Source: an optimization exercise on an open RTL-to-GDS flow (aim: small area and a short achievable clock period). Production flows keep margins and buffers that such runs may drop. In this exercise RTL edits were held to simulation tests only and were not proved equivalent to the original. Not every run is shown, and edits may drop behaviour that the tests do not exercise.

===== design/flow/constraint.sdc =====
create_clock -name core_clock -period 120.0 [get_ports {clk}]
set_input_delay 24.0000 -clock core_clock [delete_from_list [all_inputs] [get_ports {clk}]]
set_output_delay 24.0000 -clock core_clock [all_outputs]
set_load 0.01 [all_outputs]

===== design/flow/config.mk =====
export PLATFORM = sky130hd
export DESIGN_NAME = synth
export DESIGN_NICKNAME = synth
export VERILOG_FILES = /design/flow/design.v
export SDC_FILE = /design/flow/constraint.sdc
export NUM_CORES = 4
export LEC_CHECK = 0
export CAP_MARGIN = 20
export CORE_MARGIN = 2
export CORE_UTILIZATION = 40
export SLEW_MARGIN = 20

===== design/flow/run.sh =====
#!/bin/bash
# synth_recipe.tcl (not shown) runs the flow's synth.tcl, then flattens the netlist and writes it again
# the make line also repeats each setting of config.mk as NAME=value (left out here)
make -C /OpenROAD-flow-scripts/flow DESIGN_CONFIG=/design/flow/config.mk WORK_HOME=/design/flow/orfs CLKGATE_MAP_FILE= SYNTH_SCRIPT=/design/flow/synth_recipe.tcl finish

===== design/flow/design.v =====
module Triangle_wave (freq, clk, out, reset, stop, volume);
	input  logic        clk, reset, stop;
	input  logic [11:0] freq;
	input  logic [3:0]  volume;
	output logic [23:0] out;
	logic signed [14:0] v;
	logic               h;
	logic signed [14:0] a, am, fv, fs;
	assign fs   = {3'b000, freq};
	logic               park, turn;
	assign a    = v + fs;
	assign fv   = fs - v;
	assign park = stop & ~a[14] & ~fv[14];           
	assign turn = (a >= 15'sd12000);
	assign am   = a - 15'sd24000;
	always_ff @(posedge clk) begin
		if (reset) begin
			v <= -15'sd12000;
			h <= 1'b0;
		end else if (park) begin
			v <= '0;
			h <= 1'b0;
		end else if (turn) begin
			v <= am;
			h <= ~h;
		end else begin
			v <= a;
		end
	end
	logic signed [14:0] u;
	logic signed [21:0] q;
	logic        [31:0] s;
	assign u = h ? -v : v;
	assign q = 22'sd87 * u + 22'sd529856;
	assign s = {{8{q[21]}}, q, 2'b00};
	assign out = s >> volume;
endmodule
module synth (reset, freqs, play, clk, out, volume);
	input  logic        reset, clk;
	input  logic [5:0]  play;
	input  logic [71:0] freqs;
	input  logic [23:0] volume;
	output logic [23:0] out;
	logic [5:0][23:0] w;
	genvar n;
	generate
		for (n = 0; n < 6; n = n + 1) begin : all_notes
			Triangle_wave tr_note (.freq(freqs[12*n +: 12]), .clk(clk), .out(w[n]), .reset(reset),
				.stop(~play[n]), .volume(volume[4*n +: 4]));
		end
	endgenerate
	logic signed [26:0] S;
	assign S = (play[0] ? {{3{w[0][23]}}, w[0]} : 27'd0) + (play[1] ? {{3{w[1][23]}}, w[1]} : 27'd0)
	         + (play[2] ? {{3{w[2][23]}}, w[2]} : 27'd0) + (play[3] ? {{3{w[3][23]}}, w[3]} : 27'd0)
	         + (play[4] ? {{3{w[4][23]}}, w[4]} : 27'd0) + {{3{w[5][23]}}, w[5]};
	logic [2:0] cnt;
	assign cnt = play[0] + play[1] + play[2] + play[3] + play[4];
	logic m3, m5;
	logic [1:0] k;
	always_comb begin
		m3 = 0; m5 = 0; k = 0;
		case (cnt)
			3'd1: k = 1;
			3'd2: m3 = 1;
			3'd3: k = 2;
			3'd4: m5 = 1;
			3'd5: begin m3 = 1; k = 1; end
			default: ;
		endcase
	end
	logic [26:0] Q;
	logic [2:0]  r [27];
	logic [3:0]  t [26];
	always_comb begin
		Q[26] = S[26];
		r[26] = S[26] ? (m5 ? 3'd4 : m3 ? 3'd2 : 3'd0) : 3'd0;
		for (int i = 25; i >= 0; i--) begin
			t[i] = {r[i+1], S[i]};
			if (m5) begin
				Q[i] = t[i] >= 5;
				r[i] = Q[i] ? t[i] - 5 : t[i];
			end else if (m3) begin
				Q[i] = t[i] >= 3;
				r[i] = Q[i] ? t[i] - 3 : t[i];
			end else begin
				Q[i] = S[i];
				r[i] = 0;
			end
		end
	end
	logic [23:0] Qs;
	logic        inexact;
	always_comb begin
		case (k)
			2'd1: begin Qs = Q[24:1]; inexact = (r[0] != 0) | Q[0]; end
			2'd2: begin Qs = Q[25:2]; inexact = (r[0] != 0) | (Q[1:0] != 0); end
			default: begin Qs = Q[23:0]; inexact = (r[0] != 0); end
		endcase
	end
	assign out = Qs + (S[26] & inexact);
endmodule

**Run 1: full-chip view from the flow's report step**

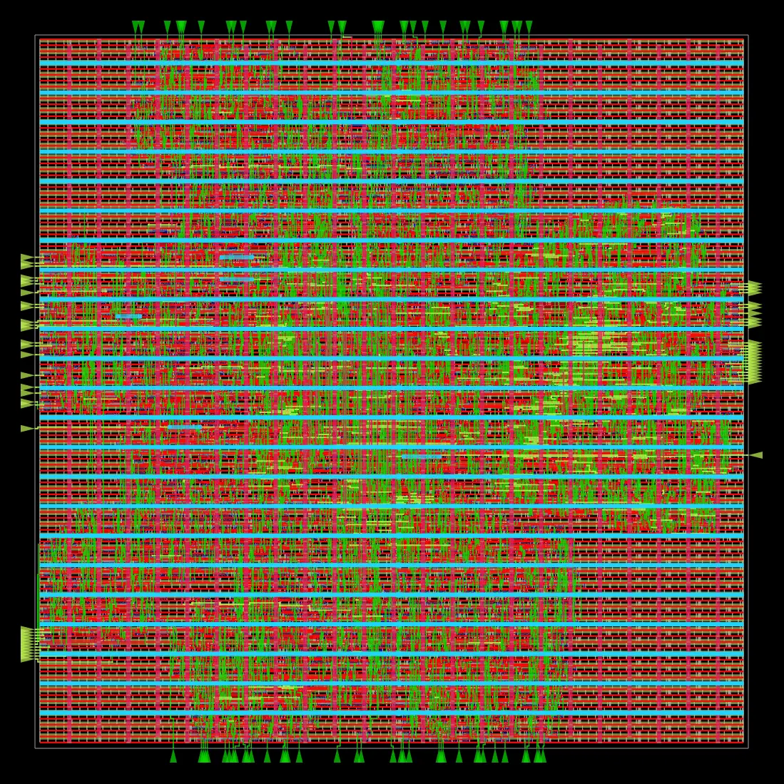
num ports: 128
total wire length: 105 mm
Die Y: 328 um

**Run 1: met1 routing**

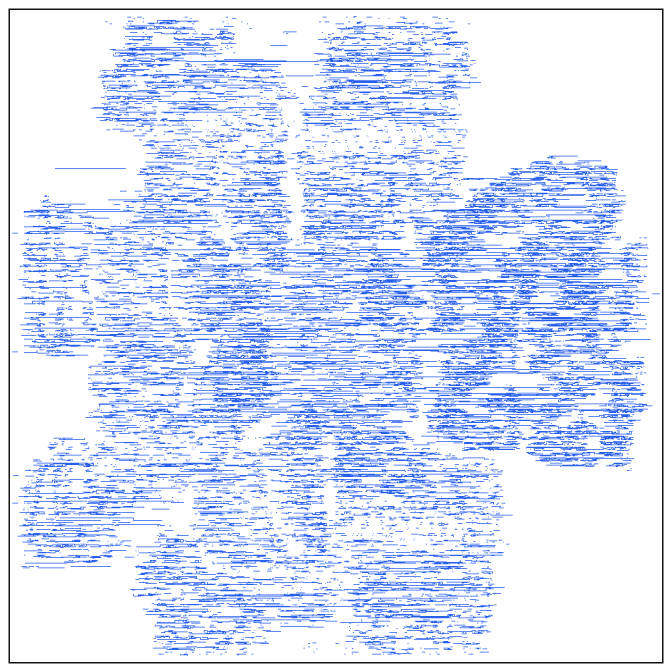
share of all routed wire = 47%
main direction = horizontal
longest straight run = 75.9 um
nets with wire on the layer = 6138
Vias: 36300
GR met1 Demand/Resource: 26.5%

**Run 1: cell placement**

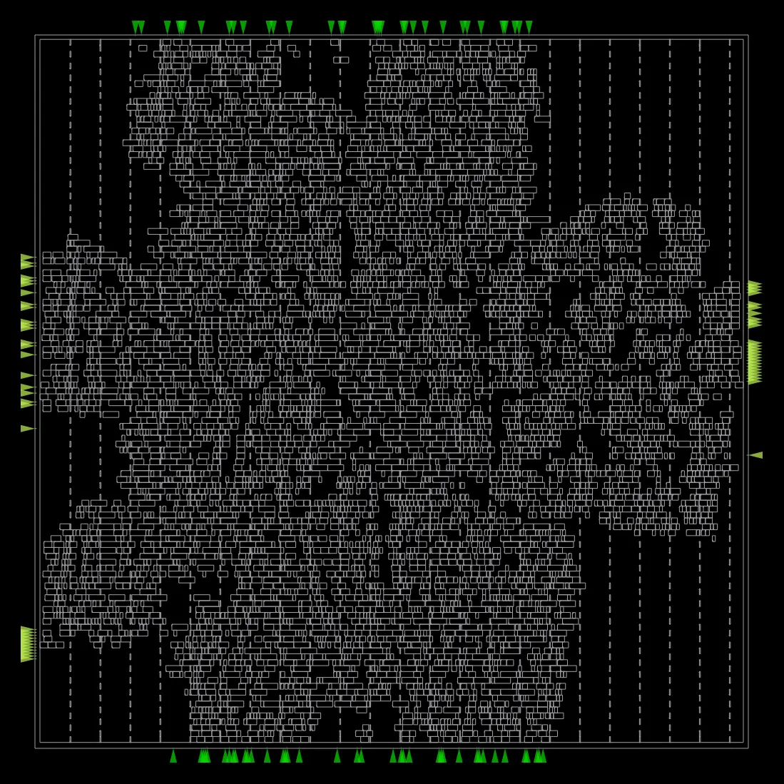
core area: 105000 sq um
fillers: 10800
fraction of standard cell area that is sequential: 4.28%
tapcell count: 1391
cell row count: 119

==> summary.md, run 1 <==
| Metric | Value |
|---|---|
| Outcome | timing/DRC/antenna clean |
| CP delay by family, top | compound AO/OA/AOI/OAI gates |
| Critical-path top delay cell | clkdlybuf4s50_1 |
| Starting DRC count in detailed routing | 2208 |
| Cells after Synth | 5502 |
| Critical path startpoint | volume[13] |
| Final hold slack | 0.693 ns |
| Most used cell along the critical path | ha_1 |
| Seq/Total Area, Yosys | 4.56% |
| Asr flop ratio synth | 0% |
| Placement Cell Area | 44600 sq um |
| Main synth FF type | dfxtp_1 |
| Area growth, synth to finish | 6.67% |
| Met3 WL post-DR | 4.21 mm |
| H-Tree Depth | 3 |
| Die Width | 328 um |
| Max-cap viol count | 0 |
| Drt pass-1 iters | 6 |
| Critical Path Start Type | input port |
| Synth warn | 4 |
| Hold Buf Count CTS | 0 |
| Fin. Hold Viols | 0 |
| Setup CP Type | in2out |
| GP Congestion | 0.922 |
| XOR/XNOR share of the synthesized area | 7.94% |
| Fraction of layout cells with a size suffix above 1 | 3.85% |
| Seq cells post-synth | 96 |
| # DRC | 0 |
| Design Area, Final | 44900 sq um |
| Adder-cell share of the synthesized area | 34.8% |
| Fin. max-slew vios | 0 |
| Clock Sinks | 96 |
| # port buffers | 127 |
| Post-CTS resize count | 0 |
| Period utilisation layout | 73.9% |
| Mux contribution to synthesized area | 7.54% |
| Setup ws final | 31.37 ns |
| Critical path fanouts, max | 25 |
| Top-area cell type share of the netlist area | 17.7% |
| RSZ-0062 raised after global routing | false |
| Placed insts | 6856 |
| Num CTS Buffers | 9 |
| Worst reg-to-reg setup slack | 115.47 ns |
| Wl on met1 | 49.5 mm |
| Syn Area/Cell | 7.65 sq um |
| Worst slew pin tran | 1.10 ns |
| Hold_sp | all_notes[0].tr_note.v[13] |
| Final Non-Filler Cells | 6875 |
| Worst Reg-to-Reg Cells | 27 |
| M2 GR Usage | 33.4% |
| GRT Max-Usage Layer | met2 |
| GR met3 Demand/Resource | 1.92% |
| Setup WS pre-CTS | 32.25 ns |
| Post-layout util | 42.8% |
| Worst EP arrival | 64.63 ns |
| Via/cell ratio | 5.28 |
| Crit Reg-Reg Startpoint | all_notes[2].tr_note.v[1] |
| All-Layer GR Usage | 19.6% |
| Initial Util | 40.2% |
| F_max | 0.0113 GHz |
| Worst hold path stage count | 2 |
| Average wire per standard cell | 15.3 um |
| Top cells by area, synth | fa_1 (18%), ha_1 (17%), inv_1 (8.6%) |
| Synth cell types | 120 |
| Compound-Gate Fraction of Synth Area | 19.2% |
| Largest net degree at the start of global routing | 63 |
| Deepest clock path buffer count | 2 |
| R2R Path End | all_notes[2].tr_note.v[12] |
| WHS Endpoint | all_notes[0].tr_note.v[13] |
| Setup bufs post-CTS | 0 |
| Root Driver | clkbuf_16 |
| Post-Syn Area | 42100 sq um |
| Critical Path RT | 96.00 ns |
| Worst slew margin | 25.9% |
| Largest family of logic cells by synthesized area | adder cells |
| Simple-Gate Fraction of Synth Area | 15.4% |
| Cell with the most instances after synthesis | inv_1 |
-- run 1: final cells by class --
cell class	instances	area [sq um]	area share, %
antenna	3	7.51	0.0167
tap	1391	1740	3.88
multi-input combinational	4222	35700	79.5
inverter	983	3690	8.22
clock inverter	7	62.6	0.139
timing repair buffer	164	1540	3.44
sequential	96	1920	4.28
clock buffer	9	225	0.501
-- run 1: layout by cell type (no fill, tap or decap), drive strengths merged, types with 96 or more instances in the layout --
cell           count
nand2            338
xnor2            305
inv              975
fa               373
o21bai           106
mux2i            260
ha               573
nor2             554
clkdlybuf4s50    126
dfxtp             96
o21ai            247
a21oi            313
-- run 1: state kept, by name (all words and copies together) (netlist names) --
register,flops
all_notes.tr_note.v,90
all_notes.tr_note.h,6
**Run 1: register map, names as in the netlist**

Other cells in gray.
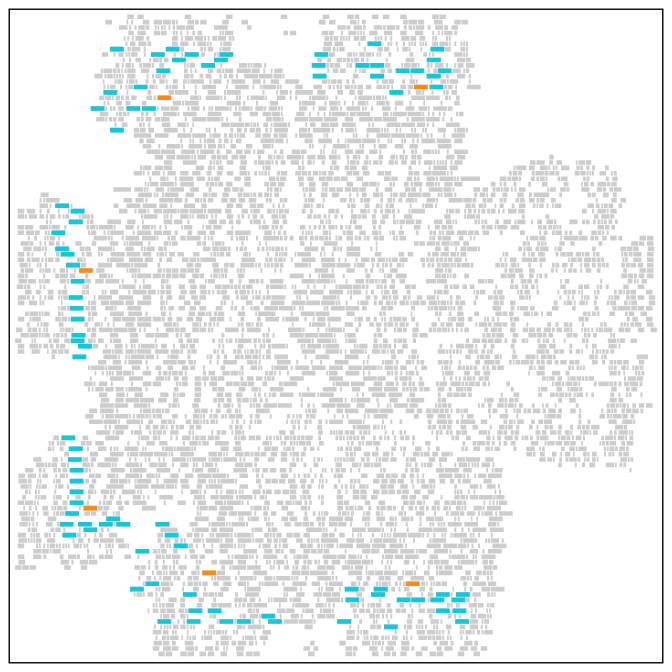

--- run 2 (changed files replaced; the others as in run 1) ---
==> design/flow/design.v <==
module rca #(parameter W = 8) (
	input  logic [W-1:0] a, b,
	input  logic         ci,
	output logic [W-1:0] s,
	output logic         co
);
	logic [W:0] c;
	assign c[0] = ci;
	genvar i;
	generate
		for (i = 0; i < W; i = i + 1) begin : bit_
			assign s[i]   = a[i] ^ b[i] ^ c[i];
			assign c[i+1] = (a[i] & b[i]) | (c[i] & (a[i] ^ b[i]));
		end
	endgenerate
	assign co = c[W];
endmodule
module csa #(parameter W = 8) (
	input  logic [W-1:0] a, b, c,
	output logic [W-1:0] s, y
);
	assign s = a ^ b ^ c;
	assign y = (a & b) | (c & (a ^ b));
endmodule
module Triangle_wave (freq, clk, out, reset, stop, volume);
	input  logic        clk, reset, stop;
	input  logic [11:0] freq;
	input  logic [3:0]  volume;
	output logic [23:0] out;
	logic [14:0] v;       
	logic        h;
	logic [14:0] a;
	rca #(15) add_a (.a(v), .b({3'b000, freq}), .ci(1'b0), .s(a), .co());
	logic turn;
	assign turn = ~a[14] & a[13] & (a[12] | (a[11] & a[10] & a[9] & (a[8] | (a[7] & a[6] & a[5]))));
	logic [12:0] lc;
	assign lc[0] = 1'b1;
	genvar i;
	generate
		for (i = 0; i < 12; i = i + 1) begin : le_
			assign lc[i+1] = (freq[i] & ~v[i]) | (lc[i] & (freq[i] | ~v[i]));
		end
	endgenerate
	logic park;
	assign park = stop & ~a[14] & (v[14] | (~v[13] & ~v[12] & lc[12]));
	logic [8:0] an;
	rca #(9) add_t (.a(a[14:6]), .b({1'b0, turn, 3'b000, turn, 2'b00, turn}), .ci(1'b0), .s(an), .co());
	always_ff @(posedge clk) begin
		if (reset) begin
			v <= 15'b101_0001_0010_0000;    
			h <= 1'b0;
		end else if (park) begin
			v <= '0;
			h <= 1'b0;
		end else begin
			v <= {an, a[5:0]};
			h <= h ^ turn;
		end
	end
	logic [14:0] e, ef, nf;
	assign e  = v ^ {15{h}};
	assign ef = {~e[14], e[13:0]};
	assign nf = {e[14], ~e[13:0]};
	logic [21:0] q;
	logic mq_w1, mq_w2, mq_w3, mq_w4, mq_w5, mq_w6, mq_w7, mq_w8, mq_w9, mq_w10, mq_w11, mq_w12;
	logic mq_w13, mq_w14, mq_w15, mq_w16, mq_w17, mq_w18, mq_w19, mq_w20, mq_w21, mq_w22, mq_w23, mq_w24;
	logic mq_w25, mq_w26, mq_w27, mq_w28, mq_w29, mq_w30, mq_w31, mq_w32, mq_w33, mq_w34, mq_w35, mq_w36;
	logic mq_w37, mq_w38, mq_w39, mq_w40, mq_w41, mq_w42, mq_w43, mq_w44, mq_w45, mq_w46, mq_w47, mq_w48;
	logic mq_w49, mq_w50, mq_w51, mq_w52, mq_w53, mq_w54, mq_w55, mq_w56, mq_w57, mq_w58, mq_w59, mq_w60;
	logic mq_w61, mq_w62, mq_w63, mq_w64, mq_w65, mq_w66, mq_w67, mq_w68, mq_w69, mq_w70, mq_w71, mq_w72;
	logic mq_w73, mq_w74, mq_w75, mq_w76, mq_w77, mq_w78, mq_w79, mq_w80, mq_w81, mq_w82, mq_w83, mq_w84;
	logic mq_w85, mq_w86, mq_w87, mq_w88, mq_w89, mq_w90, mq_w91, mq_w92, mq_w93, mq_w94, mq_w95, mq_w96;
	logic mq_w97, mq_w98, mq_w99, mq_w100, mq_w101, mq_w102, mq_w103, mq_w104, mq_w105, mq_w106, mq_w107, mq_w108;
	logic mq_w109, mq_w110, mq_w111, mq_w112, mq_w113, mq_w114, mq_w115, mq_w116, mq_w117, mq_w118, mq_w119;
	assign mq_w1 = 1'b1 ^ nf[0] ^ h;
	assign mq_w2 = (1'b1 & nf[0]) | (h & (1'b1 ^ nf[0]));
	assign mq_w3 = nf[1] ^ h ^ mq_w2;
	assign mq_w4 = (nf[1] & h) | (mq_w2 & (nf[1] ^ h));
	assign mq_w5 = nf[2] ^ h ^ mq_w4;
	assign mq_w6 = (nf[2] & h) | (mq_w4 & (nf[2] ^ h));
	assign mq_w7 = ef[0] ^ nf[3] ^ mq_w6;
	assign mq_w8 = (ef[0] & nf[3]) | (mq_w6 & (ef[0] ^ nf[3]));
	assign mq_w9 = ef[0] ^ ef[1] ^ nf[4];
	assign mq_w10 = (ef[0] & ef[1]) | (nf[4] & (ef[0] ^ ef[1]));
	assign mq_w11 = h ^ mq_w9 ^ mq_w8;
	assign mq_w12 = (h & mq_w9) | (mq_w8 & (h ^ mq_w9));
	assign mq_w13 = ef[1] ^ ef[2] ^ nf[5];
	assign mq_w14 = (ef[1] & ef[2]) | (nf[5] & (ef[1] ^ ef[2]));
	assign mq_w15 = mq_w10 ^ mq_w13 ^ mq_w12;
	assign mq_w16 = (mq_w10 & mq_w13) | (mq_w12 & (mq_w10 ^ mq_w13));
	assign mq_w17 = 1'b1 ^ ef[0] ^ ef[2];
	assign mq_w18 = (1'b1 & ef[0]) | (ef[2] & (1'b1 ^ ef[0]));
	assign mq_w19 = ef[3] ^ nf[6] ^ h;
	assign mq_w20 = (ef[3] & nf[6]) | (h & (ef[3] ^ nf[6]));
	assign mq_w21 = mq_w14 ^ mq_w17 ^ mq_w19;
	assign mq_w22 = (mq_w14 & mq_w17) | (mq_w19 & (mq_w14 ^ mq_w17));
	assign mq_w23 = 1'b1 ^ ef[1] ^ ef[3];
	assign mq_w24 = (1'b1 & ef[1]) | (ef[3] & (1'b1 ^ ef[1]));
	assign mq_w25 = ef[4] ^ nf[7] ^ mq_w18;
	assign mq_w26 = (ef[4] & nf[7]) | (mq_w18 & (ef[4] ^ nf[7]));
	assign mq_w27 = mq_w20 ^ mq_w23 ^ mq_w22;
	assign mq_w28 = (mq_w20 & mq_w23) | (mq_w22 & (mq_w20 ^ mq_w23));
	assign mq_w29 = 1'b1 ^ ef[2] ^ ef[4];
	assign mq_w30 = (1'b1 & ef[2]) | (ef[4] & (1'b1 ^ ef[2]));
	assign mq_w31 = ef[5] ^ nf[8] ^ mq_w24;
	assign mq_w32 = (ef[5] & nf[8]) | (mq_w24 & (ef[5] ^ nf[8]));
	assign mq_w33 = mq_w29 ^ mq_w26 ^ mq_w31;
	assign mq_w34 = (mq_w29 & mq_w26) | (mq_w31 & (mq_w29 ^ mq_w26));
	assign mq_w35 = ef[3] ^ ef[5] ^ ef[6];
	assign mq_w36 = (ef[3] & ef[5]) | (ef[6] & (ef[3] ^ ef[5]));
	assign mq_w37 = nf[9] ^ mq_w30 ^ mq_w35;
	assign mq_w38 = (nf[9] & mq_w30) | (mq_w35 & (nf[9] ^ mq_w30));
	assign mq_w39 = mq_w32 ^ mq_w37 ^ mq_w34;
	assign mq_w40 = (mq_w32 & mq_w37) | (mq_w34 & (mq_w32 ^ mq_w37));
	assign mq_w41 = 1'b1 ^ ef[4] ^ ef[6];
	assign mq_w42 = (1'b1 & ef[4]) | (ef[6] & (1'b1 ^ ef[4]));
	assign mq_w43 = ef[7] ^ nf[10] ^ mq_w36;
	assign mq_w44 = (ef[7] & nf[10]) | (mq_w36 & (ef[7] ^ nf[10]));
	assign mq_w45 = mq_w41 ^ mq_w38 ^ mq_w43;
	assign mq_w46 = (mq_w41 & mq_w38) | (mq_w43 & (mq_w41 ^ mq_w38));
	assign mq_w47 = ef[5] ^ ef[7] ^ ef[8];
	assign mq_w48 = (ef[5] & ef[7]) | (ef[8] & (ef[5] ^ ef[7]));
	assign mq_w49 = nf[11] ^ mq_w42 ^ mq_w47;
	assign mq_w50 = (nf[11] & mq_w42) | (mq_w47 & (nf[11] ^ mq_w42));
	assign mq_w51 = mq_w44 ^ mq_w49 ^ mq_w46;
	assign mq_w52 = (mq_w44 & mq_w49) | (mq_w46 & (mq_w44 ^ mq_w49));
	assign mq_w53 = 1'b1 ^ ef[6] ^ ef[8];
	assign mq_w54 = (1'b1 & ef[6]) | (ef[8] & (1'b1 ^ ef[6]));
	assign mq_w55 = ef[9] ^ nf[12] ^ mq_w48;
	assign mq_w56 = (ef[9] & nf[12]) | (mq_w48 & (ef[9] ^ nf[12]));
	assign mq_w57 = mq_w53 ^ mq_w50 ^ mq_w55;
	assign mq_w58 = (mq_w53 & mq_w50) | (mq_w55 & (mq_w53 ^ mq_w50));
	assign mq_w59 = ef[7] ^ ef[9] ^ ef[10];
	assign mq_w60 = (ef[7] & ef[9]) | (ef[10] & (ef[7] ^ ef[9]));
	assign mq_w61 = nf[13] ^ mq_w54 ^ mq_w59;
	assign mq_w62 = (nf[13] & mq_w54) | (mq_w59 & (nf[13] ^ mq_w54));
	assign mq_w63 = mq_w56 ^ mq_w61 ^ mq_w58;
	assign mq_w64 = (mq_w56 & mq_w61) | (mq_w58 & (mq_w56 ^ mq_w61));
	assign mq_w65 = 1'b1 ^ ef[8] ^ ef[10];
	assign mq_w66 = (1'b1 & ef[8]) | (ef[10] & (1'b1 ^ ef[8]));
	assign mq_w67 = ef[11] ^ nf[14] ^ mq_w60;
	assign mq_w68 = (ef[11] & nf[14]) | (mq_w60 & (ef[11] ^ nf[14]));
	assign mq_w69 = mq_w65 ^ mq_w62 ^ mq_w67;
	assign mq_w70 = (mq_w65 & mq_w62) | (mq_w67 & (mq_w65 ^ mq_w62));
	assign mq_w71 = 1'b1 ^ ef[9] ^ ef[11];
	assign mq_w72 = (1'b1 & ef[9]) | (ef[11] & (1'b1 ^ ef[9]));
	assign mq_w73 = ef[12] ^ mq_w66 ^ mq_w71;
	assign mq_w74 = (ef[12] & mq_w66) | (mq_w71 & (ef[12] ^ mq_w66));
	assign mq_w75 = mq_w68 ^ mq_w73 ^ mq_w70;
	assign mq_w76 = (mq_w68 & mq_w73) | (mq_w70 & (mq_w68 ^ mq_w73));
	assign mq_w77 = 1'b1 ^ ef[10] ^ ef[12];
	assign mq_w78 = (1'b1 & ef[10]) | (ef[12] & (1'b1 ^ ef[10]));
	assign mq_w79 = ef[13] ^ mq_w72 ^ mq_w77;
	assign mq_w80 = (ef[13] & mq_w72) | (mq_w77 & (ef[13] ^ mq_w72));
	assign mq_w81 = mq_w74 ^ mq_w79 ^ mq_w76;
	assign mq_w82 = (mq_w74 & mq_w79) | (mq_w76 & (mq_w74 ^ mq_w79));
	assign mq_w83 = ef[11] ^ ef[13] ^ ef[14];
	assign mq_w84 = (ef[11] & ef[13]) | (ef[14] & (ef[11] ^ ef[13]));
	assign mq_w85 = mq_w78 ^ mq_w83 ^ mq_w80;
	assign mq_w86 = (mq_w78 & mq_w83) | (mq_w80 & (mq_w78 ^ mq_w83));
	assign mq_w87 = ef[12] ^ ef[14] ^ mq_w84;
	assign mq_w88 = (ef[12] & ef[14]) | (mq_w84 & (ef[12] ^ ef[14]));
	assign mq_w89 = mq_w16 ^ mq_w21;
	assign mq_w90 = mq_w16 & mq_w21;
	assign mq_w91 = mq_w25 ^ mq_w27 ^ mq_w90;
	assign mq_w92 = (mq_w25 & mq_w27) | (mq_w90 & (mq_w25 ^ mq_w27));
	assign mq_w93 = mq_w28 ^ mq_w33 ^ mq_w92;
	assign mq_w94 = (mq_w28 & mq_w33) | (mq_w92 & (mq_w28 ^ mq_w33));
	assign mq_w95 = mq_w39 ^ mq_w94;
	assign mq_w96 = mq_w39 & mq_w94;
	assign mq_w97 = mq_w40 ^ mq_w45 ^ mq_w96;
	assign mq_w98 = (mq_w40 & mq_w45) | (mq_w96 & (mq_w40 ^ mq_w45));
	assign mq_w99 = mq_w51 ^ mq_w98;
	assign mq_w100 = mq_w51 & mq_w98;
	assign mq_w101 = mq_w52 ^ mq_w57 ^ mq_w100;
	assign mq_w102 = (mq_w52 & mq_w57) | (mq_w100 & (mq_w52 ^ mq_w57));
	assign mq_w103 = mq_w63 ^ mq_w102;
	assign mq_w104 = mq_w63 & mq_w102;
	assign mq_w105 = mq_w64 ^ mq_w69 ^ mq_w104;
	assign mq_w106 = (mq_w64 & mq_w69) | (mq_w104 & (mq_w64 ^ mq_w69));
	assign mq_w107 = mq_w75 ^ mq_w106;
	assign mq_w108 = mq_w75 & mq_w106;
	assign mq_w109 = mq_w81 ^ mq_w108;
	assign mq_w110 = mq_w81 & mq_w108;
	assign mq_w111 = mq_w82 ^ mq_w85 ^ mq_w110;
	assign mq_w112 = (mq_w82 & mq_w85) | (mq_w110 & (mq_w82 ^ mq_w85));
	assign mq_w113 = mq_w86 ^ mq_w87 ^ mq_w112;
	assign mq_w114 = (mq_w86 & mq_w87) | (mq_w112 & (mq_w86 ^ mq_w87));
	assign mq_w115 = ef[13] ^ mq_w88 ^ mq_w114;
	assign mq_w116 = (ef[13] & mq_w88) | (mq_w114 & (ef[13] ^ mq_w88));
	assign mq_w117 = ef[14] ^ 1'b1 ^ mq_w116;
	assign mq_w118 = (ef[14] & 1'b1) | (mq_w116 & (ef[14] ^ 1'b1));
	assign mq_w119 = 1'b1 ^ mq_w118;
	assign q = {mq_w119, mq_w117, mq_w115, mq_w113, mq_w111, mq_w109, mq_w107, mq_w105, mq_w103, mq_w101, mq_w99, mq_w97, mq_w95, mq_w93, mq_w91, mq_w89, mq_w15, mq_w11, mq_w7, mq_w5, mq_w3, mq_w1};
	logic [31:0] s;
	assign s = {{8{q[21]}}, q, 2'b00};
	assign out = s >> volume;
endmodule
module synth (reset, freqs, play, clk, out, volume);
	input  logic        reset, clk;
	input  logic [5:0]  play;
	input  logic [71:0] freqs;
	input  logic [23:0] volume;
	output logic [23:0] out;
	logic [5:0][23:0] w;
	genvar n;
	generate
		for (n = 0; n < 6; n = n + 1) begin : all_notes
			Triangle_wave tr_note (.freq(freqs[12*n +: 12]), .clk(clk), .out(w[n]), .reset(reset),
				.stop(~play[n]), .volume(volume[4*n +: 4]));
		end
	endgenerate
	logic [5:0][22:0] wm;
	logic [5:0]       wn;
	generate
		for (n = 0; n < 6; n = n + 1) begin : mask
			if (n < 5) begin : m
				assign wm[n] = w[n][22:0] & {23{play[n]}};
				assign wn[n] = ~(w[n][23] & play[n]);
			end else begin : m
				assign wm[n] = w[n][22:0];
				assign wn[n] = ~w[n][23];
			end
		end
	endgenerate
	logic [26:0] S, SA, SB;
	logic ms_w1, ms_w2, ms_w3, ms_w4, ms_w5, ms_w6, ms_w7, ms_w8, ms_w9, ms_w10, ms_w11, ms_w12;
	logic ms_w13, ms_w14, ms_w15, ms_w16, ms_w17, ms_w18, ms_w19, ms_w20, ms_w21, ms_w22, ms_w23, ms_w24;
	logic ms_w25, ms_w26, ms_w27, ms_w28, ms_w29, ms_w30, ms_w31, ms_w32, ms_w33, ms_w34, ms_w35, ms_w36;
	logic ms_w37, ms_w38, ms_w39, ms_w40, ms_w41, ms_w42, ms_w43, ms_w44, ms_w45, ms_w46, ms_w47, ms_w48;
	logic ms_w49, ms_w50, ms_w51, ms_w52, ms_w53, ms_w54, ms_w55, ms_w56, ms_w57, ms_w58, ms_w59, ms_w60;
	logic ms_w61, ms_w62, ms_w63, ms_w64, ms_w65, ms_w66, ms_w67, ms_w68, ms_w69, ms_w70, ms_w71, ms_w72;
	logic ms_w73, ms_w74, ms_w75, ms_w76, ms_w77, ms_w78, ms_w79, ms_w80, ms_w81, ms_w82, ms_w83, ms_w84;
	logic ms_w85, ms_w86, ms_w87, ms_w88, ms_w89, ms_w90, ms_w91, ms_w92, ms_w93, ms_w94, ms_w95, ms_w96;
	logic ms_w97, ms_w98, ms_w99, ms_w100, ms_w101, ms_w102, ms_w103, ms_w104, ms_w105, ms_w106, ms_w107, ms_w108;
	logic ms_w109, ms_w110, ms_w111, ms_w112, ms_w113, ms_w114, ms_w115, ms_w116, ms_w117, ms_w118, ms_w119, ms_w120;
	logic ms_w121, ms_w122, ms_w123, ms_w124, ms_w125, ms_w126, ms_w127, ms_w128, ms_w129, ms_w130, ms_w131, ms_w132;
	logic ms_w133, ms_w134, ms_w135, ms_w136, ms_w137, ms_w138, ms_w139, ms_w140, ms_w141, ms_w142, ms_w143, ms_w144;
	logic ms_w145, ms_w146, ms_w147, ms_w148, ms_w149, ms_w150, ms_w151, ms_w152, ms_w153, ms_w154, ms_w155, ms_w156;
	logic ms_w157, ms_w158, ms_w159, ms_w160, ms_w161, ms_w162, ms_w163, ms_w164, ms_w165, ms_w166, ms_w167, ms_w168;
	logic ms_w169, ms_w170, ms_w171, ms_w172, ms_w173, ms_w174, ms_w175, ms_w176, ms_w177, ms_w178, ms_w179, ms_w180;
	logic ms_w181, ms_w182, ms_w183, ms_w184, ms_w185, ms_w186, ms_w187, ms_w188, ms_w189, ms_w190;
	assign ms_w1 = wm[0][0] ^ wm[1][0] ^ wm[2][0];
	assign ms_w2 = (wm[0][0] & wm[1][0]) | (wm[2][0] & (wm[0][0] ^ wm[1][0]));
	assign ms_w3 = wm[3][0] ^ wm[4][0] ^ wm[5][0];
	assign ms_w4 = (wm[3][0] & wm[4][0]) | (wm[5][0] & (wm[3][0] ^ wm[4][0]));
	assign ms_w5 = wm[0][1] ^ wm[1][1] ^ wm[2][1];
	assign ms_w6 = (wm[0][1] & wm[1][1]) | (wm[2][1] & (wm[0][1] ^ wm[1][1]));
	assign ms_w7 = wm[3][1] ^ wm[4][1] ^ wm[5][1];
	assign ms_w8 = (wm[3][1] & wm[4][1]) | (wm[5][1] & (wm[3][1] ^ wm[4][1]));
	assign ms_w9 = ms_w2 ^ ms_w4 ^ ms_w5;
	assign ms_w10 = (ms_w2 & ms_w4) | (ms_w5 & (ms_w2 ^ ms_w4));
	assign ms_w11 = wm[0][2] ^ wm[1][2] ^ wm[2][2];
	assign ms_w12 = (wm[0][2] & wm[1][2]) | (wm[2][2] & (wm[0][2] ^ wm[1][2]));
	assign ms_w13 = wm[3][2] ^ wm[4][2] ^ wm[5][2];
	assign ms_w14 = (wm[3][2] & wm[4][2]) | (wm[5][2] & (wm[3][2] ^ wm[4][2]));
	assign ms_w15 = ms_w6 ^ ms_w8 ^ ms_w11;
	assign ms_w16 = (ms_w6 & ms_w8) | (ms_w11 & (ms_w6 ^ ms_w8));
	assign ms_w17 = ms_w13 ^ ms_w10 ^ ms_w15;
	assign ms_w18 = (ms_w13 & ms_w10) | (ms_w15 & (ms_w13 ^ ms_w10));
	assign ms_w19 = wm[0][3] ^ wm[1][3] ^ wm[2][3];
	assign ms_w20 = (wm[0][3] & wm[1][3]) | (wm[2][3] & (wm[0][3] ^ wm[1][3]));
	assign ms_w21 = wm[3][3] ^ wm[4][3] ^ wm[5][3];
	assign ms_w22 = (wm[3][3] & wm[4][3]) | (wm[5][3] & (wm[3][3] ^ wm[4][3]));
	assign ms_w23 = ms_w12 ^ ms_w14 ^ ms_w19;
	assign ms_w24 = (ms_w12 & ms_w14) | (ms_w19 & (ms_w12 ^ ms_w14));
	assign ms_w25 = ms_w21 ^ ms_w16 ^ ms_w23;
	assign ms_w26 = (ms_w21 & ms_w16) | (ms_w23 & (ms_w21 ^ ms_w16));
	assign ms_w27 = wm[0][4] ^ wm[1][4] ^ wm[2][4];
	assign ms_w28 = (wm[0][4] & wm[1][4]) | (wm[2][4] & (wm[0][4] ^ wm[1][4]));
	assign ms_w29 = wm[3][4] ^ wm[4][4] ^ wm[5][4];
	assign ms_w30 = (wm[3][4] & wm[4][4]) | (wm[5][4] & (wm[3][4] ^ wm[4][4]));
	assign ms_w31 = ms_w20 ^ ms_w22 ^ ms_w27;
	assign ms_w32 = (ms_w20 & ms_w22) | (ms_w27 & (ms_w20 ^ ms_w22));
	assign ms_w33 = ms_w29 ^ ms_w24 ^ ms_w31;
	assign ms_w34 = (ms_w29 & ms_w24) | (ms_w31 & (ms_w29 ^ ms_w24));
	assign ms_w35 = wm[0][5] ^ wm[1][5] ^ wm[2][5];
	assign ms_w36 = (wm[0][5] & wm[1][5]) | (wm[2][5] & (wm[0][5] ^ wm[1][5]));
	assign ms_w37 = wm[3][5] ^ wm[4][5] ^ wm[5][5];
	assign ms_w38 = (wm[3][5] & wm[4][5]) | (wm[5][5] & (wm[3][5] ^ wm[4][5]));
	assign ms_w39 = ms_w28 ^ ms_w30 ^ ms_w35;
	assign ms_w40 = (ms_w28 & ms_w30) | (ms_w35 & (ms_w28 ^ ms_w30));
	assign ms_w41 = ms_w37 ^ ms_w32 ^ ms_w39;
	assign ms_w42 = (ms_w37 & ms_w32) | (ms_w39 & (ms_w37 ^ ms_w32));
	assign ms_w43 = wm[0][6] ^ wm[1][6] ^ wm[2][6];
	assign ms_w44 = (wm[0][6] & wm[1][6]) | (wm[2][6] & (wm[0][6] ^ wm[1][6]));
	assign ms_w45 = wm[3][6] ^ wm[4][6] ^ wm[5][6];
	assign ms_w46 = (wm[3][6] & wm[4][6]) | (wm[5][6] & (wm[3][6] ^ wm[4][6]));
	assign ms_w47 = ms_w36 ^ ms_w38 ^ ms_w43;
	assign ms_w48 = (ms_w36 & ms_w38) | (ms_w43 & (ms_w36 ^ ms_w38));
	assign ms_w49 = ms_w45 ^ ms_w40 ^ ms_w47;
	assign ms_w50 = (ms_w45 & ms_w40) | (ms_w47 & (ms_w45 ^ ms_w40));
	assign ms_w51 = wm[0][7] ^ wm[1][7] ^ wm[2][7];
	assign ms_w52 = (wm[0][7] & wm[1][7]) | (wm[2][7] & (wm[0][7] ^ wm[1][7]));
	assign ms_w53 = wm[3][7] ^ wm[4][7] ^ wm[5][7];
	assign ms_w54 = (wm[3][7] & wm[4][7]) | (wm[5][7] & (wm[3][7] ^ wm[4][7]));
	assign ms_w55 = ms_w44 ^ ms_w46 ^ ms_w51;
	assign ms_w56 = (ms_w44 & ms_w46) | (ms_w51 & (ms_w44 ^ ms_w46));
	assign ms_w57 = ms_w53 ^ ms_w48 ^ ms_w55;
	assign ms_w58 = (ms_w53 & ms_w48) | (ms_w55 & (ms_w53 ^ ms_w48));
	assign ms_w59 = wm[0][8] ^ wm[1][8] ^ wm[2][8];
	assign ms_w60 = (wm[0][8] & wm[1][8]) | (wm[2][8] & (wm[0][8] ^ wm[1][8]));
	assign ms_w61 = wm[3][8] ^ wm[4][8] ^ wm[5][8];
	assign ms_w62 = (wm[3][8] & wm[4][8]) | (wm[5][8] & (wm[3][8] ^ wm[4][8]));
	assign ms_w63 = ms_w52 ^ ms_w54 ^ ms_w59;
	assign ms_w64 = (ms_w52 & ms_w54) | (ms_w59 & (ms_w52 ^ ms_w54));
	assign ms_w65 = ms_w61 ^ ms_w56 ^ ms_w63;
	assign ms_w66 = (ms_w61 & ms_w56) | (ms_w63 & (ms_w61 ^ ms_w56));
	assign ms_w67 = wm[0][9] ^ wm[1][9] ^ wm[2][9];
	assign ms_w68 = (wm[0][9] & wm[1][9]) | (wm[2][9] & (wm[0][9] ^ wm[1][9]));
	assign ms_w69 = wm[3][9] ^ wm[4][9] ^ wm[5][9];
	assign ms_w70 = (wm[3][9] & wm[4][9]) | (wm[5][9] & (wm[3][9] ^ wm[4][9]));
	assign ms_w71 = ms_w60 ^ ms_w62 ^ ms_w67;
	assign ms_w72 = (ms_w60 & ms_w62) | (ms_w67 & (ms_w60 ^ ms_w62));
	assign ms_w73 = ms_w69 ^ ms_w64 ^ ms_w71;
	assign ms_w74 = (ms_w69 & ms_w64) | (ms_w71 & (ms_w69 ^ ms_w64));
	assign ms_w75 = wm[0][10] ^ wm[1][10] ^ wm[2][10];
	assign ms_w76 = (wm[0][10] & wm[1][10]) | (wm[2][10] & (wm[0][10] ^ wm[1][10]));
	assign ms_w77 = wm[3][10] ^ wm[4][10] ^ wm[5][10];
	assign ms_w78 = (wm[3][10] & wm[4][10]) | (wm[5][10] & (wm[3][10] ^ wm[4][10]));
	assign ms_w79 = ms_w68 ^ ms_w70 ^ ms_w75;
	assign ms_w80 = (ms_w68 & ms_w70) | (ms_w75 & (ms_w68 ^ ms_w70));
	assign ms_w81 = ms_w77 ^ ms_w72 ^ ms_w79;
	assign ms_w82 = (ms_w77 & ms_w72) | (ms_w79 & (ms_w77 ^ ms_w72));
	assign ms_w83 = wm[0][11] ^ wm[1][11] ^ wm[2][11];
	assign ms_w84 = (wm[0][11] & wm[1][11]) | (wm[2][11] & (wm[0][11] ^ wm[1][11]));
	assign ms_w85 = wm[3][11] ^ wm[4][11] ^ wm[5][11];
	assign ms_w86 = (wm[3][11] & wm[4][11]) | (wm[5][11] & (wm[3][11] ^ wm[4][11]));
	assign ms_w87 = ms_w76 ^ ms_w78 ^ ms_w83;
	assign ms_w88 = (ms_w76 & ms_w78) | (ms_w83 & (ms_w76 ^ ms_w78));
	assign ms_w89 = ms_w85 ^ ms_w80 ^ ms_w87;
	assign ms_w90 = (ms_w85 & ms_w80) | (ms_w87 & (ms_w85 ^ ms_w80));
	assign ms_w91 = wm[0][12] ^ wm[1][12] ^ wm[2][12];
	assign ms_w92 = (wm[0][12] & wm[1][12]) | (wm[2][12] & (wm[0][12] ^ wm[1][12]));
	assign ms_w93 = wm[3][12] ^ wm[4][12] ^ wm[5][12];
	assign ms_w94 = (wm[3][12] & wm[4][12]) | (wm[5][12] & (wm[3][12] ^ wm[4][12]));
	assign ms_w95 = ms_w84 ^ ms_w86 ^ ms_w91;
	assign ms_w96 = (ms_w84 & ms_w86) | (ms_w91 & (ms_w84 ^ ms_w86));
	assign ms_w97 = ms_w93 ^ ms_w88 ^ ms_w95;
	assign ms_w98 = (ms_w93 & ms_w88) | (ms_w95 & (ms_w93 ^ ms_w88));
	assign ms_w99 = wm[0][13] ^ wm[1][13] ^ wm[2][13];
	assign ms_w100 = (wm[0][13] & wm[1][13]) | (wm[2][13] & (wm[0][13] ^ wm[1][13]));
	assign ms_w101 = wm[3][13] ^ wm[4][13] ^ wm[5][13];
	assign ms_w102 = (wm[3][13] & wm[4][13]) | (wm[5][13] & (wm[3][13] ^ wm[4][13]));
	assign ms_w103 = ms_w92 ^ ms_w94 ^ ms_w99;
	assign ms_w104 = (ms_w92 & ms_w94) | (ms_w99 & (ms_w92 ^ ms_w94));
	assign ms_w105 = ms_w101 ^ ms_w96 ^ ms_w103;
	assign ms_w106 = (ms_w101 & ms_w96) | (ms_w103 & (ms_w101 ^ ms_w96));
	assign ms_w107 = wm[0][14] ^ wm[1][14] ^ wm[2][14];
	assign ms_w108 = (wm[0][14] & wm[1][14]) | (wm[2][14] & (wm[0][14] ^ wm[1][14]));
	assign ms_w109 = wm[3][14] ^ wm[4][14] ^ wm[5][14];
	assign ms_w110 = (wm[3][14] & wm[4][14]) | (wm[5][14] & (wm[3][14] ^ wm[4][14]));
	assign ms_w111 = ms_w100 ^ ms_w102 ^ ms_w107;
	assign ms_w112 = (ms_w100 & ms_w102) | (ms_w107 & (ms_w100 ^ ms_w102));
	assign ms_w113 = ms_w109 ^ ms_w104 ^ ms_w111;
	assign ms_w114 = (ms_w109 & ms_w104) | (ms_w111 & (ms_w109 ^ ms_w104));
	assign ms_w115 = wm[0][15] ^ wm[1][15] ^ wm[2][15];
	assign ms_w116 = (wm[0][15] & wm[1][15]) | (wm[2][15] & (wm[0][15] ^ wm[1][15]));
	assign ms_w117 = wm[3][15] ^ wm[4][15] ^ wm[5][15];
	assign ms_w118 = (wm[3][15] & wm[4][15]) | (wm[5][15] & (wm[3][15] ^ wm[4][15]));
	assign ms_w119 = ms_w108 ^ ms_w110 ^ ms_w115;
	assign ms_w120 = (ms_w108 & ms_w110) | (ms_w115 & (ms_w108 ^ ms_w110));
	assign ms_w121 = ms_w117 ^ ms_w112 ^ ms_w119;
	assign ms_w122 = (ms_w117 & ms_w112) | (ms_w119 & (ms_w117 ^ ms_w112));
	assign ms_w123 = wm[0][16] ^ wm[1][16] ^ wm[2][16];
	assign ms_w124 = (wm[0][16] & wm[1][16]) | (wm[2][16] & (wm[0][16] ^ wm[1][16]));
	assign ms_w125 = wm[3][16] ^ wm[4][16] ^ wm[5][16];
	assign ms_w126 = (wm[3][16] & wm[4][16]) | (wm[5][16] & (wm[3][16] ^ wm[4][16]));
	assign ms_w127 = ms_w116 ^ ms_w118 ^ ms_w123;
	assign ms_w128 = (ms_w116 & ms_w118) | (ms_w123 & (ms_w116 ^ ms_w118));
	assign ms_w129 = ms_w125 ^ ms_w120 ^ ms_w127;
	assign ms_w130 = (ms_w125 & ms_w120) | (ms_w127 & (ms_w125 ^ ms_w120));
	assign ms_w131 = wm[0][17] ^ wm[1][17] ^ wm[2][17];
	assign ms_w132 = (wm[0][17] & wm[1][17]) | (wm[2][17] & (wm[0][17] ^ wm[1][17]));
	assign ms_w133 = wm[3][17] ^ wm[4][17] ^ wm[5][17];
	assign ms_w134 = (wm[3][17] & wm[4][17]) | (wm[5][17] & (wm[3][17] ^ wm[4][17]));
	assign ms_w135 = ms_w124 ^ ms_w126 ^ ms_w131;
	assign ms_w136 = (ms_w124 & ms_w126) | (ms_w131 & (ms_w124 ^ ms_w126));
	assign ms_w137 = ms_w133 ^ ms_w128 ^ ms_w135;
	assign ms_w138 = (ms_w133 & ms_w128) | (ms_w135 & (ms_w133 ^ ms_w128));
	assign ms_w139 = wm[0][18] ^ wm[1][18] ^ wm[2][18];
	assign ms_w140 = (wm[0][18] & wm[1][18]) | (wm[2][18] & (wm[0][18] ^ wm[1][18]));
	assign ms_w141 = wm[3][18] ^ wm[4][18] ^ wm[5][18];
	assign ms_w142 = (wm[3][18] & wm[4][18]) | (wm[5][18] & (wm[3][18] ^ wm[4][18]));
	assign ms_w143 = ms_w132 ^ ms_w134 ^ ms_w139;
	assign ms_w144 = (ms_w132 & ms_w134) | (ms_w139 & (ms_w132 ^ ms_w134));
	assign ms_w145 = ms_w141 ^ ms_w136 ^ ms_w143;
	assign ms_w146 = (ms_w141 & ms_w136) | (ms_w143 & (ms_w141 ^ ms_w136));
	assign ms_w147 = wm[0][19] ^ wm[1][19] ^ wm[2][19];
	assign ms_w148 = (wm[0][19] & wm[1][19]) | (wm[2][19] & (wm[0][19] ^ wm[1][19]));
	assign ms_w149 = wm[3][19] ^ wm[4][19] ^ wm[5][19];
	assign ms_w150 = (wm[3][19] & wm[4][19]) | (wm[5][19] & (wm[3][19] ^ wm[4][19]));
	assign ms_w151 = ms_w140 ^ ms_w142 ^ ms_w147;
	assign ms_w152 = (ms_w140 & ms_w142) | (ms_w147 & (ms_w140 ^ ms_w142));
	assign ms_w153 = ms_w149 ^ ms_w144 ^ ms_w151;
	assign ms_w154 = (ms_w149 & ms_w144) | (ms_w151 & (ms_w149 ^ ms_w144));
	assign ms_w155 = wm[0][20] ^ wm[1][20] ^ wm[2][20];
	assign ms_w156 = (wm[0][20] & wm[1][20]) | (wm[2][20] & (wm[0][20] ^ wm[1][20]));
	assign ms_w157 = wm[3][20] ^ wm[4][20] ^ wm[5][20];
	assign ms_w158 = (wm[3][20] & wm[4][20]) | (wm[5][20] & (wm[3][20] ^ wm[4][20]));
	assign ms_w159 = ms_w148 ^ ms_w150 ^ ms_w155;
	assign ms_w160 = (ms_w148 & ms_w150) | (ms_w155 & (ms_w148 ^ ms_w150));
	assign ms_w161 = ms_w157 ^ ms_w152 ^ ms_w159;
	assign ms_w162 = (ms_w157 & ms_w152) | (ms_w159 & (ms_w157 ^ ms_w152));
	assign ms_w163 = wm[0][21] ^ wm[1][21] ^ wm[2][21];
	assign ms_w164 = (wm[0][21] & wm[1][21]) | (wm[2][21] & (wm[0][21] ^ wm[1][21]));
	assign ms_w165 = wm[3][21] ^ wm[4][21] ^ wm[5][21];
	assign ms_w166 = (wm[3][21] & wm[4][21]) | (wm[5][21] & (wm[3][21] ^ wm[4][21]));
	assign ms_w167 = ms_w156 ^ ms_w158 ^ ms_w163;
	assign ms_w168 = (ms_w156 & ms_w158) | (ms_w163 & (ms_w156 ^ ms_w158));
	assign ms_w169 = ms_w165 ^ ms_w160 ^ ms_w167;
	assign ms_w170 = (ms_w165 & ms_w160) | (ms_w167 & (ms_w165 ^ ms_w160));
	assign ms_w171 = wm[0][22] ^ wm[1][22] ^ wm[2][22];
	assign ms_w172 = (wm[0][22] & wm[1][22]) | (wm[2][22] & (wm[0][22] ^ wm[1][22]));
	assign ms_w173 = wm[3][22] ^ wm[4][22] ^ wm[5][22];
	assign ms_w174 = (wm[3][22] & wm[4][22]) | (wm[5][22] & (wm[3][22] ^ wm[4][22]));
	assign ms_w175 = ms_w164 ^ ms_w166 ^ ms_w171;
	assign ms_w176 = (ms_w164 & ms_w166) | (ms_w171 & (ms_w164 ^ ms_w166));
	assign ms_w177 = ms_w173 ^ ms_w168 ^ ms_w175;
	assign ms_w178 = (ms_w173 & ms_w168) | (ms_w175 & (ms_w173 ^ ms_w168));
	assign ms_w179 = wn[0] ^ wn[1] ^ wn[2];
	assign ms_w180 = (wn[0] & wn[1]) | (wn[2] & (wn[0] ^ wn[1]));
	assign ms_w181 = wn[3] ^ wn[4] ^ wn[5];
	assign ms_w182 = (wn[3] & wn[4]) | (wn[5] & (wn[3] ^ wn[4]));
	assign ms_w183 = ms_w172 ^ ms_w174 ^ ms_w179;
	assign ms_w184 = (ms_w172 & ms_w174) | (ms_w179 & (ms_w172 ^ ms_w174));
	assign ms_w185 = ms_w181 ^ ms_w176 ^ ms_w183;
	assign ms_w186 = (ms_w181 & ms_w176) | (ms_w183 & (ms_w181 ^ ms_w176));
	assign ms_w187 = 1'b1 ^ ms_w180 ^ ms_w182;
	assign ms_w188 = (1'b1 & ms_w180) | (ms_w182 & (1'b1 ^ ms_w180));
	assign ms_w189 = ms_w184 ^ ms_w187 ^ ms_w186;
	assign ms_w190 = (ms_w184 & ms_w187) | (ms_w186 & (ms_w184 ^ ms_w187));
	assign SA = {1'b1, ms_w188, ms_w189, ms_w178, ms_w170, ms_w162, ms_w154, ms_w146, ms_w138, ms_w130, ms_w122, ms_w114, ms_w106, ms_w98, ms_w90, ms_w82, ms_w74, ms_w66, ms_w58, ms_w50, ms_w42, ms_w34, ms_w26, ms_w18, ms_w17, ms_w7, ms_w1};
	assign SB = {1'b0, ms_w190, 1'b0, ms_w185, ms_w177, ms_w169, ms_w161, ms_w153, ms_w145, ms_w137, ms_w129, ms_w121, ms_w113, ms_w105, ms_w97, ms_w89, ms_w81, ms_w73, ms_w65, ms_w57, ms_w49, ms_w41, ms_w33, ms_w25, 1'b0, ms_w9, ms_w3};
	assign S = SA + SB;
	logic [2:0] cnt;
	assign cnt = play[0] + play[1] + play[2] + play[3] + play[4];
	logic m3, m5;
	logic [1:0] k;
	always_comb begin
		m3 = 0; m5 = 0; k = 0;
		case (cnt)
			3'd1: k = 1;
			3'd2: m3 = 1;
			3'd3: k = 2;
			3'd4: m5 = 1;
			3'd5: begin m3 = 1; k = 1; end
			default: ;
		endcase
	end
	logic [25:0] Q3, Q5;
	logic [2:0]  R3 [27];
	logic [4:0]  R5 [27];
	assign R3[26] = S[26] ? 3'b100 : 3'b001;
	assign R5[26] = S[26] ? 5'b10000 : 5'b00001;
	generate
		for (n = 25; n >= 0; n = n - 1) begin : div
			logic b;
			logic [2:0] p3;
			logic [4:0] p5;
			assign b  = S[n];
			assign p3 = R3[n+1];
			assign p5 = R5[n+1];
			assign Q3[n] = p3[2] | (p3[1] & b);
			assign R3[n] = b ? {p3[2], p3[0], p3[1]} : {p3[1], p3[2], p3[0]};
			assign Q5[n] = p5[4] | p5[3] | (p5[2] & b);
			assign R5[n] = b ? {p5[4], p5[1], p5[3], p5[0], p5[2]} : {p5[2], p5[4], p5[1], p5[3], p5[0]};
		end
	endgenerate
	logic [25:0] Q;
	logic        rnz;
	assign Q   = m5 ? Q5 : m3 ? Q3 : S[25:0];
	assign rnz = m5 ? ~R5[0][0] : m3 ? ~R3[0][0] : 1'b0;
	logic [23:0] Qs;
	logic        inexact;
	always_comb begin
		case (k)
			2'd1: begin Qs = Q[24:1]; inexact = rnz | Q[0]; end
			2'd2: begin Qs = Q[25:2]; inexact = rnz | (Q[1:0] != 0); end
			default: begin Qs = Q[23:0]; inexact = rnz; end
		endcase
	end
	logic [23:0] ones;
	assign ones[0] = S[26] & inexact;
	generate
		for (n = 1; n < 24; n = n + 1) begin : inc
			assign ones[n] = ones[0] & (&Qs[n-1:0]);
		end
	endgenerate
	assign out = Qs ^ ones;
endmodule
**Run 2: register map, names as in the netlist**

Other cells in gray.
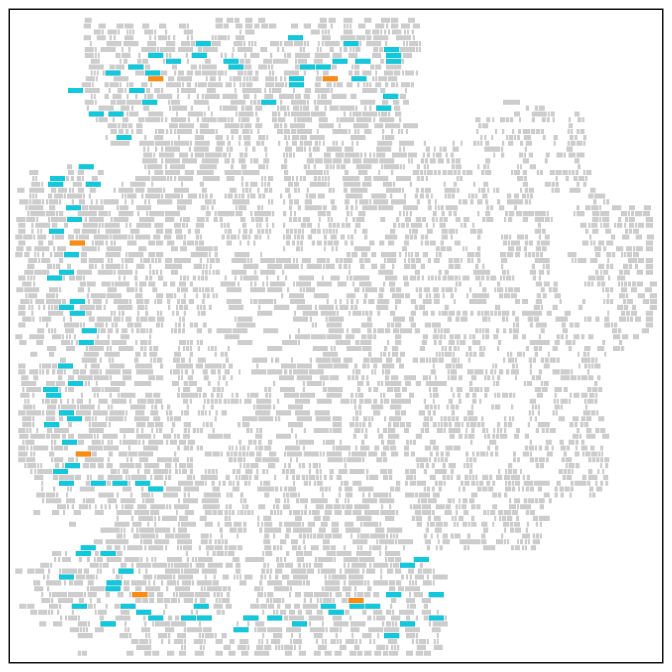
all_notes.tr_note.h -> orange  # sequential cells 6
all_notes.tr_note.v -> cyan  # sequential cells 90
fraction of standard cell area that is sequential: 5.04%
post-layout util: 43.2%
sequential cell area: 1920 sq um

**Run 2: met1 routing**

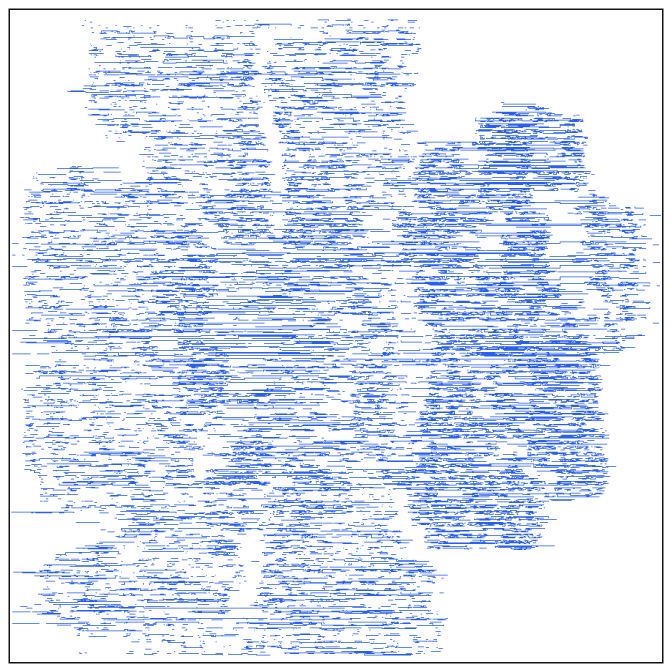
nets with wire on the layer = 4897
wire length on this layer = 45.3 mm
main direction = horizontal
share of all routed wire = 46%
longest straight run = 93.1 um
total wire length: 99.4 mm
GR met1 Demand/Resource: 29.9%
Vias: 31100

==> run 2 against run 1 <==
Maximum frequency is 40% higher. Critical path type unchanged. Non-clock buffer count is 29 higher. Wire length is 5.5% lower. First-iteration DRC count is 5.3% higher. Synthesized cell count is 18% lower. Count of clock-buffer cells in the layout is 1 higher. Global-route usage is 2.2 points higher. Via count is 14% lower.
==> summary.md, run 2 <==
| Metric | Value |
|---|---|
| Outcome | timing/DRC/antenna clean |
| Area growth, synth to finish | 7.02% |
| Biggest register | all_notes.tr_note.v |
| Top cells by area, synth | fa_1 (23%), ha_1 (11%), inv_1 (7.1%) |
| Die Width | 303 um |
| All-Layer GR Usage | 21.8% |
| Worst EP arrival | 39.30 ns |
| Num ports | 128 |
| Placed insts | 5638 |
| WHS Endpoint | all_notes[1].tr_note.v[0] |
| Most frequent cells in the layout | inv_1 (674), nor2_1 (459), fa_1 (415) |
| Fillers | 9059 |
| Cells after Synth | 4524 |
| Max-cap viol count | 0 |
| GRT Max-Usage Layer | met2 |
| Commonest non-fill, non-tap cell in the layout | inv_1 |
| Worst slew pin tran | 1.09 ns |
| Critical path startpoint | volume[3] |
| CP delay by family, top | compound AO/OA/AOI/OAI gates |
| Deepest clock path buffer count | 2 |
| Cell row count | 109 |
| Final hold slack | 0.571 ns |
| # port buffers | 127 |
| Hold Buf Count CTS | 0 |
| Core area | 88400 sq um |
| Seq cells post-synth | 96 |
| Average wire per standard cell | 17.6 um |
| Hold_sp | all_notes[1].tr_note.v[0] |
| Setup ws final | 56.70 ns |
| Met3 WL post-DR | 4.30 mm |
| Critical-path top delay cell | clkdlybuf4s50_1 |
| Placement Cell Area | 37800 sq um |
| Starting DRC count in detailed routing | 2324 |
| Setup CP Type | in2out |
| Top-area cell type share of the netlist area | 23.3% |
| Drt pass-1 iters | 6 |
| H-Tree Depth | 3 |
| F_max | 0.0158 GHz |
| Root Driver | clkbuf_16 |
| Via/cell ratio | 5.50 |
**Run 2: metal layers overlaid**

Only two layers are drawn.
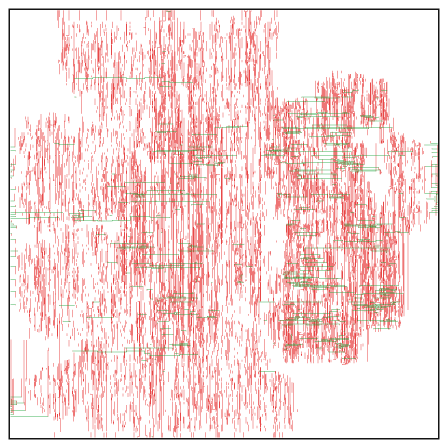
met2 -> red  # wire length 46.8 mm
met3 -> green  # wire length 4300 um

[run 2: worst reg2reg max path, delay by kind of cell, from the launching register on]
family | cells | cell delay (ns)
buffers and inverters | 5 | 0.45
AOI/OAI and AO/OA | 1 | 0.08
adders and majority gates | 21 | 5.72
and+or+nand+nor | 2 | 0.41
DFF | 1 | 0.54
xor gates and xnor gates | 2 | 0.35
[run 2: final cells by class]
class                   count  area (sq um)  area share, %
diodes                      1          2.50        0.00656
clock buffers              10           239          0.626
clock inverters             6          73.8          0.193
inverters                 685          2570           6.74
multi-input cells        3499         30100           79.0
flip-flops and latches     96          1920           5.04
well taps                1165          1460           3.82
repair buffers            193          1760           4.62
[run 2: logic make-up after synthesis]
| logic type | synth area share (%) |
|---|---|
| simple gates | 16.2 |
| compound gates | 20.2 |
| buf+inv | 10.4 |
| fa+ha+maj | 34.5 |
| mux | 8.11 |
| xor+xnor | 5.20 |
| flops | 5.39 |
**Run 2: cell placement**

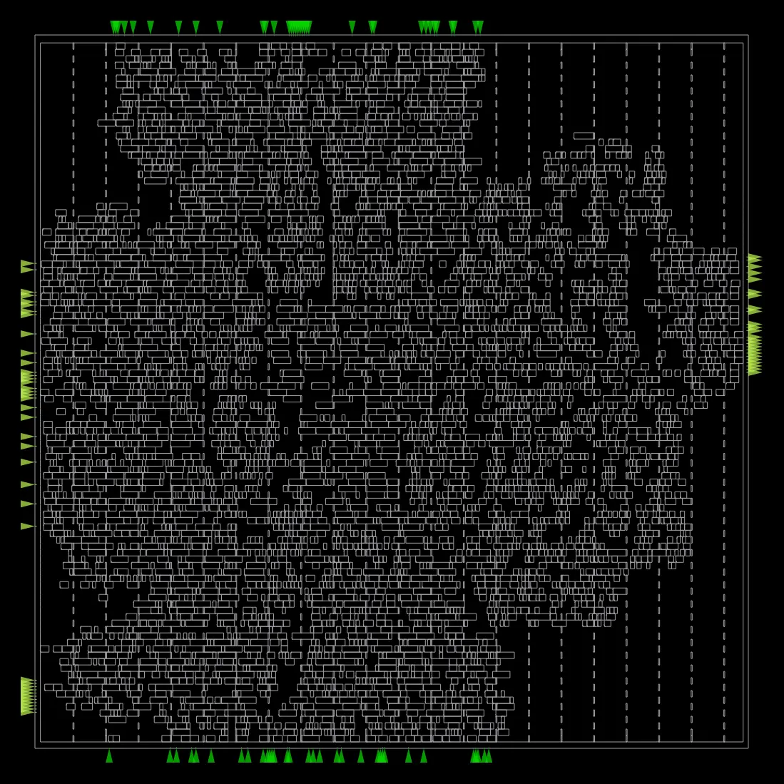

## Run 3: what changed since run 2
--- a/design/flow/config.mk
+++ b/design/flow/config.mk
@@ -5,6 +5,7 @@
 export SDC_FILE = /design/flow/constraint.sdc
 export NUM_CORES = 4
 export LEC_CHECK = 0
+export ABC_AREA = 1
 export CAP_MARGIN = 20
 export CORE_MARGIN = 2
 export CORE_UTILIZATION = 40
**Run 3: cell placement**

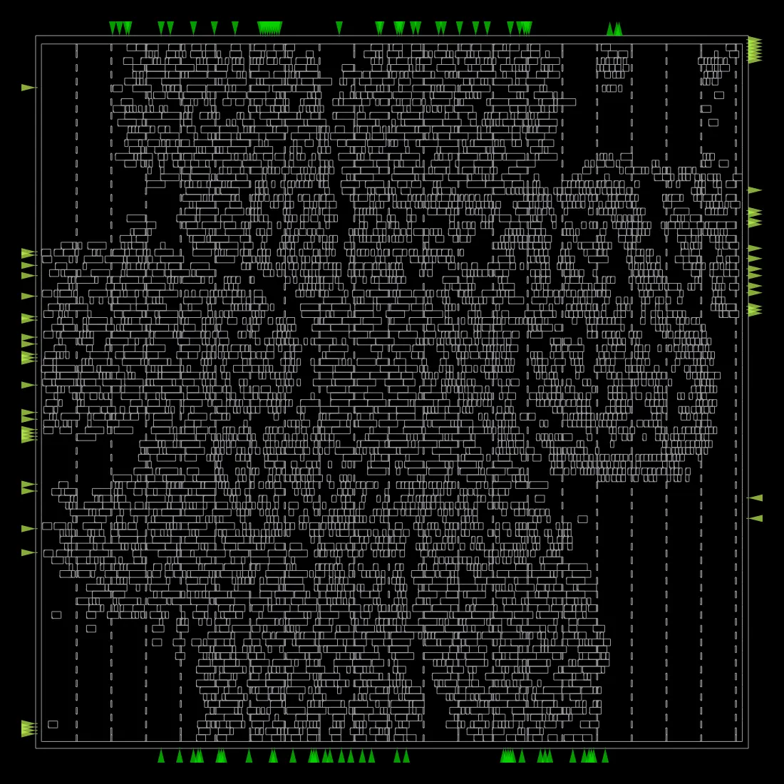
cell row count: 102
post-layout util: 43.5%

**Run 3: register map, names as in the netlist**

Other cells in gray.
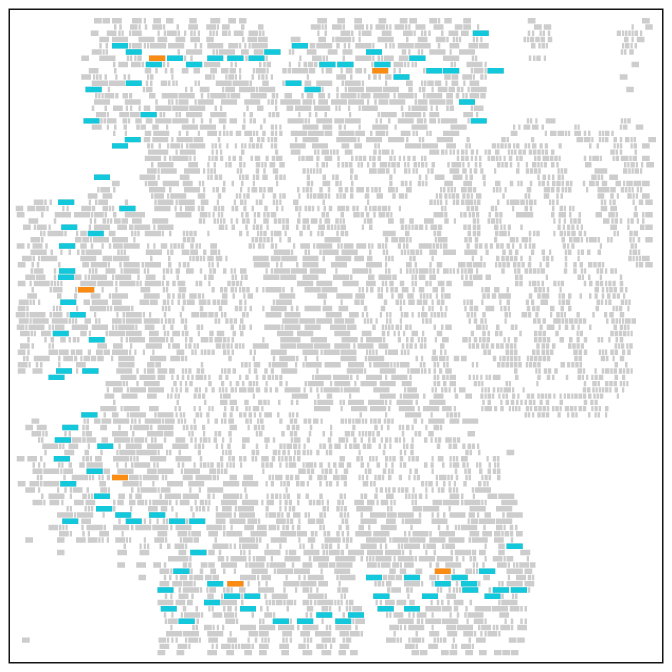
all_notes.tr_note.v -> cyan  # sequential cells 90, where widely spread
all_notes.tr_note.h -> orange  # sequential cells 6

**Run 3: full-chip view from the flow's report step**

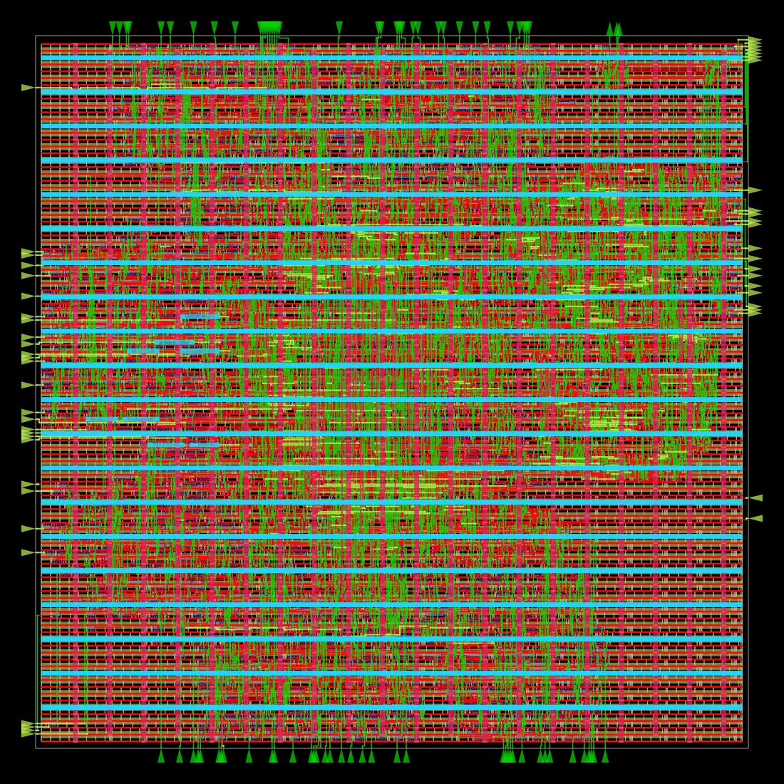
Die Width: 283 um
die area: 80400 sq um
Final Non-Filler Cells: 5579
Design Area, Final: 33600 sq um

==> run 3 against run 2 <==
Synthesized cell count up 0.22%. Cell area down 12%. Maximum frequency up 4.3%. Die area down 12%. Flip-flop and latch count unchanged. Largest cell class unchanged. First-iteration DRC count down 15%. Cell count down 1.3%. Utilization up 0.30 points. Via count down 10%. Register-to-register slack better by 0.25 ns.
==> summary.md, run 3 <==
| Metric | Value |
|---|---|
| Seq/Total Area, Yosys | 6.15% |
| Vias | 27900 |
| Worst slew pin tran | 1.06 ns |
| Fin. max-slew vios | 0 |
| Deepest clock path buffer count | 2 |
| Area-dominant class | multi-input combinational cells |
| CLK BUF | 11 |
| Post-Syn Area | 31200 sq um |
| # DRC | 0 |
| Worst EP arrival | 36.70 ns |
| Buffering overhead | 4.28% |
| GR met3 Demand/Resource | 2.57% |
| Invs w/o clock | 894 |
| Critical Path RT | 96.00 ns |
| Cell with the most instances after synthesis | nand2_1 |
| Worst slew margin | 28.8% |
| Placed insts | 5561 |
| Top-area cell type share of the netlist area | 26.6% |
| Seq cells post-synth | 96 |
| Critical Path Start Type | input port |
| Commonest non-fill, non-tap cell in the layout | nand2_1 |
| Most used cell along the critical path | nand3_1 |
| Clock Sinks | 96 |
| Syn Area/Cell | 6.89 sq um |
| Fraction of standard cell area that is sequential | 5.72% |
| F_max | 0.0165 GHz |
| Root Driver | clkbuf_16 |
| Num ports | 128 |
| Tapcell count | 1040 |
| All-Layer GR Usage | 20.4% |
| Period utilisation layout | 50.6% |
| Top cells by area, synth | fa_1 (27%), ha_1 (13%), nand2_1 (12%) |
| Main synth FF type | dfxtp_1 |
| Most frequent cells in the layout | nand2_1 (987), inv_1 (867), nand3_1 (419) |
| Asr flop ratio synth | 0% |
| Antenna cells | 2 |
| Critical path fanouts, max | 26 |
| Setup CP Type | in2out |
| Max-cap viol count | 0 |
| Biggest register | all_notes.tr_note.v |
| ClkCell Share | 0.815% |
| Multi-input gates | 3381 |
| Largest net degree at the start of global routing | 45 |
| Fin. Hold Viols | 0 |
| Met3 WL post-DR | 3.52 mm |
| Core area | 77300 sq um |
| Setup WS pre-CTS | 59.40 ns |
| RSZ-0062 raised after global routing | false |
| Critical-path top delay cell | clkdlybuf4s50_1 |
| Multi-input combinational cell area | 25300 sq um |
| Area growth, synth to finish | 7.62% |
| Setup ws final | 59.30 ns |
| Via/cell ratio | 5.01 |
| Fillers | 8189 |
| Hold Buf Count CTS | 0 |
| # port buffers | 127 |
| Initial Util | 40.4% |
| Initial antenna violation count | 10 |
| GRT Max-Usage Layer | met2 |
| Final hold slack | 0.573 ns |
| CP bufs+invs | 7 |
| GR met1 Demand/Resource | 26.9% |
| Worst Clk Skew | 0.0126 ns |
| CP delay by family, top | simple AND/OR/NAND/NOR gates |
| Multi-input combinational area share | 75.3% |
| Average wire per standard cell | 14.4 um |
| Outcome | timing/DRC/antenna clean |
| Fraction of layout cells with a size suffix above 1 | 2.62% |
| Seq cells | 96 |
| Bufs w/o clock | 150 |
| GP Congestion | 0.968 |
| Placement Cell Area | 33400 sq um |
| H-Tree Depth | 3 |
| Number of flip-flops in the largest register | 90 |
| Wl on met1 | 36.3 mm |
| Synth warn | 4 |
| Synth cell types | 60 |
| Cells after Synth | 4534 |
| Starting DRC count in detailed routing | 1979 |
| Post-CTS resize count | 0 |
==> run 3: cell count changes after synthesis, sizes merged, moves of 73 or more <==
cell   before   now
nand2     409  1005
nand3      89   430
inv       678   879
nor2      465   334
a21oi     233   106
mux2i     147    44
o21ai     260   356
nor3       88    15
==> run 3: worst paths after layout <==
check / end / start / cells past startpoint / slack, ns
setup reg to reg: all_notes[2].tr_note.v[14] / all_notes[2].tr_note.v[0] / 33 / 112.61
setup / recovery: out[1] / volume[4] / 59 / 59.30
hold / removal: all_notes[0].tr_note.v[0] / all_notes[0].tr_note.v[0] / 2 / 0.57
hold reg to reg: all_notes[0].tr_note.v[0] / all_notes[0].tr_note.v[0] / 2 / 0.57
==> run 3: kinds of logic after synthesis <==
logic type / after synthesis / synth area share, %
mux: 44 / 1.41
xor+xnor: 131 / 3.74
simple gates: 1865 / 25.4
flops: 96 / 6.15
fa+ha+maj: 734 / 39.4
buf+inv: 1057 / 12.8
compound gates: 607 / 11.1
**Run 3: metal layers overlaid**

Only two layers are drawn.
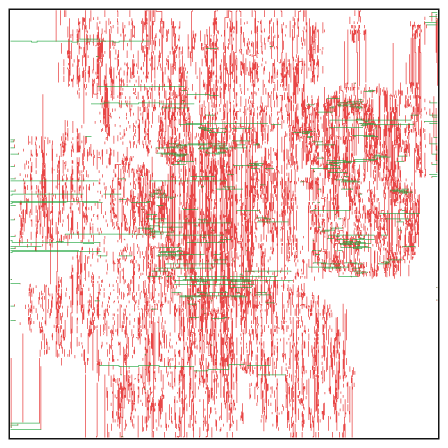

## Run 4: what changed since run 3
--- a/design/flow/design.v
+++ b/design/flow/design.v
@@ -34,15 +34,15 @@
 	logic turn;
 	assign turn = ~a[14] & a[13] & (a[12] | (a[11] & a[10] & a[9] & (a[8] | (a[7] & a[6] & a[5]))));
 	logic [12:0] lc;
-	assign lc[0] = 1'b1;
+	assign lc[0] = ~a[0];
 	genvar i;
 	generate
 		for (i = 0; i < 12; i = i + 1) begin : le_
-			assign lc[i+1] = (freq[i] & ~v[i]) | (lc[i] & (freq[i] | ~v[i]));
+			assign lc[i+1] = (freq[i] & ~a[i+1]) | (lc[i] & (freq[i] | ~a[i+1]));
 		end
 	endgenerate
 	logic park;
-	assign park = stop & ~a[14] & (v[14] | (~v[13] & ~v[12] & lc[12]));
+	assign park = stop & ~a[14] & ~a[13] & lc[12];
 	logic [8:0] an;
 	rca #(9) add_t (.a(a[14:6]), .b({1'b0, turn, 3'b000, turn, 2'b00, turn}), .ci(1'b0), .s(an), .co());
 	always_ff @(posedge clk) begin
**Run 4: metal layers overlaid**

Only two layers are drawn.
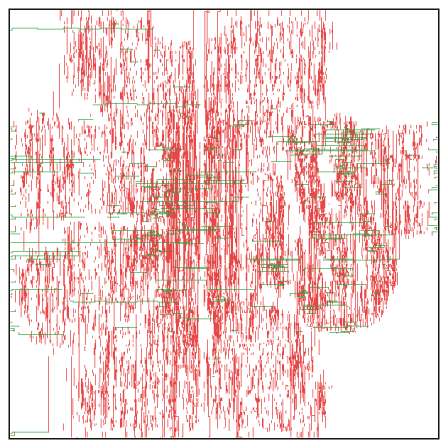
met3 -> green  # wire length 3470 um
met2 -> red  # wire length 35.6 mm
average wire per standard cell: 14.4 um
total wire length: 76.3 mm
All-Layer GR Usage: 20.4%
Vias: 27000

**Run 4: cell placement**

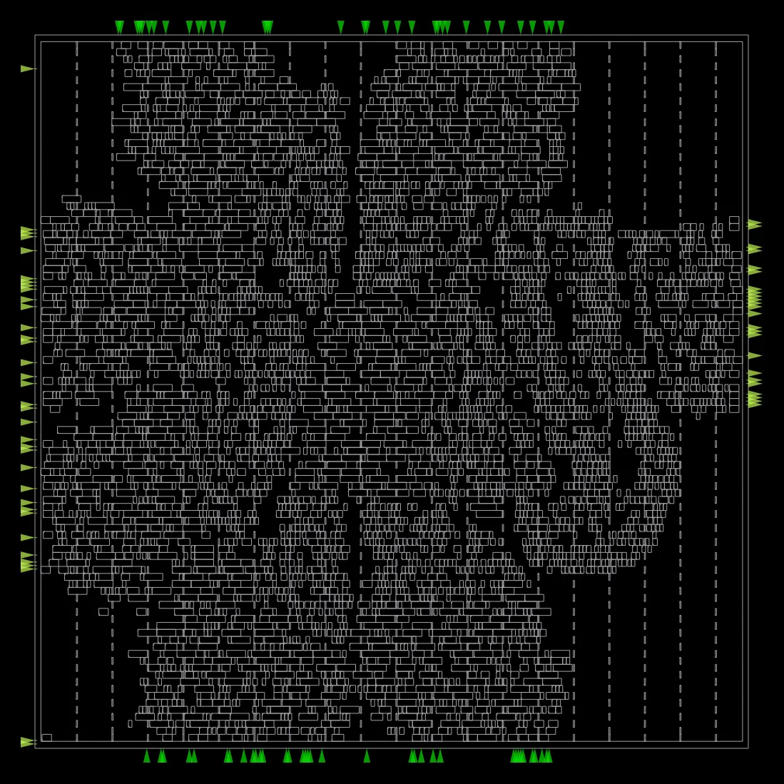
Final Non-Filler Cells: 5315
fillers: 7828
cell row count: 100
tapcell count: 969
Seq cells: 96

==> run 4 against run 3 <==
Still clean. Synthesized cell count decreased by 3.9%. Maximum frequency is 0.54% higher. First-iteration DRC count is 2.7% lower. Critical endpoint is now out[18].
==> summary.md, run 4 <==
| Metric | Value |
|---|---|
| Fraction of standard cell area that is sequential | 5.99% |
| Layout Nets | 5046 |
| Synth cell types | 58 |
| Post-layout util | 43.2% |
| Period utilisation layout | 50.3% |
| Syn Area/Cell | 6.86 sq um |
| M2 GR Usage | 34.5% |
| Fraction of layout cells with a size suffix above 1 | 3.11% |
| Post-CTS resize count | 0 |
| Critical Path RT | 96.00 ns |
| Min-Delay Path Class | reg2reg |
| # port buffers | 127 |
| GP Congestion | 0.954 |
| Sequential cell area | 1920 sq um |
| Largest registers | all_notes.tr_note.v (90), all_notes.tr_note.h (6) |
| Seq/Total Area, Yosys | 6.43% |
| Invs w/o clock | 871 |
| Initial antenna violation count | 7 |
| Most frequent cells in the layout | nand2_1 (959), inv_1 (841), o21ai_0 (416) |
| Multi-input combinational cell area | 24000 sq um |
| Mux contribution to synthesized area | 1.71% |
| Fin. Hold Viols | 0 |
| Met3 WL post-DR | 3.47 mm |
| Max-cap viol count | 0 |
| Setup WS pre-CTS | 59.72 ns |
| Top-area cell type share of the netlist area | 27.8% |
| ClkCell Share | 1.03% |
| Most used cell along the critical path | nand2_1 |
| Largest family of logic cells by synthesized area | adder cells |
| Critical path fanouts, max | 28 |
| Area-dominant class | multi-input combinational cells |
| Adder-cell share of the synthesized area | 35.7% |
| Bufs w/o clock | 141 |
| Wl on met1 | 35.1 mm |
| Outcome | timing/DRC/antenna clean |
| Top cells by area, synth | fa_1 (28%), nand2_1 (12%), inv_1 (11%) |
| Root Driver | clkbuf_16 |
| Die area | 76900 sq um |
| Area growth, synth to finish | 7.30% |
| Via/cell ratio | 5.08 |
| Simple-Gate Fraction of Synth Area | 25.1% |
| Asr flop ratio synth | 0% |
| Fin. max-slew vios | 0 |
| Core area | 74200 sq um |
| Worst slew margin | 30.5% |
| Multi-input gates | 3221 |
| Total negative slack | 0 ns |
| Multi-input combinational area share | 74.7% |
| Hold Buf Count CTS | 0 |
| Setup ws final | 59.62 ns |
| GR met1 Demand/Resource | 27.4% |
| RSZ-0062 raised after global routing | false |
| Buffering overhead | 4.29% |
| Die Width | 277 um |
| Drt pass-1 iters | 6 |
| Setup CP Type | in2out |
| EDFF count, synth | 0 |
| Starting DRC count in detailed routing | 1925 |
| H-Tree Depth | 3 |
| Deepest clock path buffer count | 2 |
| CLK BUF | 11 |
| Main synth FF type | dfxtp_1 |
| Cell with the most instances after synthesis | nand2_1 |
| Clock Sinks | 96 |
| HPWL after detailed placement | 65.6 mm |
| Initial Util | 40.3% |
| Commonest non-fill, non-tap cell in the layout | nand2_1 |
| Met2 Wirelength | 35.6 mm |
| Worst EP arrival | 36.38 ns |
| Num CTS Buffers | 9 |
| Final hold slack | 0.603 ns |
| Seq cells post-synth | 96 |
| Worst slew pin tran | 1.04 ns |
| Critical Path Start Type | input port |
| Largest net degree at the start of global routing | 44 |
| F_max | 0.0166 GHz |
| GRT Max-Usage Layer | met2 |
| Synth warn | 4 |
| Die Y | 277 um |
| Num ports | 128 |
| Compound-Gate Fraction of Synth Area | 13.5% |
| Worst Clk Skew | 0.0103 ns |
| GR met3 Demand/Resource | 2.40% |
| XOR/XNOR share of the synthesized area | 4.16% |
| Post-Syn Area | 29900 sq um |
| Number of flip-flops in the largest register | 90 |
| Critical-path top delay cell | clkdlybuf4s50_1 |
| Setup bufs post-CTS | 0 |
| Cells after Synth | 4356 |
| Antenna cells | 1 |
| # DRC | 0 |
| Biggest register | all_notes.tr_note.v |
**Run 4: met1 routing**

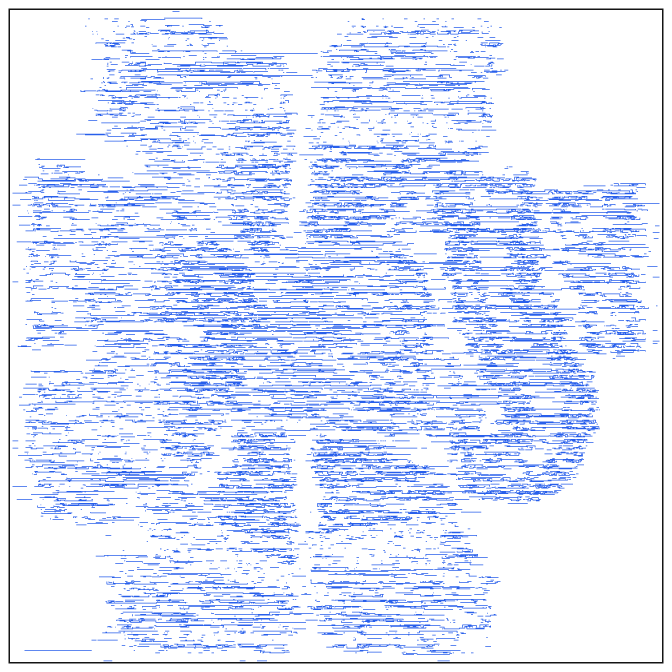
longest straight run = 52.4 um
wire length on this layer = 35.1 mm
share of all routed wire = 46%
nets with wire on the layer = 4782

## run 4: changes by cell type in the layout (fill, tap and decap cells not counted), sizes merged, moves of 10 or more
cell    delta
buf       -10
ha       -132
inv       -26
nand2     -14
nor2     -107
o21ai     +68
o221ai    +12
o22ai     +15
## run 4: stage by stage
stage	cells	area, sq um
after global routing	5314	32100
after floorplan	4356	29900
after CTS	5314	32100
after detailed placement	5298	31700
after global placement	5298	31700
final	5315	32100
## run 4: worst paths after layout
kind                             startpoint                    endpoint  slack [ns]  cells after the start
hold reg to reg      all_notes[4].tr_note.h      all_notes[4].tr_note.h        0.60                      3
setup / recovery                  volume[0]                     out[18]       59.62                     75
setup reg to reg  all_notes[2].tr_note.v[0]  all_notes[2].tr_note.v[13]      113.01                     28
hold / removal       all_notes[4].tr_note.h      all_notes[4].tr_note.h        0.60                      3
## run 4: worst max-delay path: cells and delay by family
kind | cells | cell delay [ns]
and+or+nand+nor | 56 | 6.29
adders and majority gates | 5 | 2.08
buffers and inverters | 8 | 2.45
AOI/OAI and AO/OA | 6 | 1.53
**Run 4: full-chip view from the flow's report step**

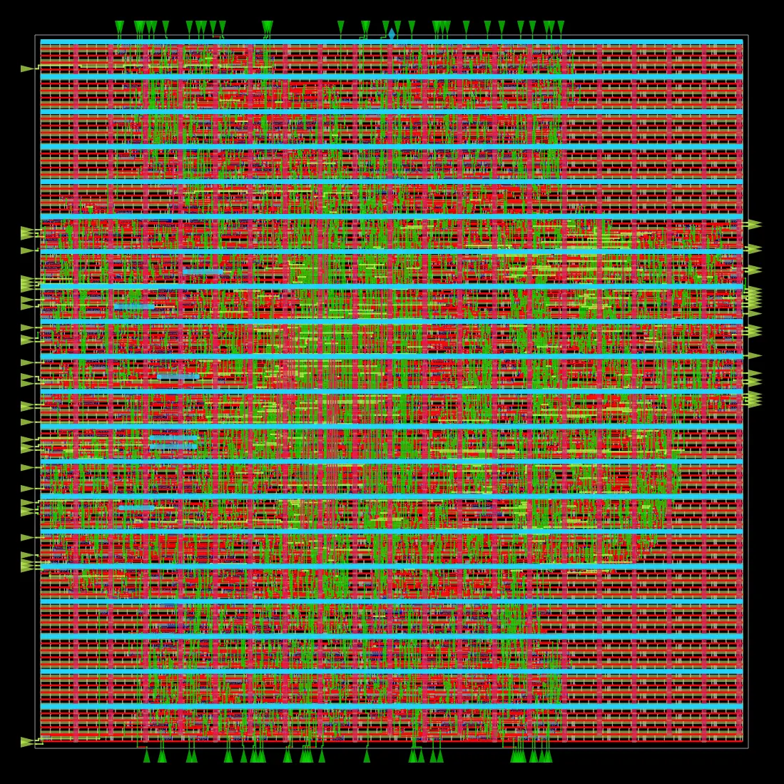

## Run 5: what changed since run 4
--- a/design/flow/config.mk
+++ b/design/flow/config.mk
@@ -8,5 +8,5 @@
 export ABC_AREA = 1
 export CAP_MARGIN = 20
 export CORE_MARGIN = 2
-export CORE_UTILIZATION = 40
+export CORE_UTILIZATION = 65
 export SLEW_MARGIN = 20
**Run 5: full-chip view from the flow's report step**

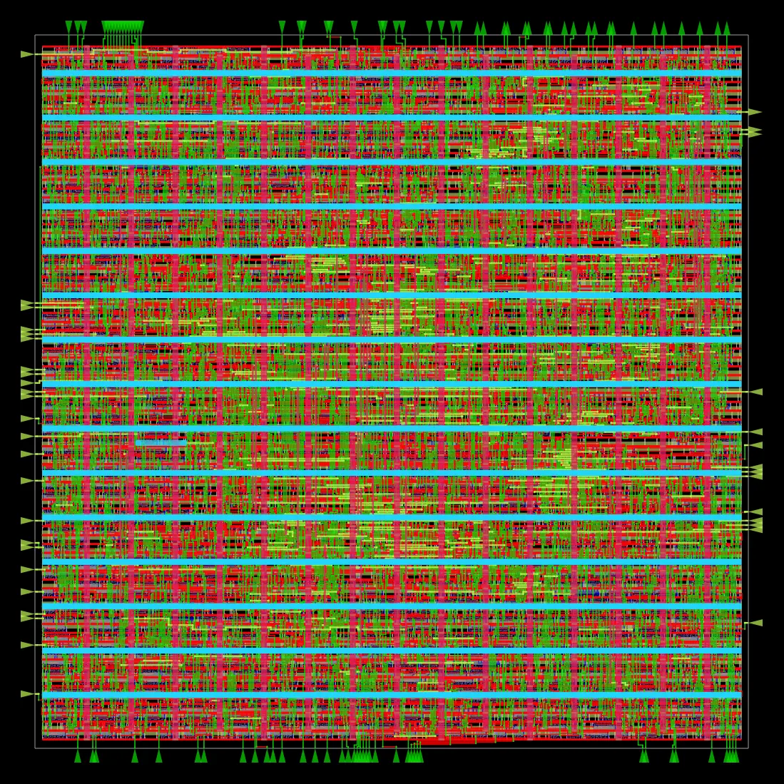
Die Width: 218 um
Die Y: 218 um

**Run 5: cell placement**

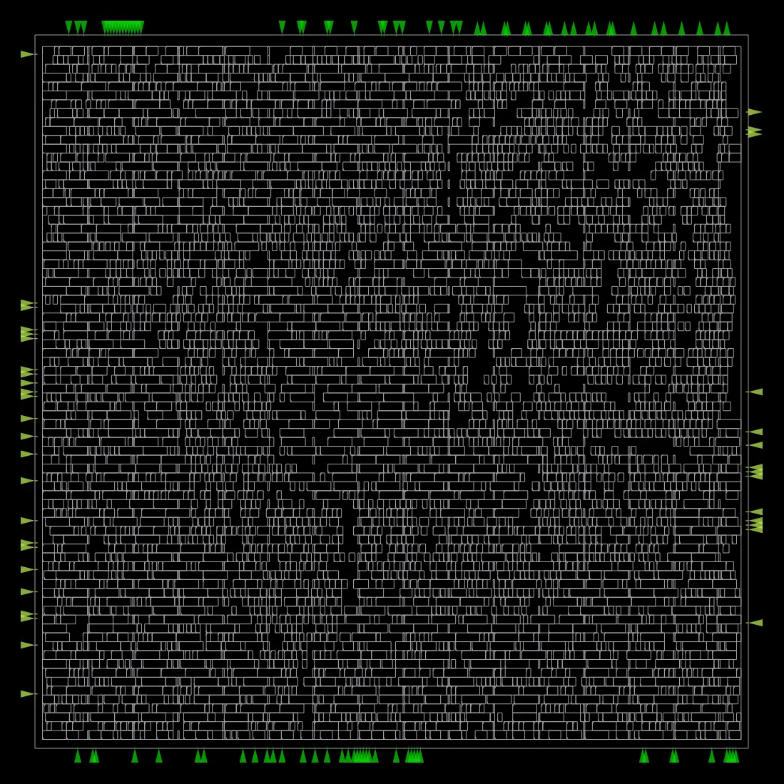
fraction of standard cell area that is sequential: 6.09%
fillers: 4077
tapcell count: 600

**Run 5: metal layers overlaid**

Only two layers are drawn.
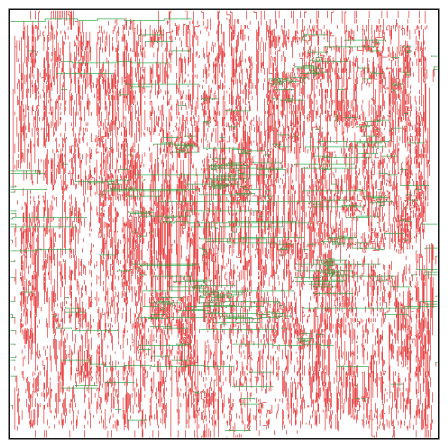
met2 -> red  # wire length 35.8 mm
met3 -> green  # wire length 4130 um
average wire per standard cell: 15.3 um
All-Layer GR Usage: 32.9%
total wire length: 75.6 mm
Vias: 27700

==> run 5 against run 4 <==
Clock skew grew 0.0081 ns. Cell area shrank 1.5%. Register-to-register slack lost 0.07 ns. Count of clock-buffer cells in the layout shrank 1. Highest routed layer unchanged. First-iteration DRC count grew 7.8%.
==> summary.md, run 5 <==
| Metric | Value |
|---|---|
| Synth cell types | 58 |
| Die area | 47700 sq um |
| RSZ-0062 raised after global routing | false |
| Initial antenna violation count | 2 |
| Syn Area/Cell | 6.86 sq um |
| H-Tree Depth | 3 |
| Remaining Overflow, GRT | 0 |
| Commonest non-fill, non-tap cell in the layout | nand2_1 |
| Commonest cells post-synth | nand2_1 (959), inv_1 (841), o21ai_0 (416) |
| Period utilisation layout | 50.3% |
| Outcome | timing/DRC/antenna clean |
| Hold Buf Count CTS | 0 |
| Core area | 45400 sq um |
| Crit Reg-Reg Startpoint | all_notes[3].tr_note.v[0] |
| # DRC | 0 |
| Critical path fanouts, max | 32 |
| Layout Nets | 5048 |
| R2R Path End | all_notes[3].tr_note.v[13] |
| Critical-path top delay cell | clkdlybuf4s50_1 |
| CP bufs+invs | 8 |
| Met3 WL post-DR | 4.13 mm |
| Worst hold path stage count | 3 |
| Placed insts | 4931 |
| Highest metal used | met5 |
| Via/cell ratio | 5.60 |
| Main synth FF type | dfxtp_1 |
| Cells after Synth | 4356 |
| Setup CP Type | in2out |
| # port buffers | 127 |
| Synth warn | 4 |
| Top-area cell type share of the netlist area | 27.8% |
| Cell with the most instances after synthesis | nand2_1 |
| Worst slew margin | 29.3% |
| Post-CTS resize count | 0 |
| Design Area, Final | 31600 sq um |
| Critical Path Start Type | input port |
| Hold_sp | all_notes[4].tr_note.h |
| Most used cell along the critical path | nand3_1 |
| Clock Latency Late Sink | 0.41 ns |
| Setup ws final | 59.69 ns |
| Vias in the first global route | 26400 |
| Drt pass-1 iters | 6 |
| HPWL after detailed placement | 64.3 mm |
| Final Non-Filler Cells | 4948 |
| Root Driver | clkbuf_16 |
| Area growth, synth to finish | 5.64% |
| Clock Sinks | 96 |
| CP delay by family, top | simple AND/OR/NAND/NOR gates |
| Most frequent cells in the layout | nand2_1 (959), inv_1 (841), o21ai_0 (416) |
| EDFF count, synth | 0 |
| Initial Util | 65.8% |
| Number of flip-flops in the largest register | 90 |
| Fraction of layout cells with a size suffix above 1 | 3.15% |
| GR met1 Demand/Resource | 44.1% |
| Num CTS Buffers | 9 |
| Met2 Wirelength | 35.8 mm |
| M2 GR Usage | 55.4% |
| Min-Delay Path Class | reg2reg |
| Wl on met1 | 33.6 mm |
| Cell row count | 78 |
| F_max | 0.0166 GHz |
| Worst EP arrival | 36.31 ns |
| Worst reg-to-reg setup slack | 112.94 ns |
| Largest registers | all_notes.tr_note.v (90), all_notes.tr_note.h (6) |
| Biggest register | all_notes.tr_note.v |
| Asr flop ratio synth | 0% |
| Setup WS pre-CTS | 59.90 ns |
| Setup bufs post-CTS | 0 |
| Seq/Total Area, Yosys | 6.43% |
| Worst Clk Skew | 0.0184 ns |
| Final hold slack | 0.610 ns |
| GRT Max-Usage Layer | met2 |
| Fin. Hold Viols | 0 |
| Total negative slack | 0 ns |
| Starting DRC count in detailed routing | 2075 |
| Post-Syn Area | 29900 sq um |
| Worst Reg-to-Reg Cells | 28 |
| GR met3 Demand/Resource | 4.16% |
| GP Congestion | 0.977 |
| Max-cap viol count | 0 |
| WHS Endpoint | all_notes[4].tr_note.h |
| Seq cells post-synth | 96 |
| Worst slew pin tran | 1.06 ns |
| Fin. max-slew vios | 0 |
| Largest net degree at the start of global routing | 44 |
| Deepest clock path buffer count | 2 |
| Critical Path RT | 96.00 ns |
| Post-layout util | 69.6% |
| Critical path startpoint | volume[4] |
| Placement Cell Area | 31300 sq um |
| Top cells by area, synth | fa_1 (28%), nand2_1 (12%), inv_1 (11%) |
| Num ports | 128 |
-- run 5: worst max path at each step --
stage / cells past startpoint / slack [ns] / endpoint
floorplan: 62 / 63.30 / out[1]
global placement: 63 / 60.03 / out[21]
detailed placement: 63 / 59.90 / out[20]
CTS: 61 / 59.86 / out[20]
global route: 62 / 58.35 / out[22]
finish: 61 / 59.69 / out[18]
-- run 5: area by class of cell --
type                            count  area [sq um]  share of cell area, %
Antenna cell                        1          2.50                0.00793
Inverter                          871          3270                   10.4
Multi-Input combinational cell   3221         24000                   75.9
Tap cell                          600           751                   2.38
Sequential cell                    96          1920                   6.09
Timing Repair Buffer              143          1390                   4.41
Clock inverter                      6          51.3                  0.163
Clock buffer                       10           229                  0.725
-- run 5: logic make-up (layout without fill, tap and decap cells) --
group | count (synthesis) | after routing | share of synthesized area, %
simple gates | 1728 | 1728 | 25.1
buf+inv | 1039 | 1030 | 13.5
compound gates | 703 | 703 | 13.5
fa+ha+maj | 603 | 603 | 35.7
xor+xnor | 136 | 136 | 4.16
flops | 96 | 96 | 6.43
mux | 51 | 51 | 1.71
other cells | 0 | 1 | 0
**Run 5: met1 routing**

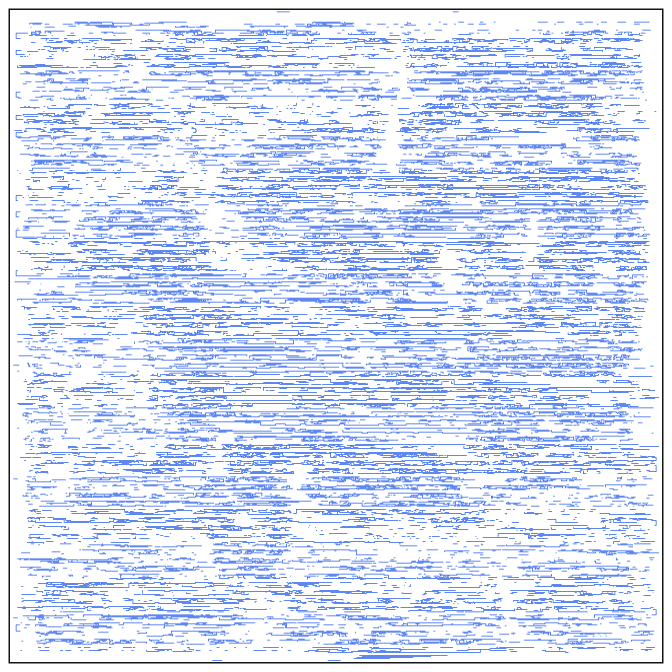

## Run 6: what changed since run 5
==> design/flow/flow/run.sh (new file) <==
#!/bin/bash
# The standard layout, with plain buffers (buf_2) on the ports instead of the
# default delay-cell buffers; everything else is standard.sh.
set -euo pipefail
export BUFFER_PORTS_ARGS="-buffer_cell sky130_fd_sc_hd__buf_2"
bash standard.sh > standard.log 2>&1
==> design/flow/standard.sh (new file) <==
#!/bin/bash
# synth_recipe.tcl (not shown) runs the flow's synth.tcl, then flattens the netlist and writes it again
# the make line also repeats each setting of config.mk as NAME=value (left out here)
make -C /OpenROAD-flow-scripts/flow DESIGN_CONFIG=/design/flow/config.mk WORK_HOME=/design/flow/orfs CLKGATE_MAP_FILE= SYNTH_SCRIPT=/design/flow/synth_recipe.tcl "${@:-finish}"
removed: design/flow/run.sh
**Run 6: met1 routing**

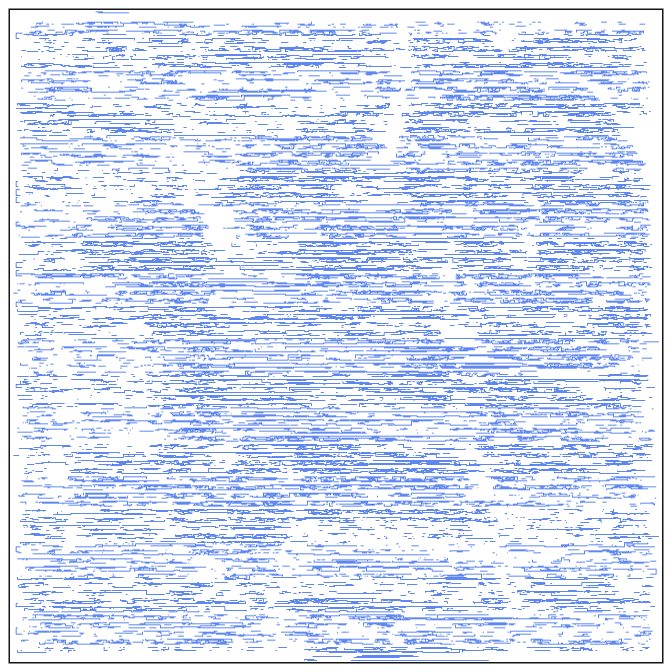
nets with wire on the layer = 4792
main direction = horizontal
longest straight run = 65.8 um
share of all routed wire = 45%

**Run 6: metal layers overlaid**

Only two layers are drawn.
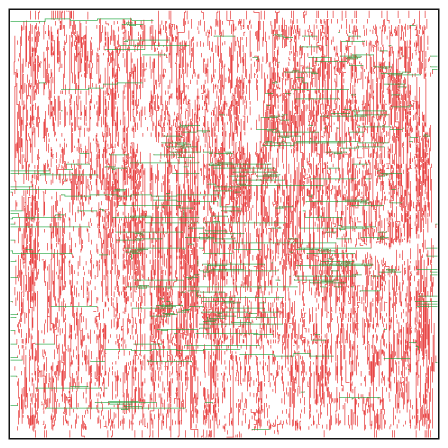
met2 -> red  # wire length 35.2 mm
met3 -> green  # wire length 4030 um

==> run 6 against run 5 <==
Count of clock-buffer cells in the layout stayed put. Via count fell by 0.78%. First-iteration DRC count fell by 3.0%. Flip-flop and latch count did not move. Non-clock buffer count is 3 lower. Sequential share of layout area grew 0.13 points. Wire length shrank 1.3%. Die area did not move. Synthesized cell count is the same. Critical endpoint is now out[19].
==> summary.md, run 6 <==
| Metric | Value |
|---|---|
| Number of flip-flops in the largest register | 90 |
| Total negative slack | 0 ns |
| Worst EP arrival | 35.14 ns |
| EDFF count, synth | 0 |
| Vias in the first global route | 26200 |
| Largest net degree at the start of global routing | 44 |
| Num CTS Buffers | 9 |
| Critical path fanouts, max | 32 |
| Critical Path RT | 96.00 ns |
| Fin. max-slew vios | 0 |
| Deepest clock path buffer count | 2 |
| Critical-path top delay cell | nor2_1 |
| Area growth, synth to finish | 3.51% |
| F_max | 0.0169 GHz |
| Vias | 27500 |
| Top-area cell type share of the netlist area | 27.8% |
| HPWL after detailed placement | 63.4 mm |
| Commonest cells post-synth | nand2_1 (959), inv_1 (841), o21ai_0 (416) |
| Final hold slack | 0.659 ns |
| Syn Area/Cell | 6.86 sq um |
| Buffering overhead | 2.37% |
| CLK BUF | 10 |
| Cells after Synth | 4356 |
| Max-cap viol count | 0 |
| Seq cells post-synth | 96 |
| First-pass GRT wire length | 127 mm |
| Starting DRC count in detailed routing | 2013 |
| Multi-input combinational cell area | 24000 sq um |
| Period utilisation layout | 49.3% |
| Post-CTS resize count | 0 |
| Cell with the most instances after synthesis | nand2_1 |
| Die area | 47700 sq um |
| Die Y | 218 um |
| H-Tree Depth | 3 |
| Design Area, Final | 30900 sq um |
| # DRC | 0 |
| Main synth FF type | dfxtp_1 |
| Post-Syn Area | 29900 sq um |
| Seq/Total Area, Yosys | 6.43% |
| Worst Clk Skew | 0.0103 ns |
| Min-Delay Path Class | reg2reg |
| Clock Sinks | 96 |
| Cell row count | 78 |
| Fraction of standard cell area that is sequential | 6.21% |
| Bufs w/o clock | 140 |
| Average wire per standard cell | 15.1 um |
| Most used cell along the critical path | nand3_1 |
| Setup CP Type | in2out |
| Fraction of layout cells with a size suffix above 1 | 6.03% |
| Setup ws final | 60.86 ns |
| Final Non-Filler Cells | 4945 |
| Placed insts | 4928 |
| Asr flop ratio synth | 0% |
| Biggest register | all_notes.tr_note.v |
| Worst slew pin tran | 1.02 ns |
| Initial antenna violation count | 2 |
| CP delay by family, top | simple AND/OR/NAND/NOR gates |
| Root Driver | clkbuf_16 |
| Hold Buf Count CTS | 0 |
| GP Congestion | 0.998 |
| Worst slew margin | 31.7% |
| Antenna cells | 1 |
| Most frequent cells in the layout | nand2_1 (959), inv_1 (841), o21ai_0 (416) |
| Synth warn | 4 |
| Multi-input combinational area share | 77.4% |
| Clock Latency Late Sink | 0.41 ns |
| Synth cell types | 58 |
| Fin. Hold Viols | 0 |
| Initial Util | 65.8% |
| Largest registers | all_notes.tr_note.v (90), all_notes.tr_note.h (6) |
| # port buffers | 127 |
| Remaining Overflow, GRT | 0 |
| Die Width | 218 um |
| RSZ-0062 raised after global routing | false |
| Invs w/o clock | 871 |
| Setup bufs post-CTS | 0 |
| CP bufs+invs | 7 |
| Layout Nets | 5045 |
| Outcome | timing/DRC/antenna clean |
| All-Layer GR Usage | 32.6% |
**Run 6: cell placement**

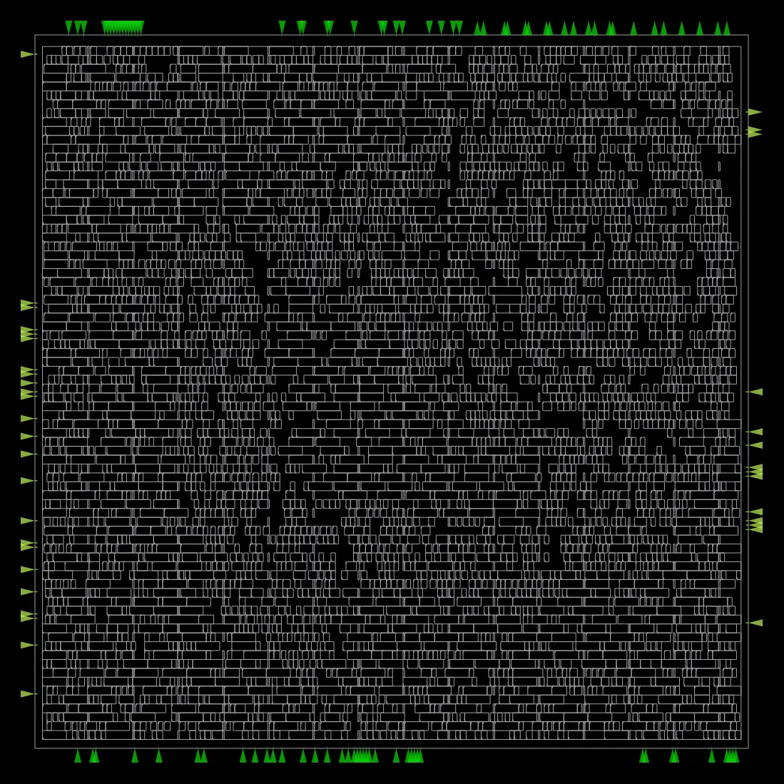
post-layout util: 68.2%
core area: 45400 sq um
fillers: 4266

[run 6: layer usage]
metal	vias to the layer above	share of wire, %	global-route usage [%]
li1	13800	-	-
met4	4	2.2	8.14
met2	700	47	54.7
met3	96	5.4	3.90
met1	12900	45	44.9
met5	-	0.029	0
[run 6: worst paths after layout]
kind | slack, ns | start | end | depth (start not counted)
worst max-delay path | 60.86 | volume[4] | out[19] | 62
worst min-delay path | 0.66 | all_notes[3].tr_note.v[0] | all_notes[3].tr_note.v[0] | 3
worst max register to register | 112.93 | all_notes[3].tr_note.v[0] | all_notes[3].tr_note.v[13] | 28
worst min register to register | 0.66 | all_notes[3].tr_note.v[0] | all_notes[3].tr_note.v[0] | 3
[run 6: kinds of logic (layout without fill, tap and decap cells)]
family	count (synthesis)	in the layout	share of synthesized area [%]
AOI/OAI and AO/OA	703	703	13.5
xor gates and xnor gates	136	136	4.16
adders and majority gates	603	603	35.7
buffers and inverters	1039	1027	13.5
DFF	96	96	6.43
muxes	51	51	1.71
other	0	1	0
and+or+nand+nor	1728	1728	25.1
**Run 6: full-chip view from the flow's report step**

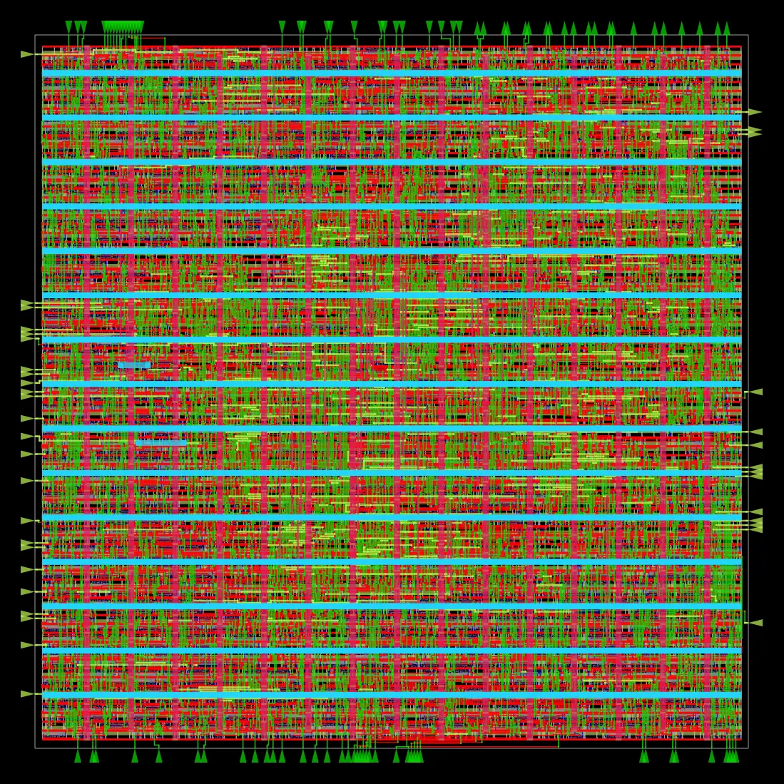

## Run 7: what changed since run 6
==> design/flow/flow/run.sh (replaced) <==
#!/bin/bash
# The standard layout, with plain buffers (buf_2) on the ports instead of the
# default delay-cell buffers, and timing repair aiming for 66 ns of setup slack
# (a 54 ns period) instead of 0; everything else is standard.sh.
set -euo pipefail
export BUFFER_PORTS_ARGS="-buffer_cell sky130_fd_sc_hd__buf_2"
export SETUP_SLACK_MARGIN=66
bash standard.sh > standard.log 2>&1
**Run 7: full-chip view from the flow's report step**

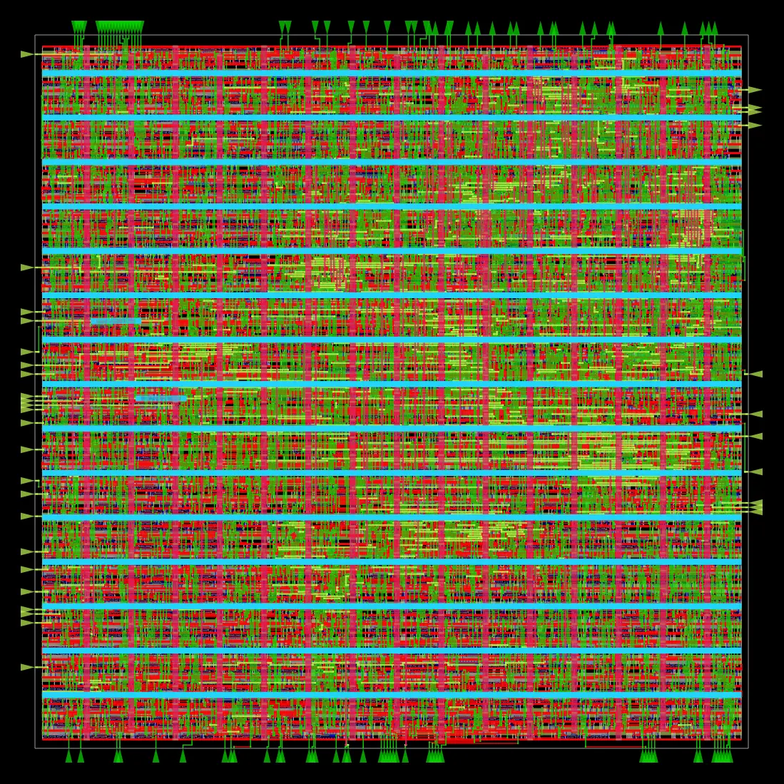
Design Area, Final: 35100 sq um
Final Non-Filler Cells: 5056

**Run 7: cell placement**

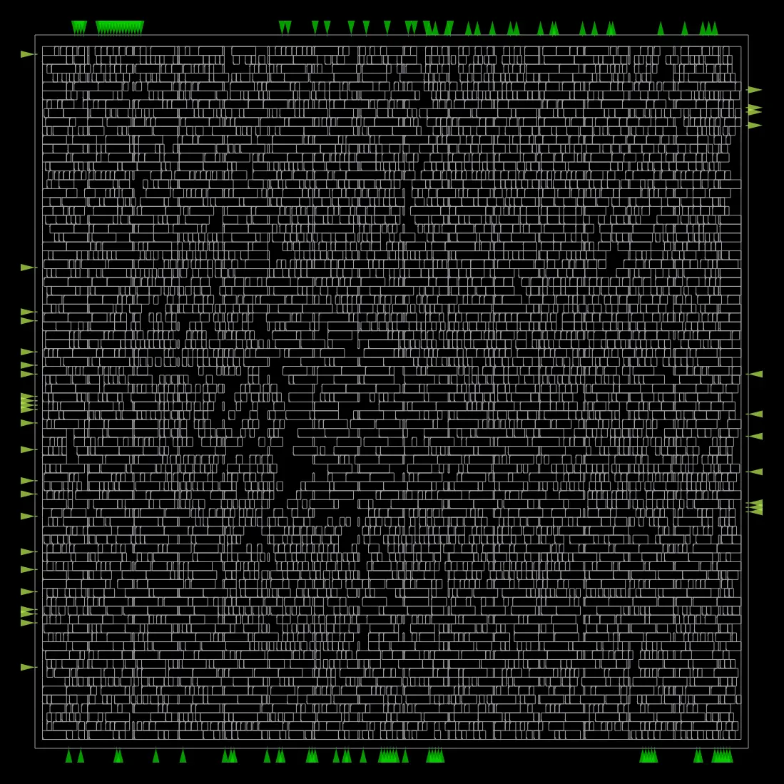
post-layout util: 77.4%
fraction of standard cell area that is sequential: 5.47%
cell row count: 78

**Run 7: register map, names as in the netlist**

Other cells in gray.
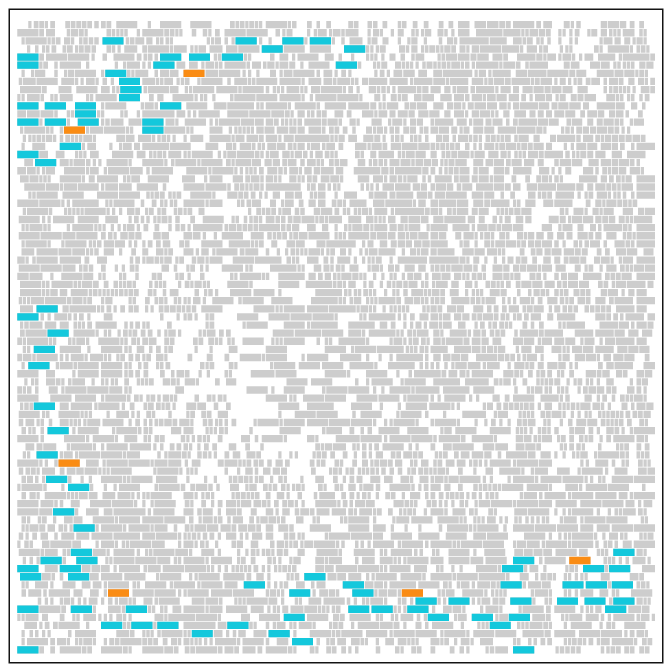
all_notes.tr_note.v -> cyan  # sequential cells 90, where widely spread
all_notes.tr_note.h -> orange  # sequential cells 6, where widely spread

==> run 7 against run 6 <==
Still clean. Sequential share of layout area shrank 0.74 points. Non-clock buffer count up 99. Via count up 5.9%. Cell area up 14%. Critical path depth increased by 18. Worst setup slack better by 1.5 ns. Cell count rose by 2.2%.
==> summary.md, run 7 <==
| Metric | Value |
|---|---|
| Drt pass-1 iters | 6 |
| Crit Reg-Reg Startpoint | all_notes[1].tr_note.v[0] |
| # port buffers | 127 |
| Number of flip-flops in the largest register | 90 |
| Met3 WL post-DR | 5.67 mm |
| GRT Max-Usage Layer | met2 |
| WHS Endpoint | all_notes[5].tr_note.h |
| CP delay by family, top | simple AND/OR/NAND/NOR gates |
| Fillers | 3441 |
| Root Driver | clkbuf_16 |
| Critical path startpoint | volume[4] |
| Worst Clk Skew | 0.00832 ns |
| Remaining Overflow, GRT | 0 |
| Highest metal used | met5 |
| Outcome | timing/DRC/antenna clean |
| Antenna cells | 0 |
| Crit path depth | 80 |
| Critical-path top delay cell | fa_2 |
| Clock Latency Late Sink | 0.39 ns |
| Synth cell types | 58 |
| Num CTS Buffers | 9 |
| Placed insts | 4931 |
| # DRC | 0 |
| GR met3 Demand/Resource | 5.48% |
| Via/cell ratio | 5.76 |
| Met2 Wirelength | 39.6 mm |
| Initial antenna violation count | 2 |
| Min-Delay Path Class | reg2reg |
| Vias | 29100 |
| F_max | 0.0174 GHz |
| HPWL after detailed placement | 64.3 mm |
| RSZ-0062 raised after global routing | true |
| All-Layer GR Usage | 34.6% |
| Post-Syn Area | 29900 sq um |
| Largest net degree at the start of global routing | 44 |
| Critical Path Start Type | input port |
| GP Congestion | 1.02 |
| Worst EP arrival | 33.61 ns |
| Top cells by area, synth | fa_1 (28%), nand2_1 (12%), inv_1 (11%) |
| First-pass GRT wire length | 134 mm |
| Setup WS pre-CTS | 61.55 ns |
| GR met1 Demand/Resource | 45.4% |
| Asr flop ratio synth | 0% |
| Total negative slack | 0 ns |
| Hold_sp | all_notes[5].tr_note.h |
| Biggest register | all_notes.tr_note.v |
| Top-area cell type share of the netlist area | 27.8% |
| Worst slew pin tran | 1.28 ns |
| Commonest cells post-synth | nand2_1 (959), inv_1 (841), o21ai_0 (416) |
| Seq/Total Area, Yosys | 6.43% |
| R2R Path End | all_notes[1].tr_note.v[13] |
| M2 GR Usage | 58.0% |
| Worst Reg-to-Reg Cells | 29 |
| Wl on met1 | 34.6 mm |
| Placement Cell Area | 31400 sq um |
| Layout Nets | 5157 |
| Max-cap viol count | 0 |
| H-Tree Depth | 3 |
| Seq cells post-synth | 96 |
| EDFF count, synth | 0 |
| Clock Sinks | 96 |
| Commonest non-fill, non-tap cell in the layout | nand2_1 |
| Setup CP Type | in2out |
| Cells after Synth | 4356 |
| Area growth, synth to finish | 17.5% |
| Initial Util | 65.8% |
| Fraction of layout cells with a size suffix above 1 | 20.0% |
| Vias in the first global route | 27900 |
| Worst slew margin | 14.4% |
| Average wire per standard cell | 16.4 um |
| Deepest clock path buffer count | 2 |
| CP bufs+invs | 10 |
| Total wire length | 83.0 mm |
| Critical Path End | out[6] |
| Critical path fanouts, max | 8 |
| Worst reg-to-reg setup slack | 112.94 ns |
| Largest registers | all_notes.tr_note.v (90), all_notes.tr_note.h (6) |
| Core area | 45400 sq um |
| Main synth FF type | dfxtp_1 |
| Period utilisation layout | 48.0% |
| Critical Path RT | 96.00 ns |
| Hold Buf Count CTS | 0 |
| Most used cell along the critical path | nand2_2 |
| Worst hold path stage count | 3 |
| Cell with the most instances after synthesis | nand2_1 |
| Starting DRC count in detailed routing | 2543 |
run 7: layout make-up:
cell class	count	area [sq um]	share of cell area (%)
tap	600	751	2.14
clock buffer	9	225	0.641
clock inverter	7	138	0.392
multi-input combinational	3222	26800	76.2
timing repair inverter	12	85.1	0.242
inverter	871	3390	9.64
timing repair buffer	239	1840	5.24
sequential	96	1920	5.47
run 7: cells by family after synthesis:
group / after synthesis / share of synthesized area [%]
XOR/XNOR: 136 / 4.16
buffers and inverters: 1039 / 13.5
AND/OR/NAND/NOR: 1728 / 25.1
flip-flops: 96 / 6.43
adder cells (fa/ha/maj): 603 / 35.7
AO/OA/AOI/OAI: 703 / 13.5
multiplexers: 51 / 1.71
run 7: timing repair:
action                                  4_1_cts  5_1_grt
hold endpoints to repair                      0        0
buffers inserted                             69       23
endpoints found under the setup margin       24       24
pin swaps                                    82      121
gates resized for setup                     344      284
gates cloned                                 16        1
**Run 7: metal layers overlaid**

Only two layers are drawn.
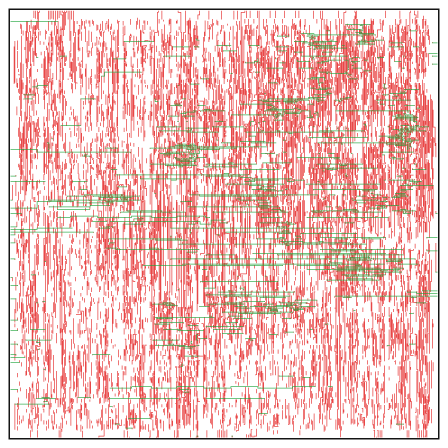

==> run 8: too many edits to list; what changed since run 7 <==
design/flow/design.v: 491 -> 492 lines; modules unchanged: 0
  fa: new, 4 lines
  ha: new, 4 lines
  fa1: new, 4 lines
  Triangle_wave: edited, 174 -> 144 lines
  synth: edited, 293 -> 336 lines
  removed: rca, csa
==> module fa as of run 8 <==
module fa (input logic a, b, c, output logic s, y);
	assign s = a ^ b ^ c;
	assign y = (a & b) | (a & c) | (b & c);
endmodule
==> module ha as of run 8 <==
module ha (input logic a, b, output logic s, y);
	assign s = a ^ b;
	assign y = a & b;
endmodule
==> module fa1 as of run 8 <==
module fa1 (input logic a, b, output logic s, y);
	assign s = ~(a ^ b);
	assign y = a | b;
endmodule
==> design/flow/flow/run.sh (replaced) <==
#!/bin/bash
# The standard layout, with plain buffers (buf_2) on the ports instead of the
# default delay-cell buffers; everything else is standard.sh.
set -euo pipefail
export BUFFER_PORTS_ARGS="-buffer_cell sky130_fd_sc_hd__buf_2"
bash standard.sh > standard.log 2>&1
**Run 8: metal layers overlaid**

Only two layers are drawn.
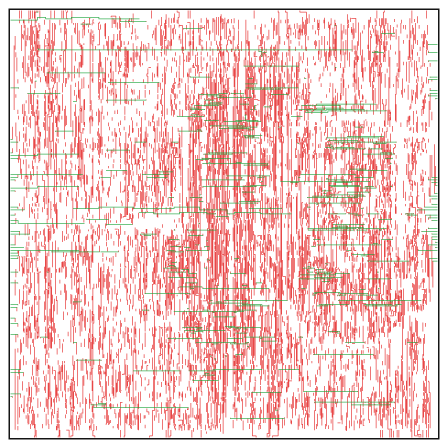
met2 -> red  # wire length 30.6 mm
met3 -> green  # wire length 3550 um

**Run 8: cell placement**

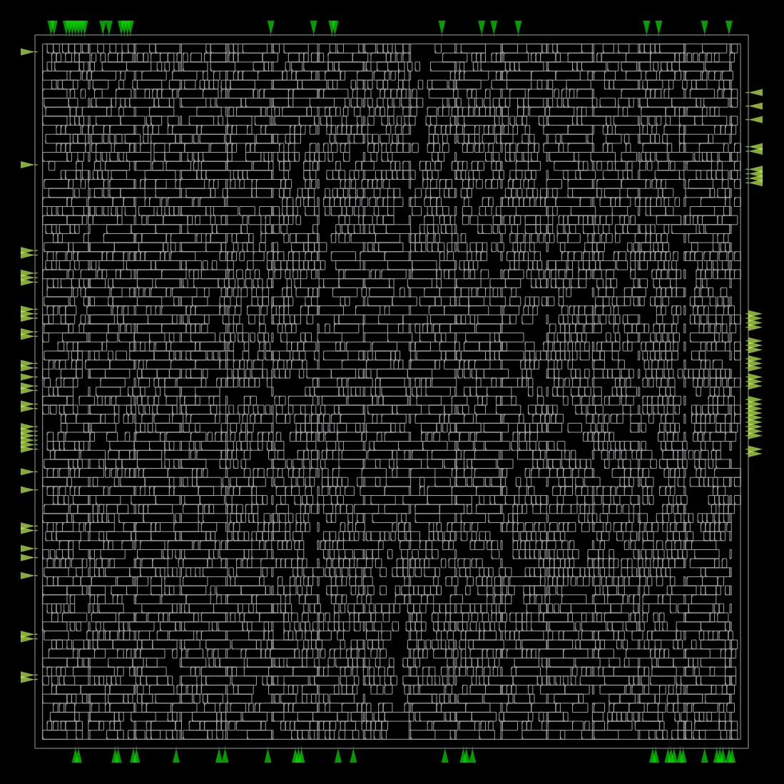
fraction of standard cell area that is sequential: 6.42%
tapcell count: 592
post-layout util: 68.0%
core area: 44000 sq um
fillers: 4104

==> run 8 against run 7 <==
Clock skew rose by 0.023 ns. Die area fell by 3.2%. Synthesized cell count decreased by 3.8%. Worst setup slack lost 3.4 ns. Count of clock-buffer cells in the layout is 1 higher. Utilization fell by 9.4 points. Register-to-register slack worse by 0.39 ns. Flip-flop and latch count stayed put. First-iteration DRC count shrank 35%.
==> summary.md, run 8 <==
| Metric | Value |
|---|---|
| Largest family of logic cells by synthesized area | adder cells |
| GP Congestion | 0.974 |
| Invs w/o clock | 924 |
| Num CTS Buffers | 9 |
| Area growth, synth to finish | 3.58% |
| Synth warn | 4 |
| Area-dominant class | multi-input combinational cells |
| CP bufs+invs | 8 |
| Cell with the most instances after synthesis | nand2_1 |
| Sequential cell area | 1920 sq um |
| Setup ws final | 59.01 ns |
| Cells after Synth | 4192 |
| Worst Clk Skew | 0.0313 ns |
| Outcome | timing/DRC/antenna clean |
| Most frequent cells in the layout | nand2_1 (966), inv_1 (900), fa_1 (420) |
| Worst reg-to-reg setup slack | 112.55 ns |
| Adder-cell share of the synthesized area | 38.0% |
| Main synth FF type | dfxtp_1 |
| Via/cell ratio | 5.37 |
| Die Y | 215 um |
| Synth cell types | 60 |
| F_max | 0.0164 GHz |
| Most used cell along the critical path | nand2_1 |
| WHS Endpoint | all_notes[5].tr_note.v[0] |
| Starting DRC count in detailed routing | 1663 |
| Design Area, Final | 29900 sq um |
| Biggest register | all_notes.tr_note.v |
| EDFF count, synth | 0 |
| Placement Cell Area | 29700 sq um |
| Post-CTS resize count | 0 |
| Worst hold path stage count | 3 |
| Simple-Gate Fraction of Synth Area | 21.3% |
| Deepest clock path buffer count | 2 |
| Initial antenna violation count | 6 |
| Layout Nets | 4904 |
| Asr flop ratio synth | 0% |
| RSZ-0062 raised after global routing | false |
| CLK BUF | 10 |
| Max-cap viol count | 0 |
| Setup CP Type | in2out |
| Vias in the first global route | 24900 |
| Crit Reg-Reg Startpoint | all_notes[3].tr_note.v[0] |
| Critical Path Start Type | input port |
| Antenna cells | 0 |
| Die area | 46200 sq um |
**Run 8: met1 routing**

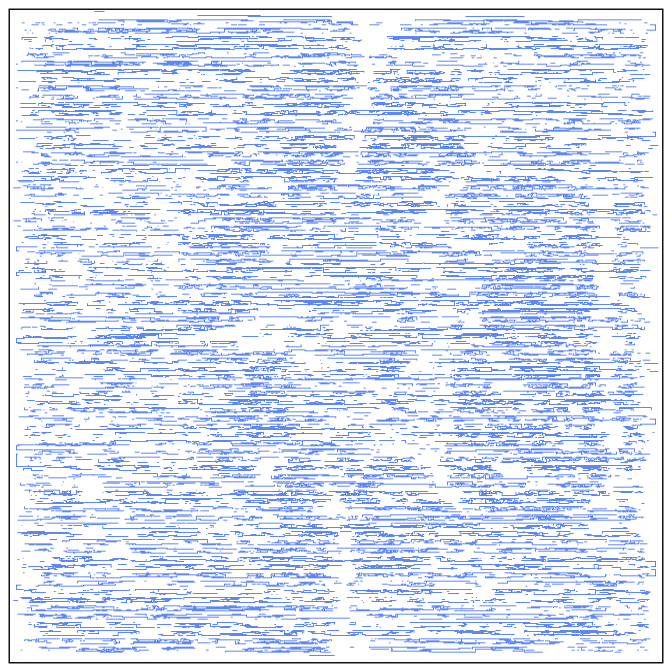
wire length on this layer = 32.7 mm
nets with wire on the layer = 4619
longest straight run = 48.3 um
Vias: 25600
total wire length: 68.8 mm

[run 8: worst max path at each step]
stage | from | depth (start not counted) | endpoint
5_1_grt | volume[0] | 89 | out[3]
3_5_place_dp | volume[0] | 90 | out[1]
4_1_cts | volume[0] | 92 | out[1]
3_3_place_gp | volume[0] | 88 | out[1]
6_report | volume[0] | 90 | out[1]
2_1_floorplan | volume[0] | 91 | out[1]
[run 8: per-layer routing]
layer  wire length, um  vias to the layer above  track usage [%]  share of wire, %
met5                72                        -                0              0.10
met4              1850                       12             9.65               2.7
met3              3550                      136             3.64               5.2
met2             30600                      603             50.0                45
met1             32700                    11800             44.0                47
li1                  -                    13100                -                 -
[run 8: per-stage QoR]
stage	std cells	hold WS [ns]
2_1_floorplan	4192	0.601
3_3_place_gp	4756	0.663
3_5_place_dp	4756	0.663
4_1_cts	4772	0.683
5_1_grt	4772	0.756
6_report	4772	0.677
**Run 8: register map, names as in the netlist**

Other cells in gray.
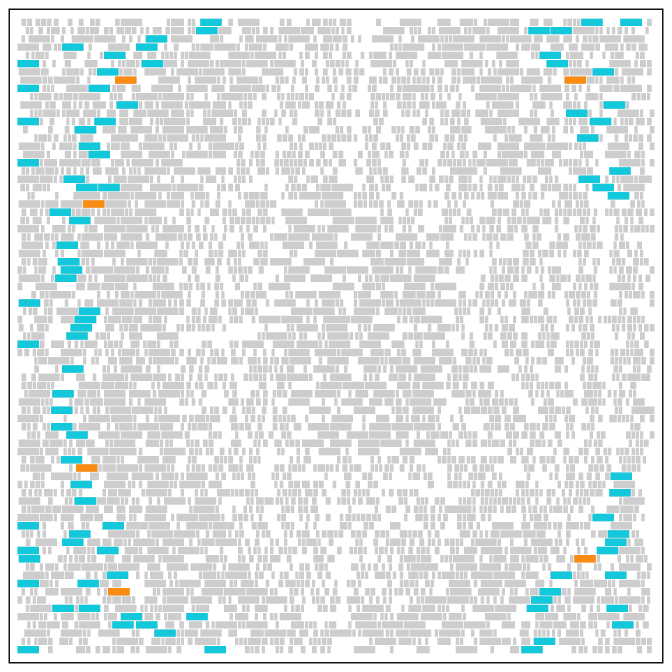

## Run 9: what changed since run 8
==> design/flow/flow/run.sh (replaced) <==
#!/bin/bash
# The standard layout (standard.sh) with three changes:
#  - synthesis keeps the fa and ha modules (one full or half adder each) whole
#    until the end, so that each maps to one adder cell, and skips the quick
#    ABC pass inside Yosys's synth (the flow's own ABC mapping still runs);
#  - plain buffers (buf_2) on the ports instead of the default delay cells.
# The final netlist is flattened by synth_recipe.tcl as usual.
set -euo pipefail
export SYNTH_KEEP_MODULES="fa ha"
export SYNTH_ARGS="-noabc"
export BUFFER_PORTS_ARGS="-buffer_cell sky130_fd_sc_hd__buf_2"
bash standard.sh > standard.log 2>&1
**Run 9: register map, names as in the netlist**

Other cells in gray.
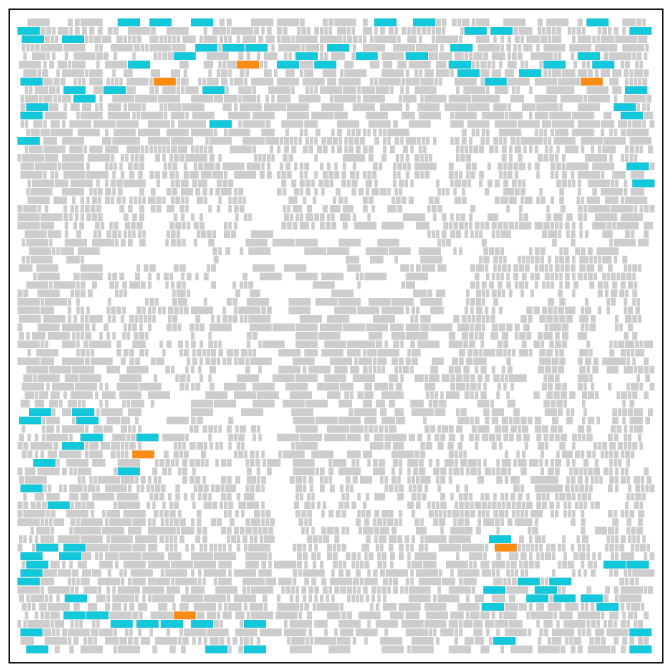
all_notes.tr_note.h -> orange  # sequential cells 6, where widely spread
all_notes.tr_note.v -> cyan  # sequential cells 90, where widely spread

**Run 9: met1 routing**

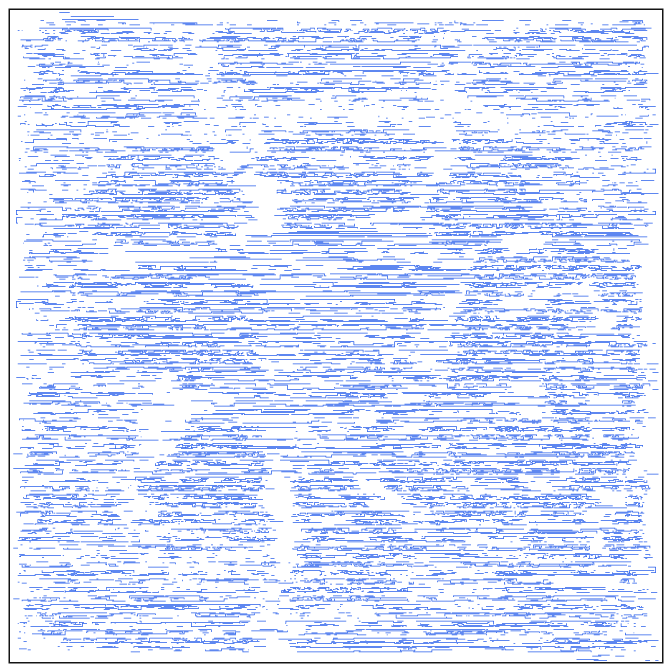
share of all routed wire = 43%
main direction = horizontal
Vias: 25300
GR met1 Demand/Resource: 45.8%
total wire length: 72.8 mm

==> run 9 against run 8 <==
Maximum frequency rose by 0.81%. Worst setup slack improved by 0.49 ns. Register-to-register slack got worse by 0.65 ns. Critical path type unchanged. Count of clock-buffer cells in the layout fell by 1. Still clean on timing, DRC and antenna. Critical endpoint is now out[3]. Highest routed layer is now met4.
==> summary.md, run 9 <==
| Metric | Value |
|---|---|
| Top cells by area, synth | fa_1 (32%), nand2_1 (13%), ha_1 (8.4%) |
| Max-cap viol count | 0 |
| Post-Syn Area | 27400 sq um |
| Hold_sp | all_notes[4].tr_note.v[0] |
| Biggest register | all_notes.tr_note.v |
| Fin. max-slew vios | 0 |
| Worst slew pin tran | 1.04 ns |
| Most used cell along the critical path | nand2_1 |
| Adder-cell share of the synthesized area | 40.9% |
| Num CTS Buffers | 9 |
| Seq cells | 96 |
| CP delay by family, top | simple AND/OR/NAND/NOR gates |
| Vias in the first global route | 25000 |
| Remaining Overflow, GRT | 0 |
| Mux contribution to synthesized area | 0.658% |
| Sequential cell area | 1920 sq um |
| Multi-input combinational cell area | 22900 sq um |
| Largest registers | all_notes.tr_note.v (90), all_notes.tr_note.h (6) |
| Critical Path RT | 96.00 ns |
| Fin. Hold Viols | 0 |
| GRT Max-Usage Layer | met2 |
| Critical-path top delay cell | a21oi_4 |
| Number of flip-flops in the largest register | 90 |
| CLK BUF | 9 |
| Worst EP arrival | 36.50 ns |
| Fraction of standard cell area that is sequential | 6.77% |
| Most frequent cells in the layout | nand2_1 (918), inv_1 (462), fa_1 (443) |
| Via/cell ratio | 5.91 |
| Die area | 43800 sq um |
| Root Driver | clkbuf_16 |
| Wl on met1 | 31.4 mm |
| Num ports | 128 |
| Compound-Gate Fraction of Synth Area | 13.1% |
| Outcome | timing/DRC/antenna clean |
| CP bufs+invs | 6 |
| F_max | 0.0165 GHz |
| # DRC | 0 |
| First-pass GRT wire length | 122 mm |
| GP Congestion | 0.971 |
| Met2 Wirelength | 34.9 mm |
**Run 9: pin map**

Pins as bars across the die edge, other pins in gray.
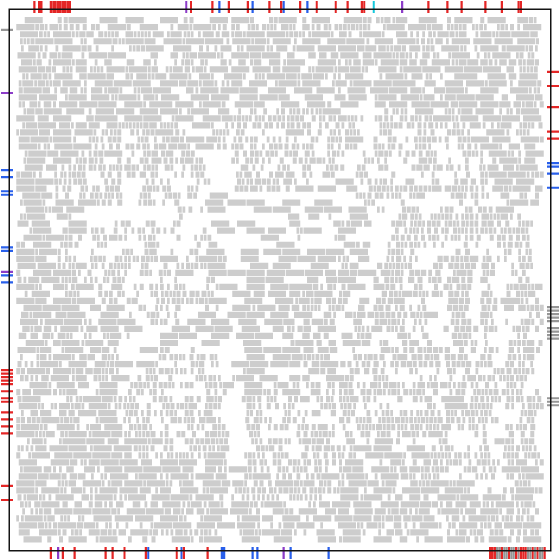
reset -> cyan  # pins 1, direction input, edge north
play -> purple  # pins 6, direction input, edge 2 south, 2 west, 2 north
volume -> blue  # pins 24, direction input, edge 8 south, 8 west, 4 east, 4 north
freqs -> red  # pins 72, direction input, edge 31 north, 22 south, 14 west, 5 east
Die Width: 209 um
# port buffers: 127
Die Y: 209 um

[run 9: stage by stage]
stage / hold WS (ns) / cell area, sq um / util (%) / setup slack (ns) / cells
2_1_floorplan: 0.585 / 27400 / - / 62.90 / 3743
3_3_place_gp: 0.619 / 28100 / 67.3 / 60.35 / 4261
3_5_place_dp: 0.645 / 28100 / 67.3 / 59.93 / 4261
4_1_cts: 0.664 / 28400 / 68.0 / 59.93 / 4277
5_1_grt: 0.693 / 28400 / 68.0 / 58.32 / 4277
6_report: 0.654 / 28400 / 68.0 / 59.50 / 4277
[run 9: worst max-delay path by stage]
stage          startpoint      to  slack (ns)  cells after the start
6_report        volume[8]  out[3]       59.50                     72
5_1_grt         volume[8]  out[3]       58.32                     72
4_1_cts         volume[8]  out[3]       59.93                     72
3_5_place_dp    volume[8]  out[3]       59.93                     72
3_3_place_gp    volume[8]  out[3]       60.35                     72
2_1_floorplan   volume[4]  out[1]       62.90                     77

## static timing again, ports no longer ideal
How much do the figures lean on ideal ports? The routed layouts below were timed once more, with nothing changed but the port constraints. Step 1: set_driving_cell puts a clkbuf_16 on clk and a buf_2 on each other input, an assumption about the parent block. Step 2, shift: input delay + t, output delay - t, t = (earliest + latest rising clock arrival at the registers) / 2. This alone moves slack from input paths to output paths. Three values: ideal ports, drivers, drivers and shift; two values: the first two.
| run | t, ns | slack for setup (ns) | hold slack, ns | worst setup path after step 2 | slew at the worst register clock pin (ns) |
|---|---|---|---|---|---|
| run 1 | 0.452 | 31.371 / 31.277 / 31.277 | 0.693 / 0.693 / 0.693 | input to output | 0.08 / 0.08 |
| run 2 | 0.450 | 56.704 / 56.591 / 56.591 | 0.571 / 0.571 / 0.571 | input to output | 0.08 / 0.08 |
| run 3 | 0.450 | 59.298 / 59.237 / 59.237 | 0.573 / 0.573 / 0.573 | input to output | 0.08 / 0.08 |
| run 4 | 0.446 | 59.623 / 59.576 / 59.576 | 0.603 / 0.603 / 0.603 | input to output | 0.08 / 0.08 |
| run 5 | 0.458 | 59.695 / 59.660 / 59.660 | 0.610 / 0.610 / 0.610 | input to output | 0.09 / 0.09 |
| run 6 | 0.457 | 60.864 / 60.827 / 60.827 | 0.659 / 0.659 / 0.659 | input to output | 0.09 / 0.09 |
| run 7 | 0.449 | 62.390 / 62.198 / 62.198 | 0.609 / 0.609 / 0.609 | input to output | 0.08 / 0.08 |
| run 8 | 0.461 | 59.012 / 58.989 / 58.989 | 0.677 / 0.677 / 0.677 | input to output | 0.10 / 0.10 |
| run 9 | 0.453 | 59.501 / 59.481 / 59.481 | 0.654 / 0.654 / 0.654 | input to output | 0.08 / 0.08 |
After both steps setup and hold are still met in every run listed. For run 7, which loses most, drivers alone change the setup slack by -0.192 ns; drivers and shift together by -0.192 ns.
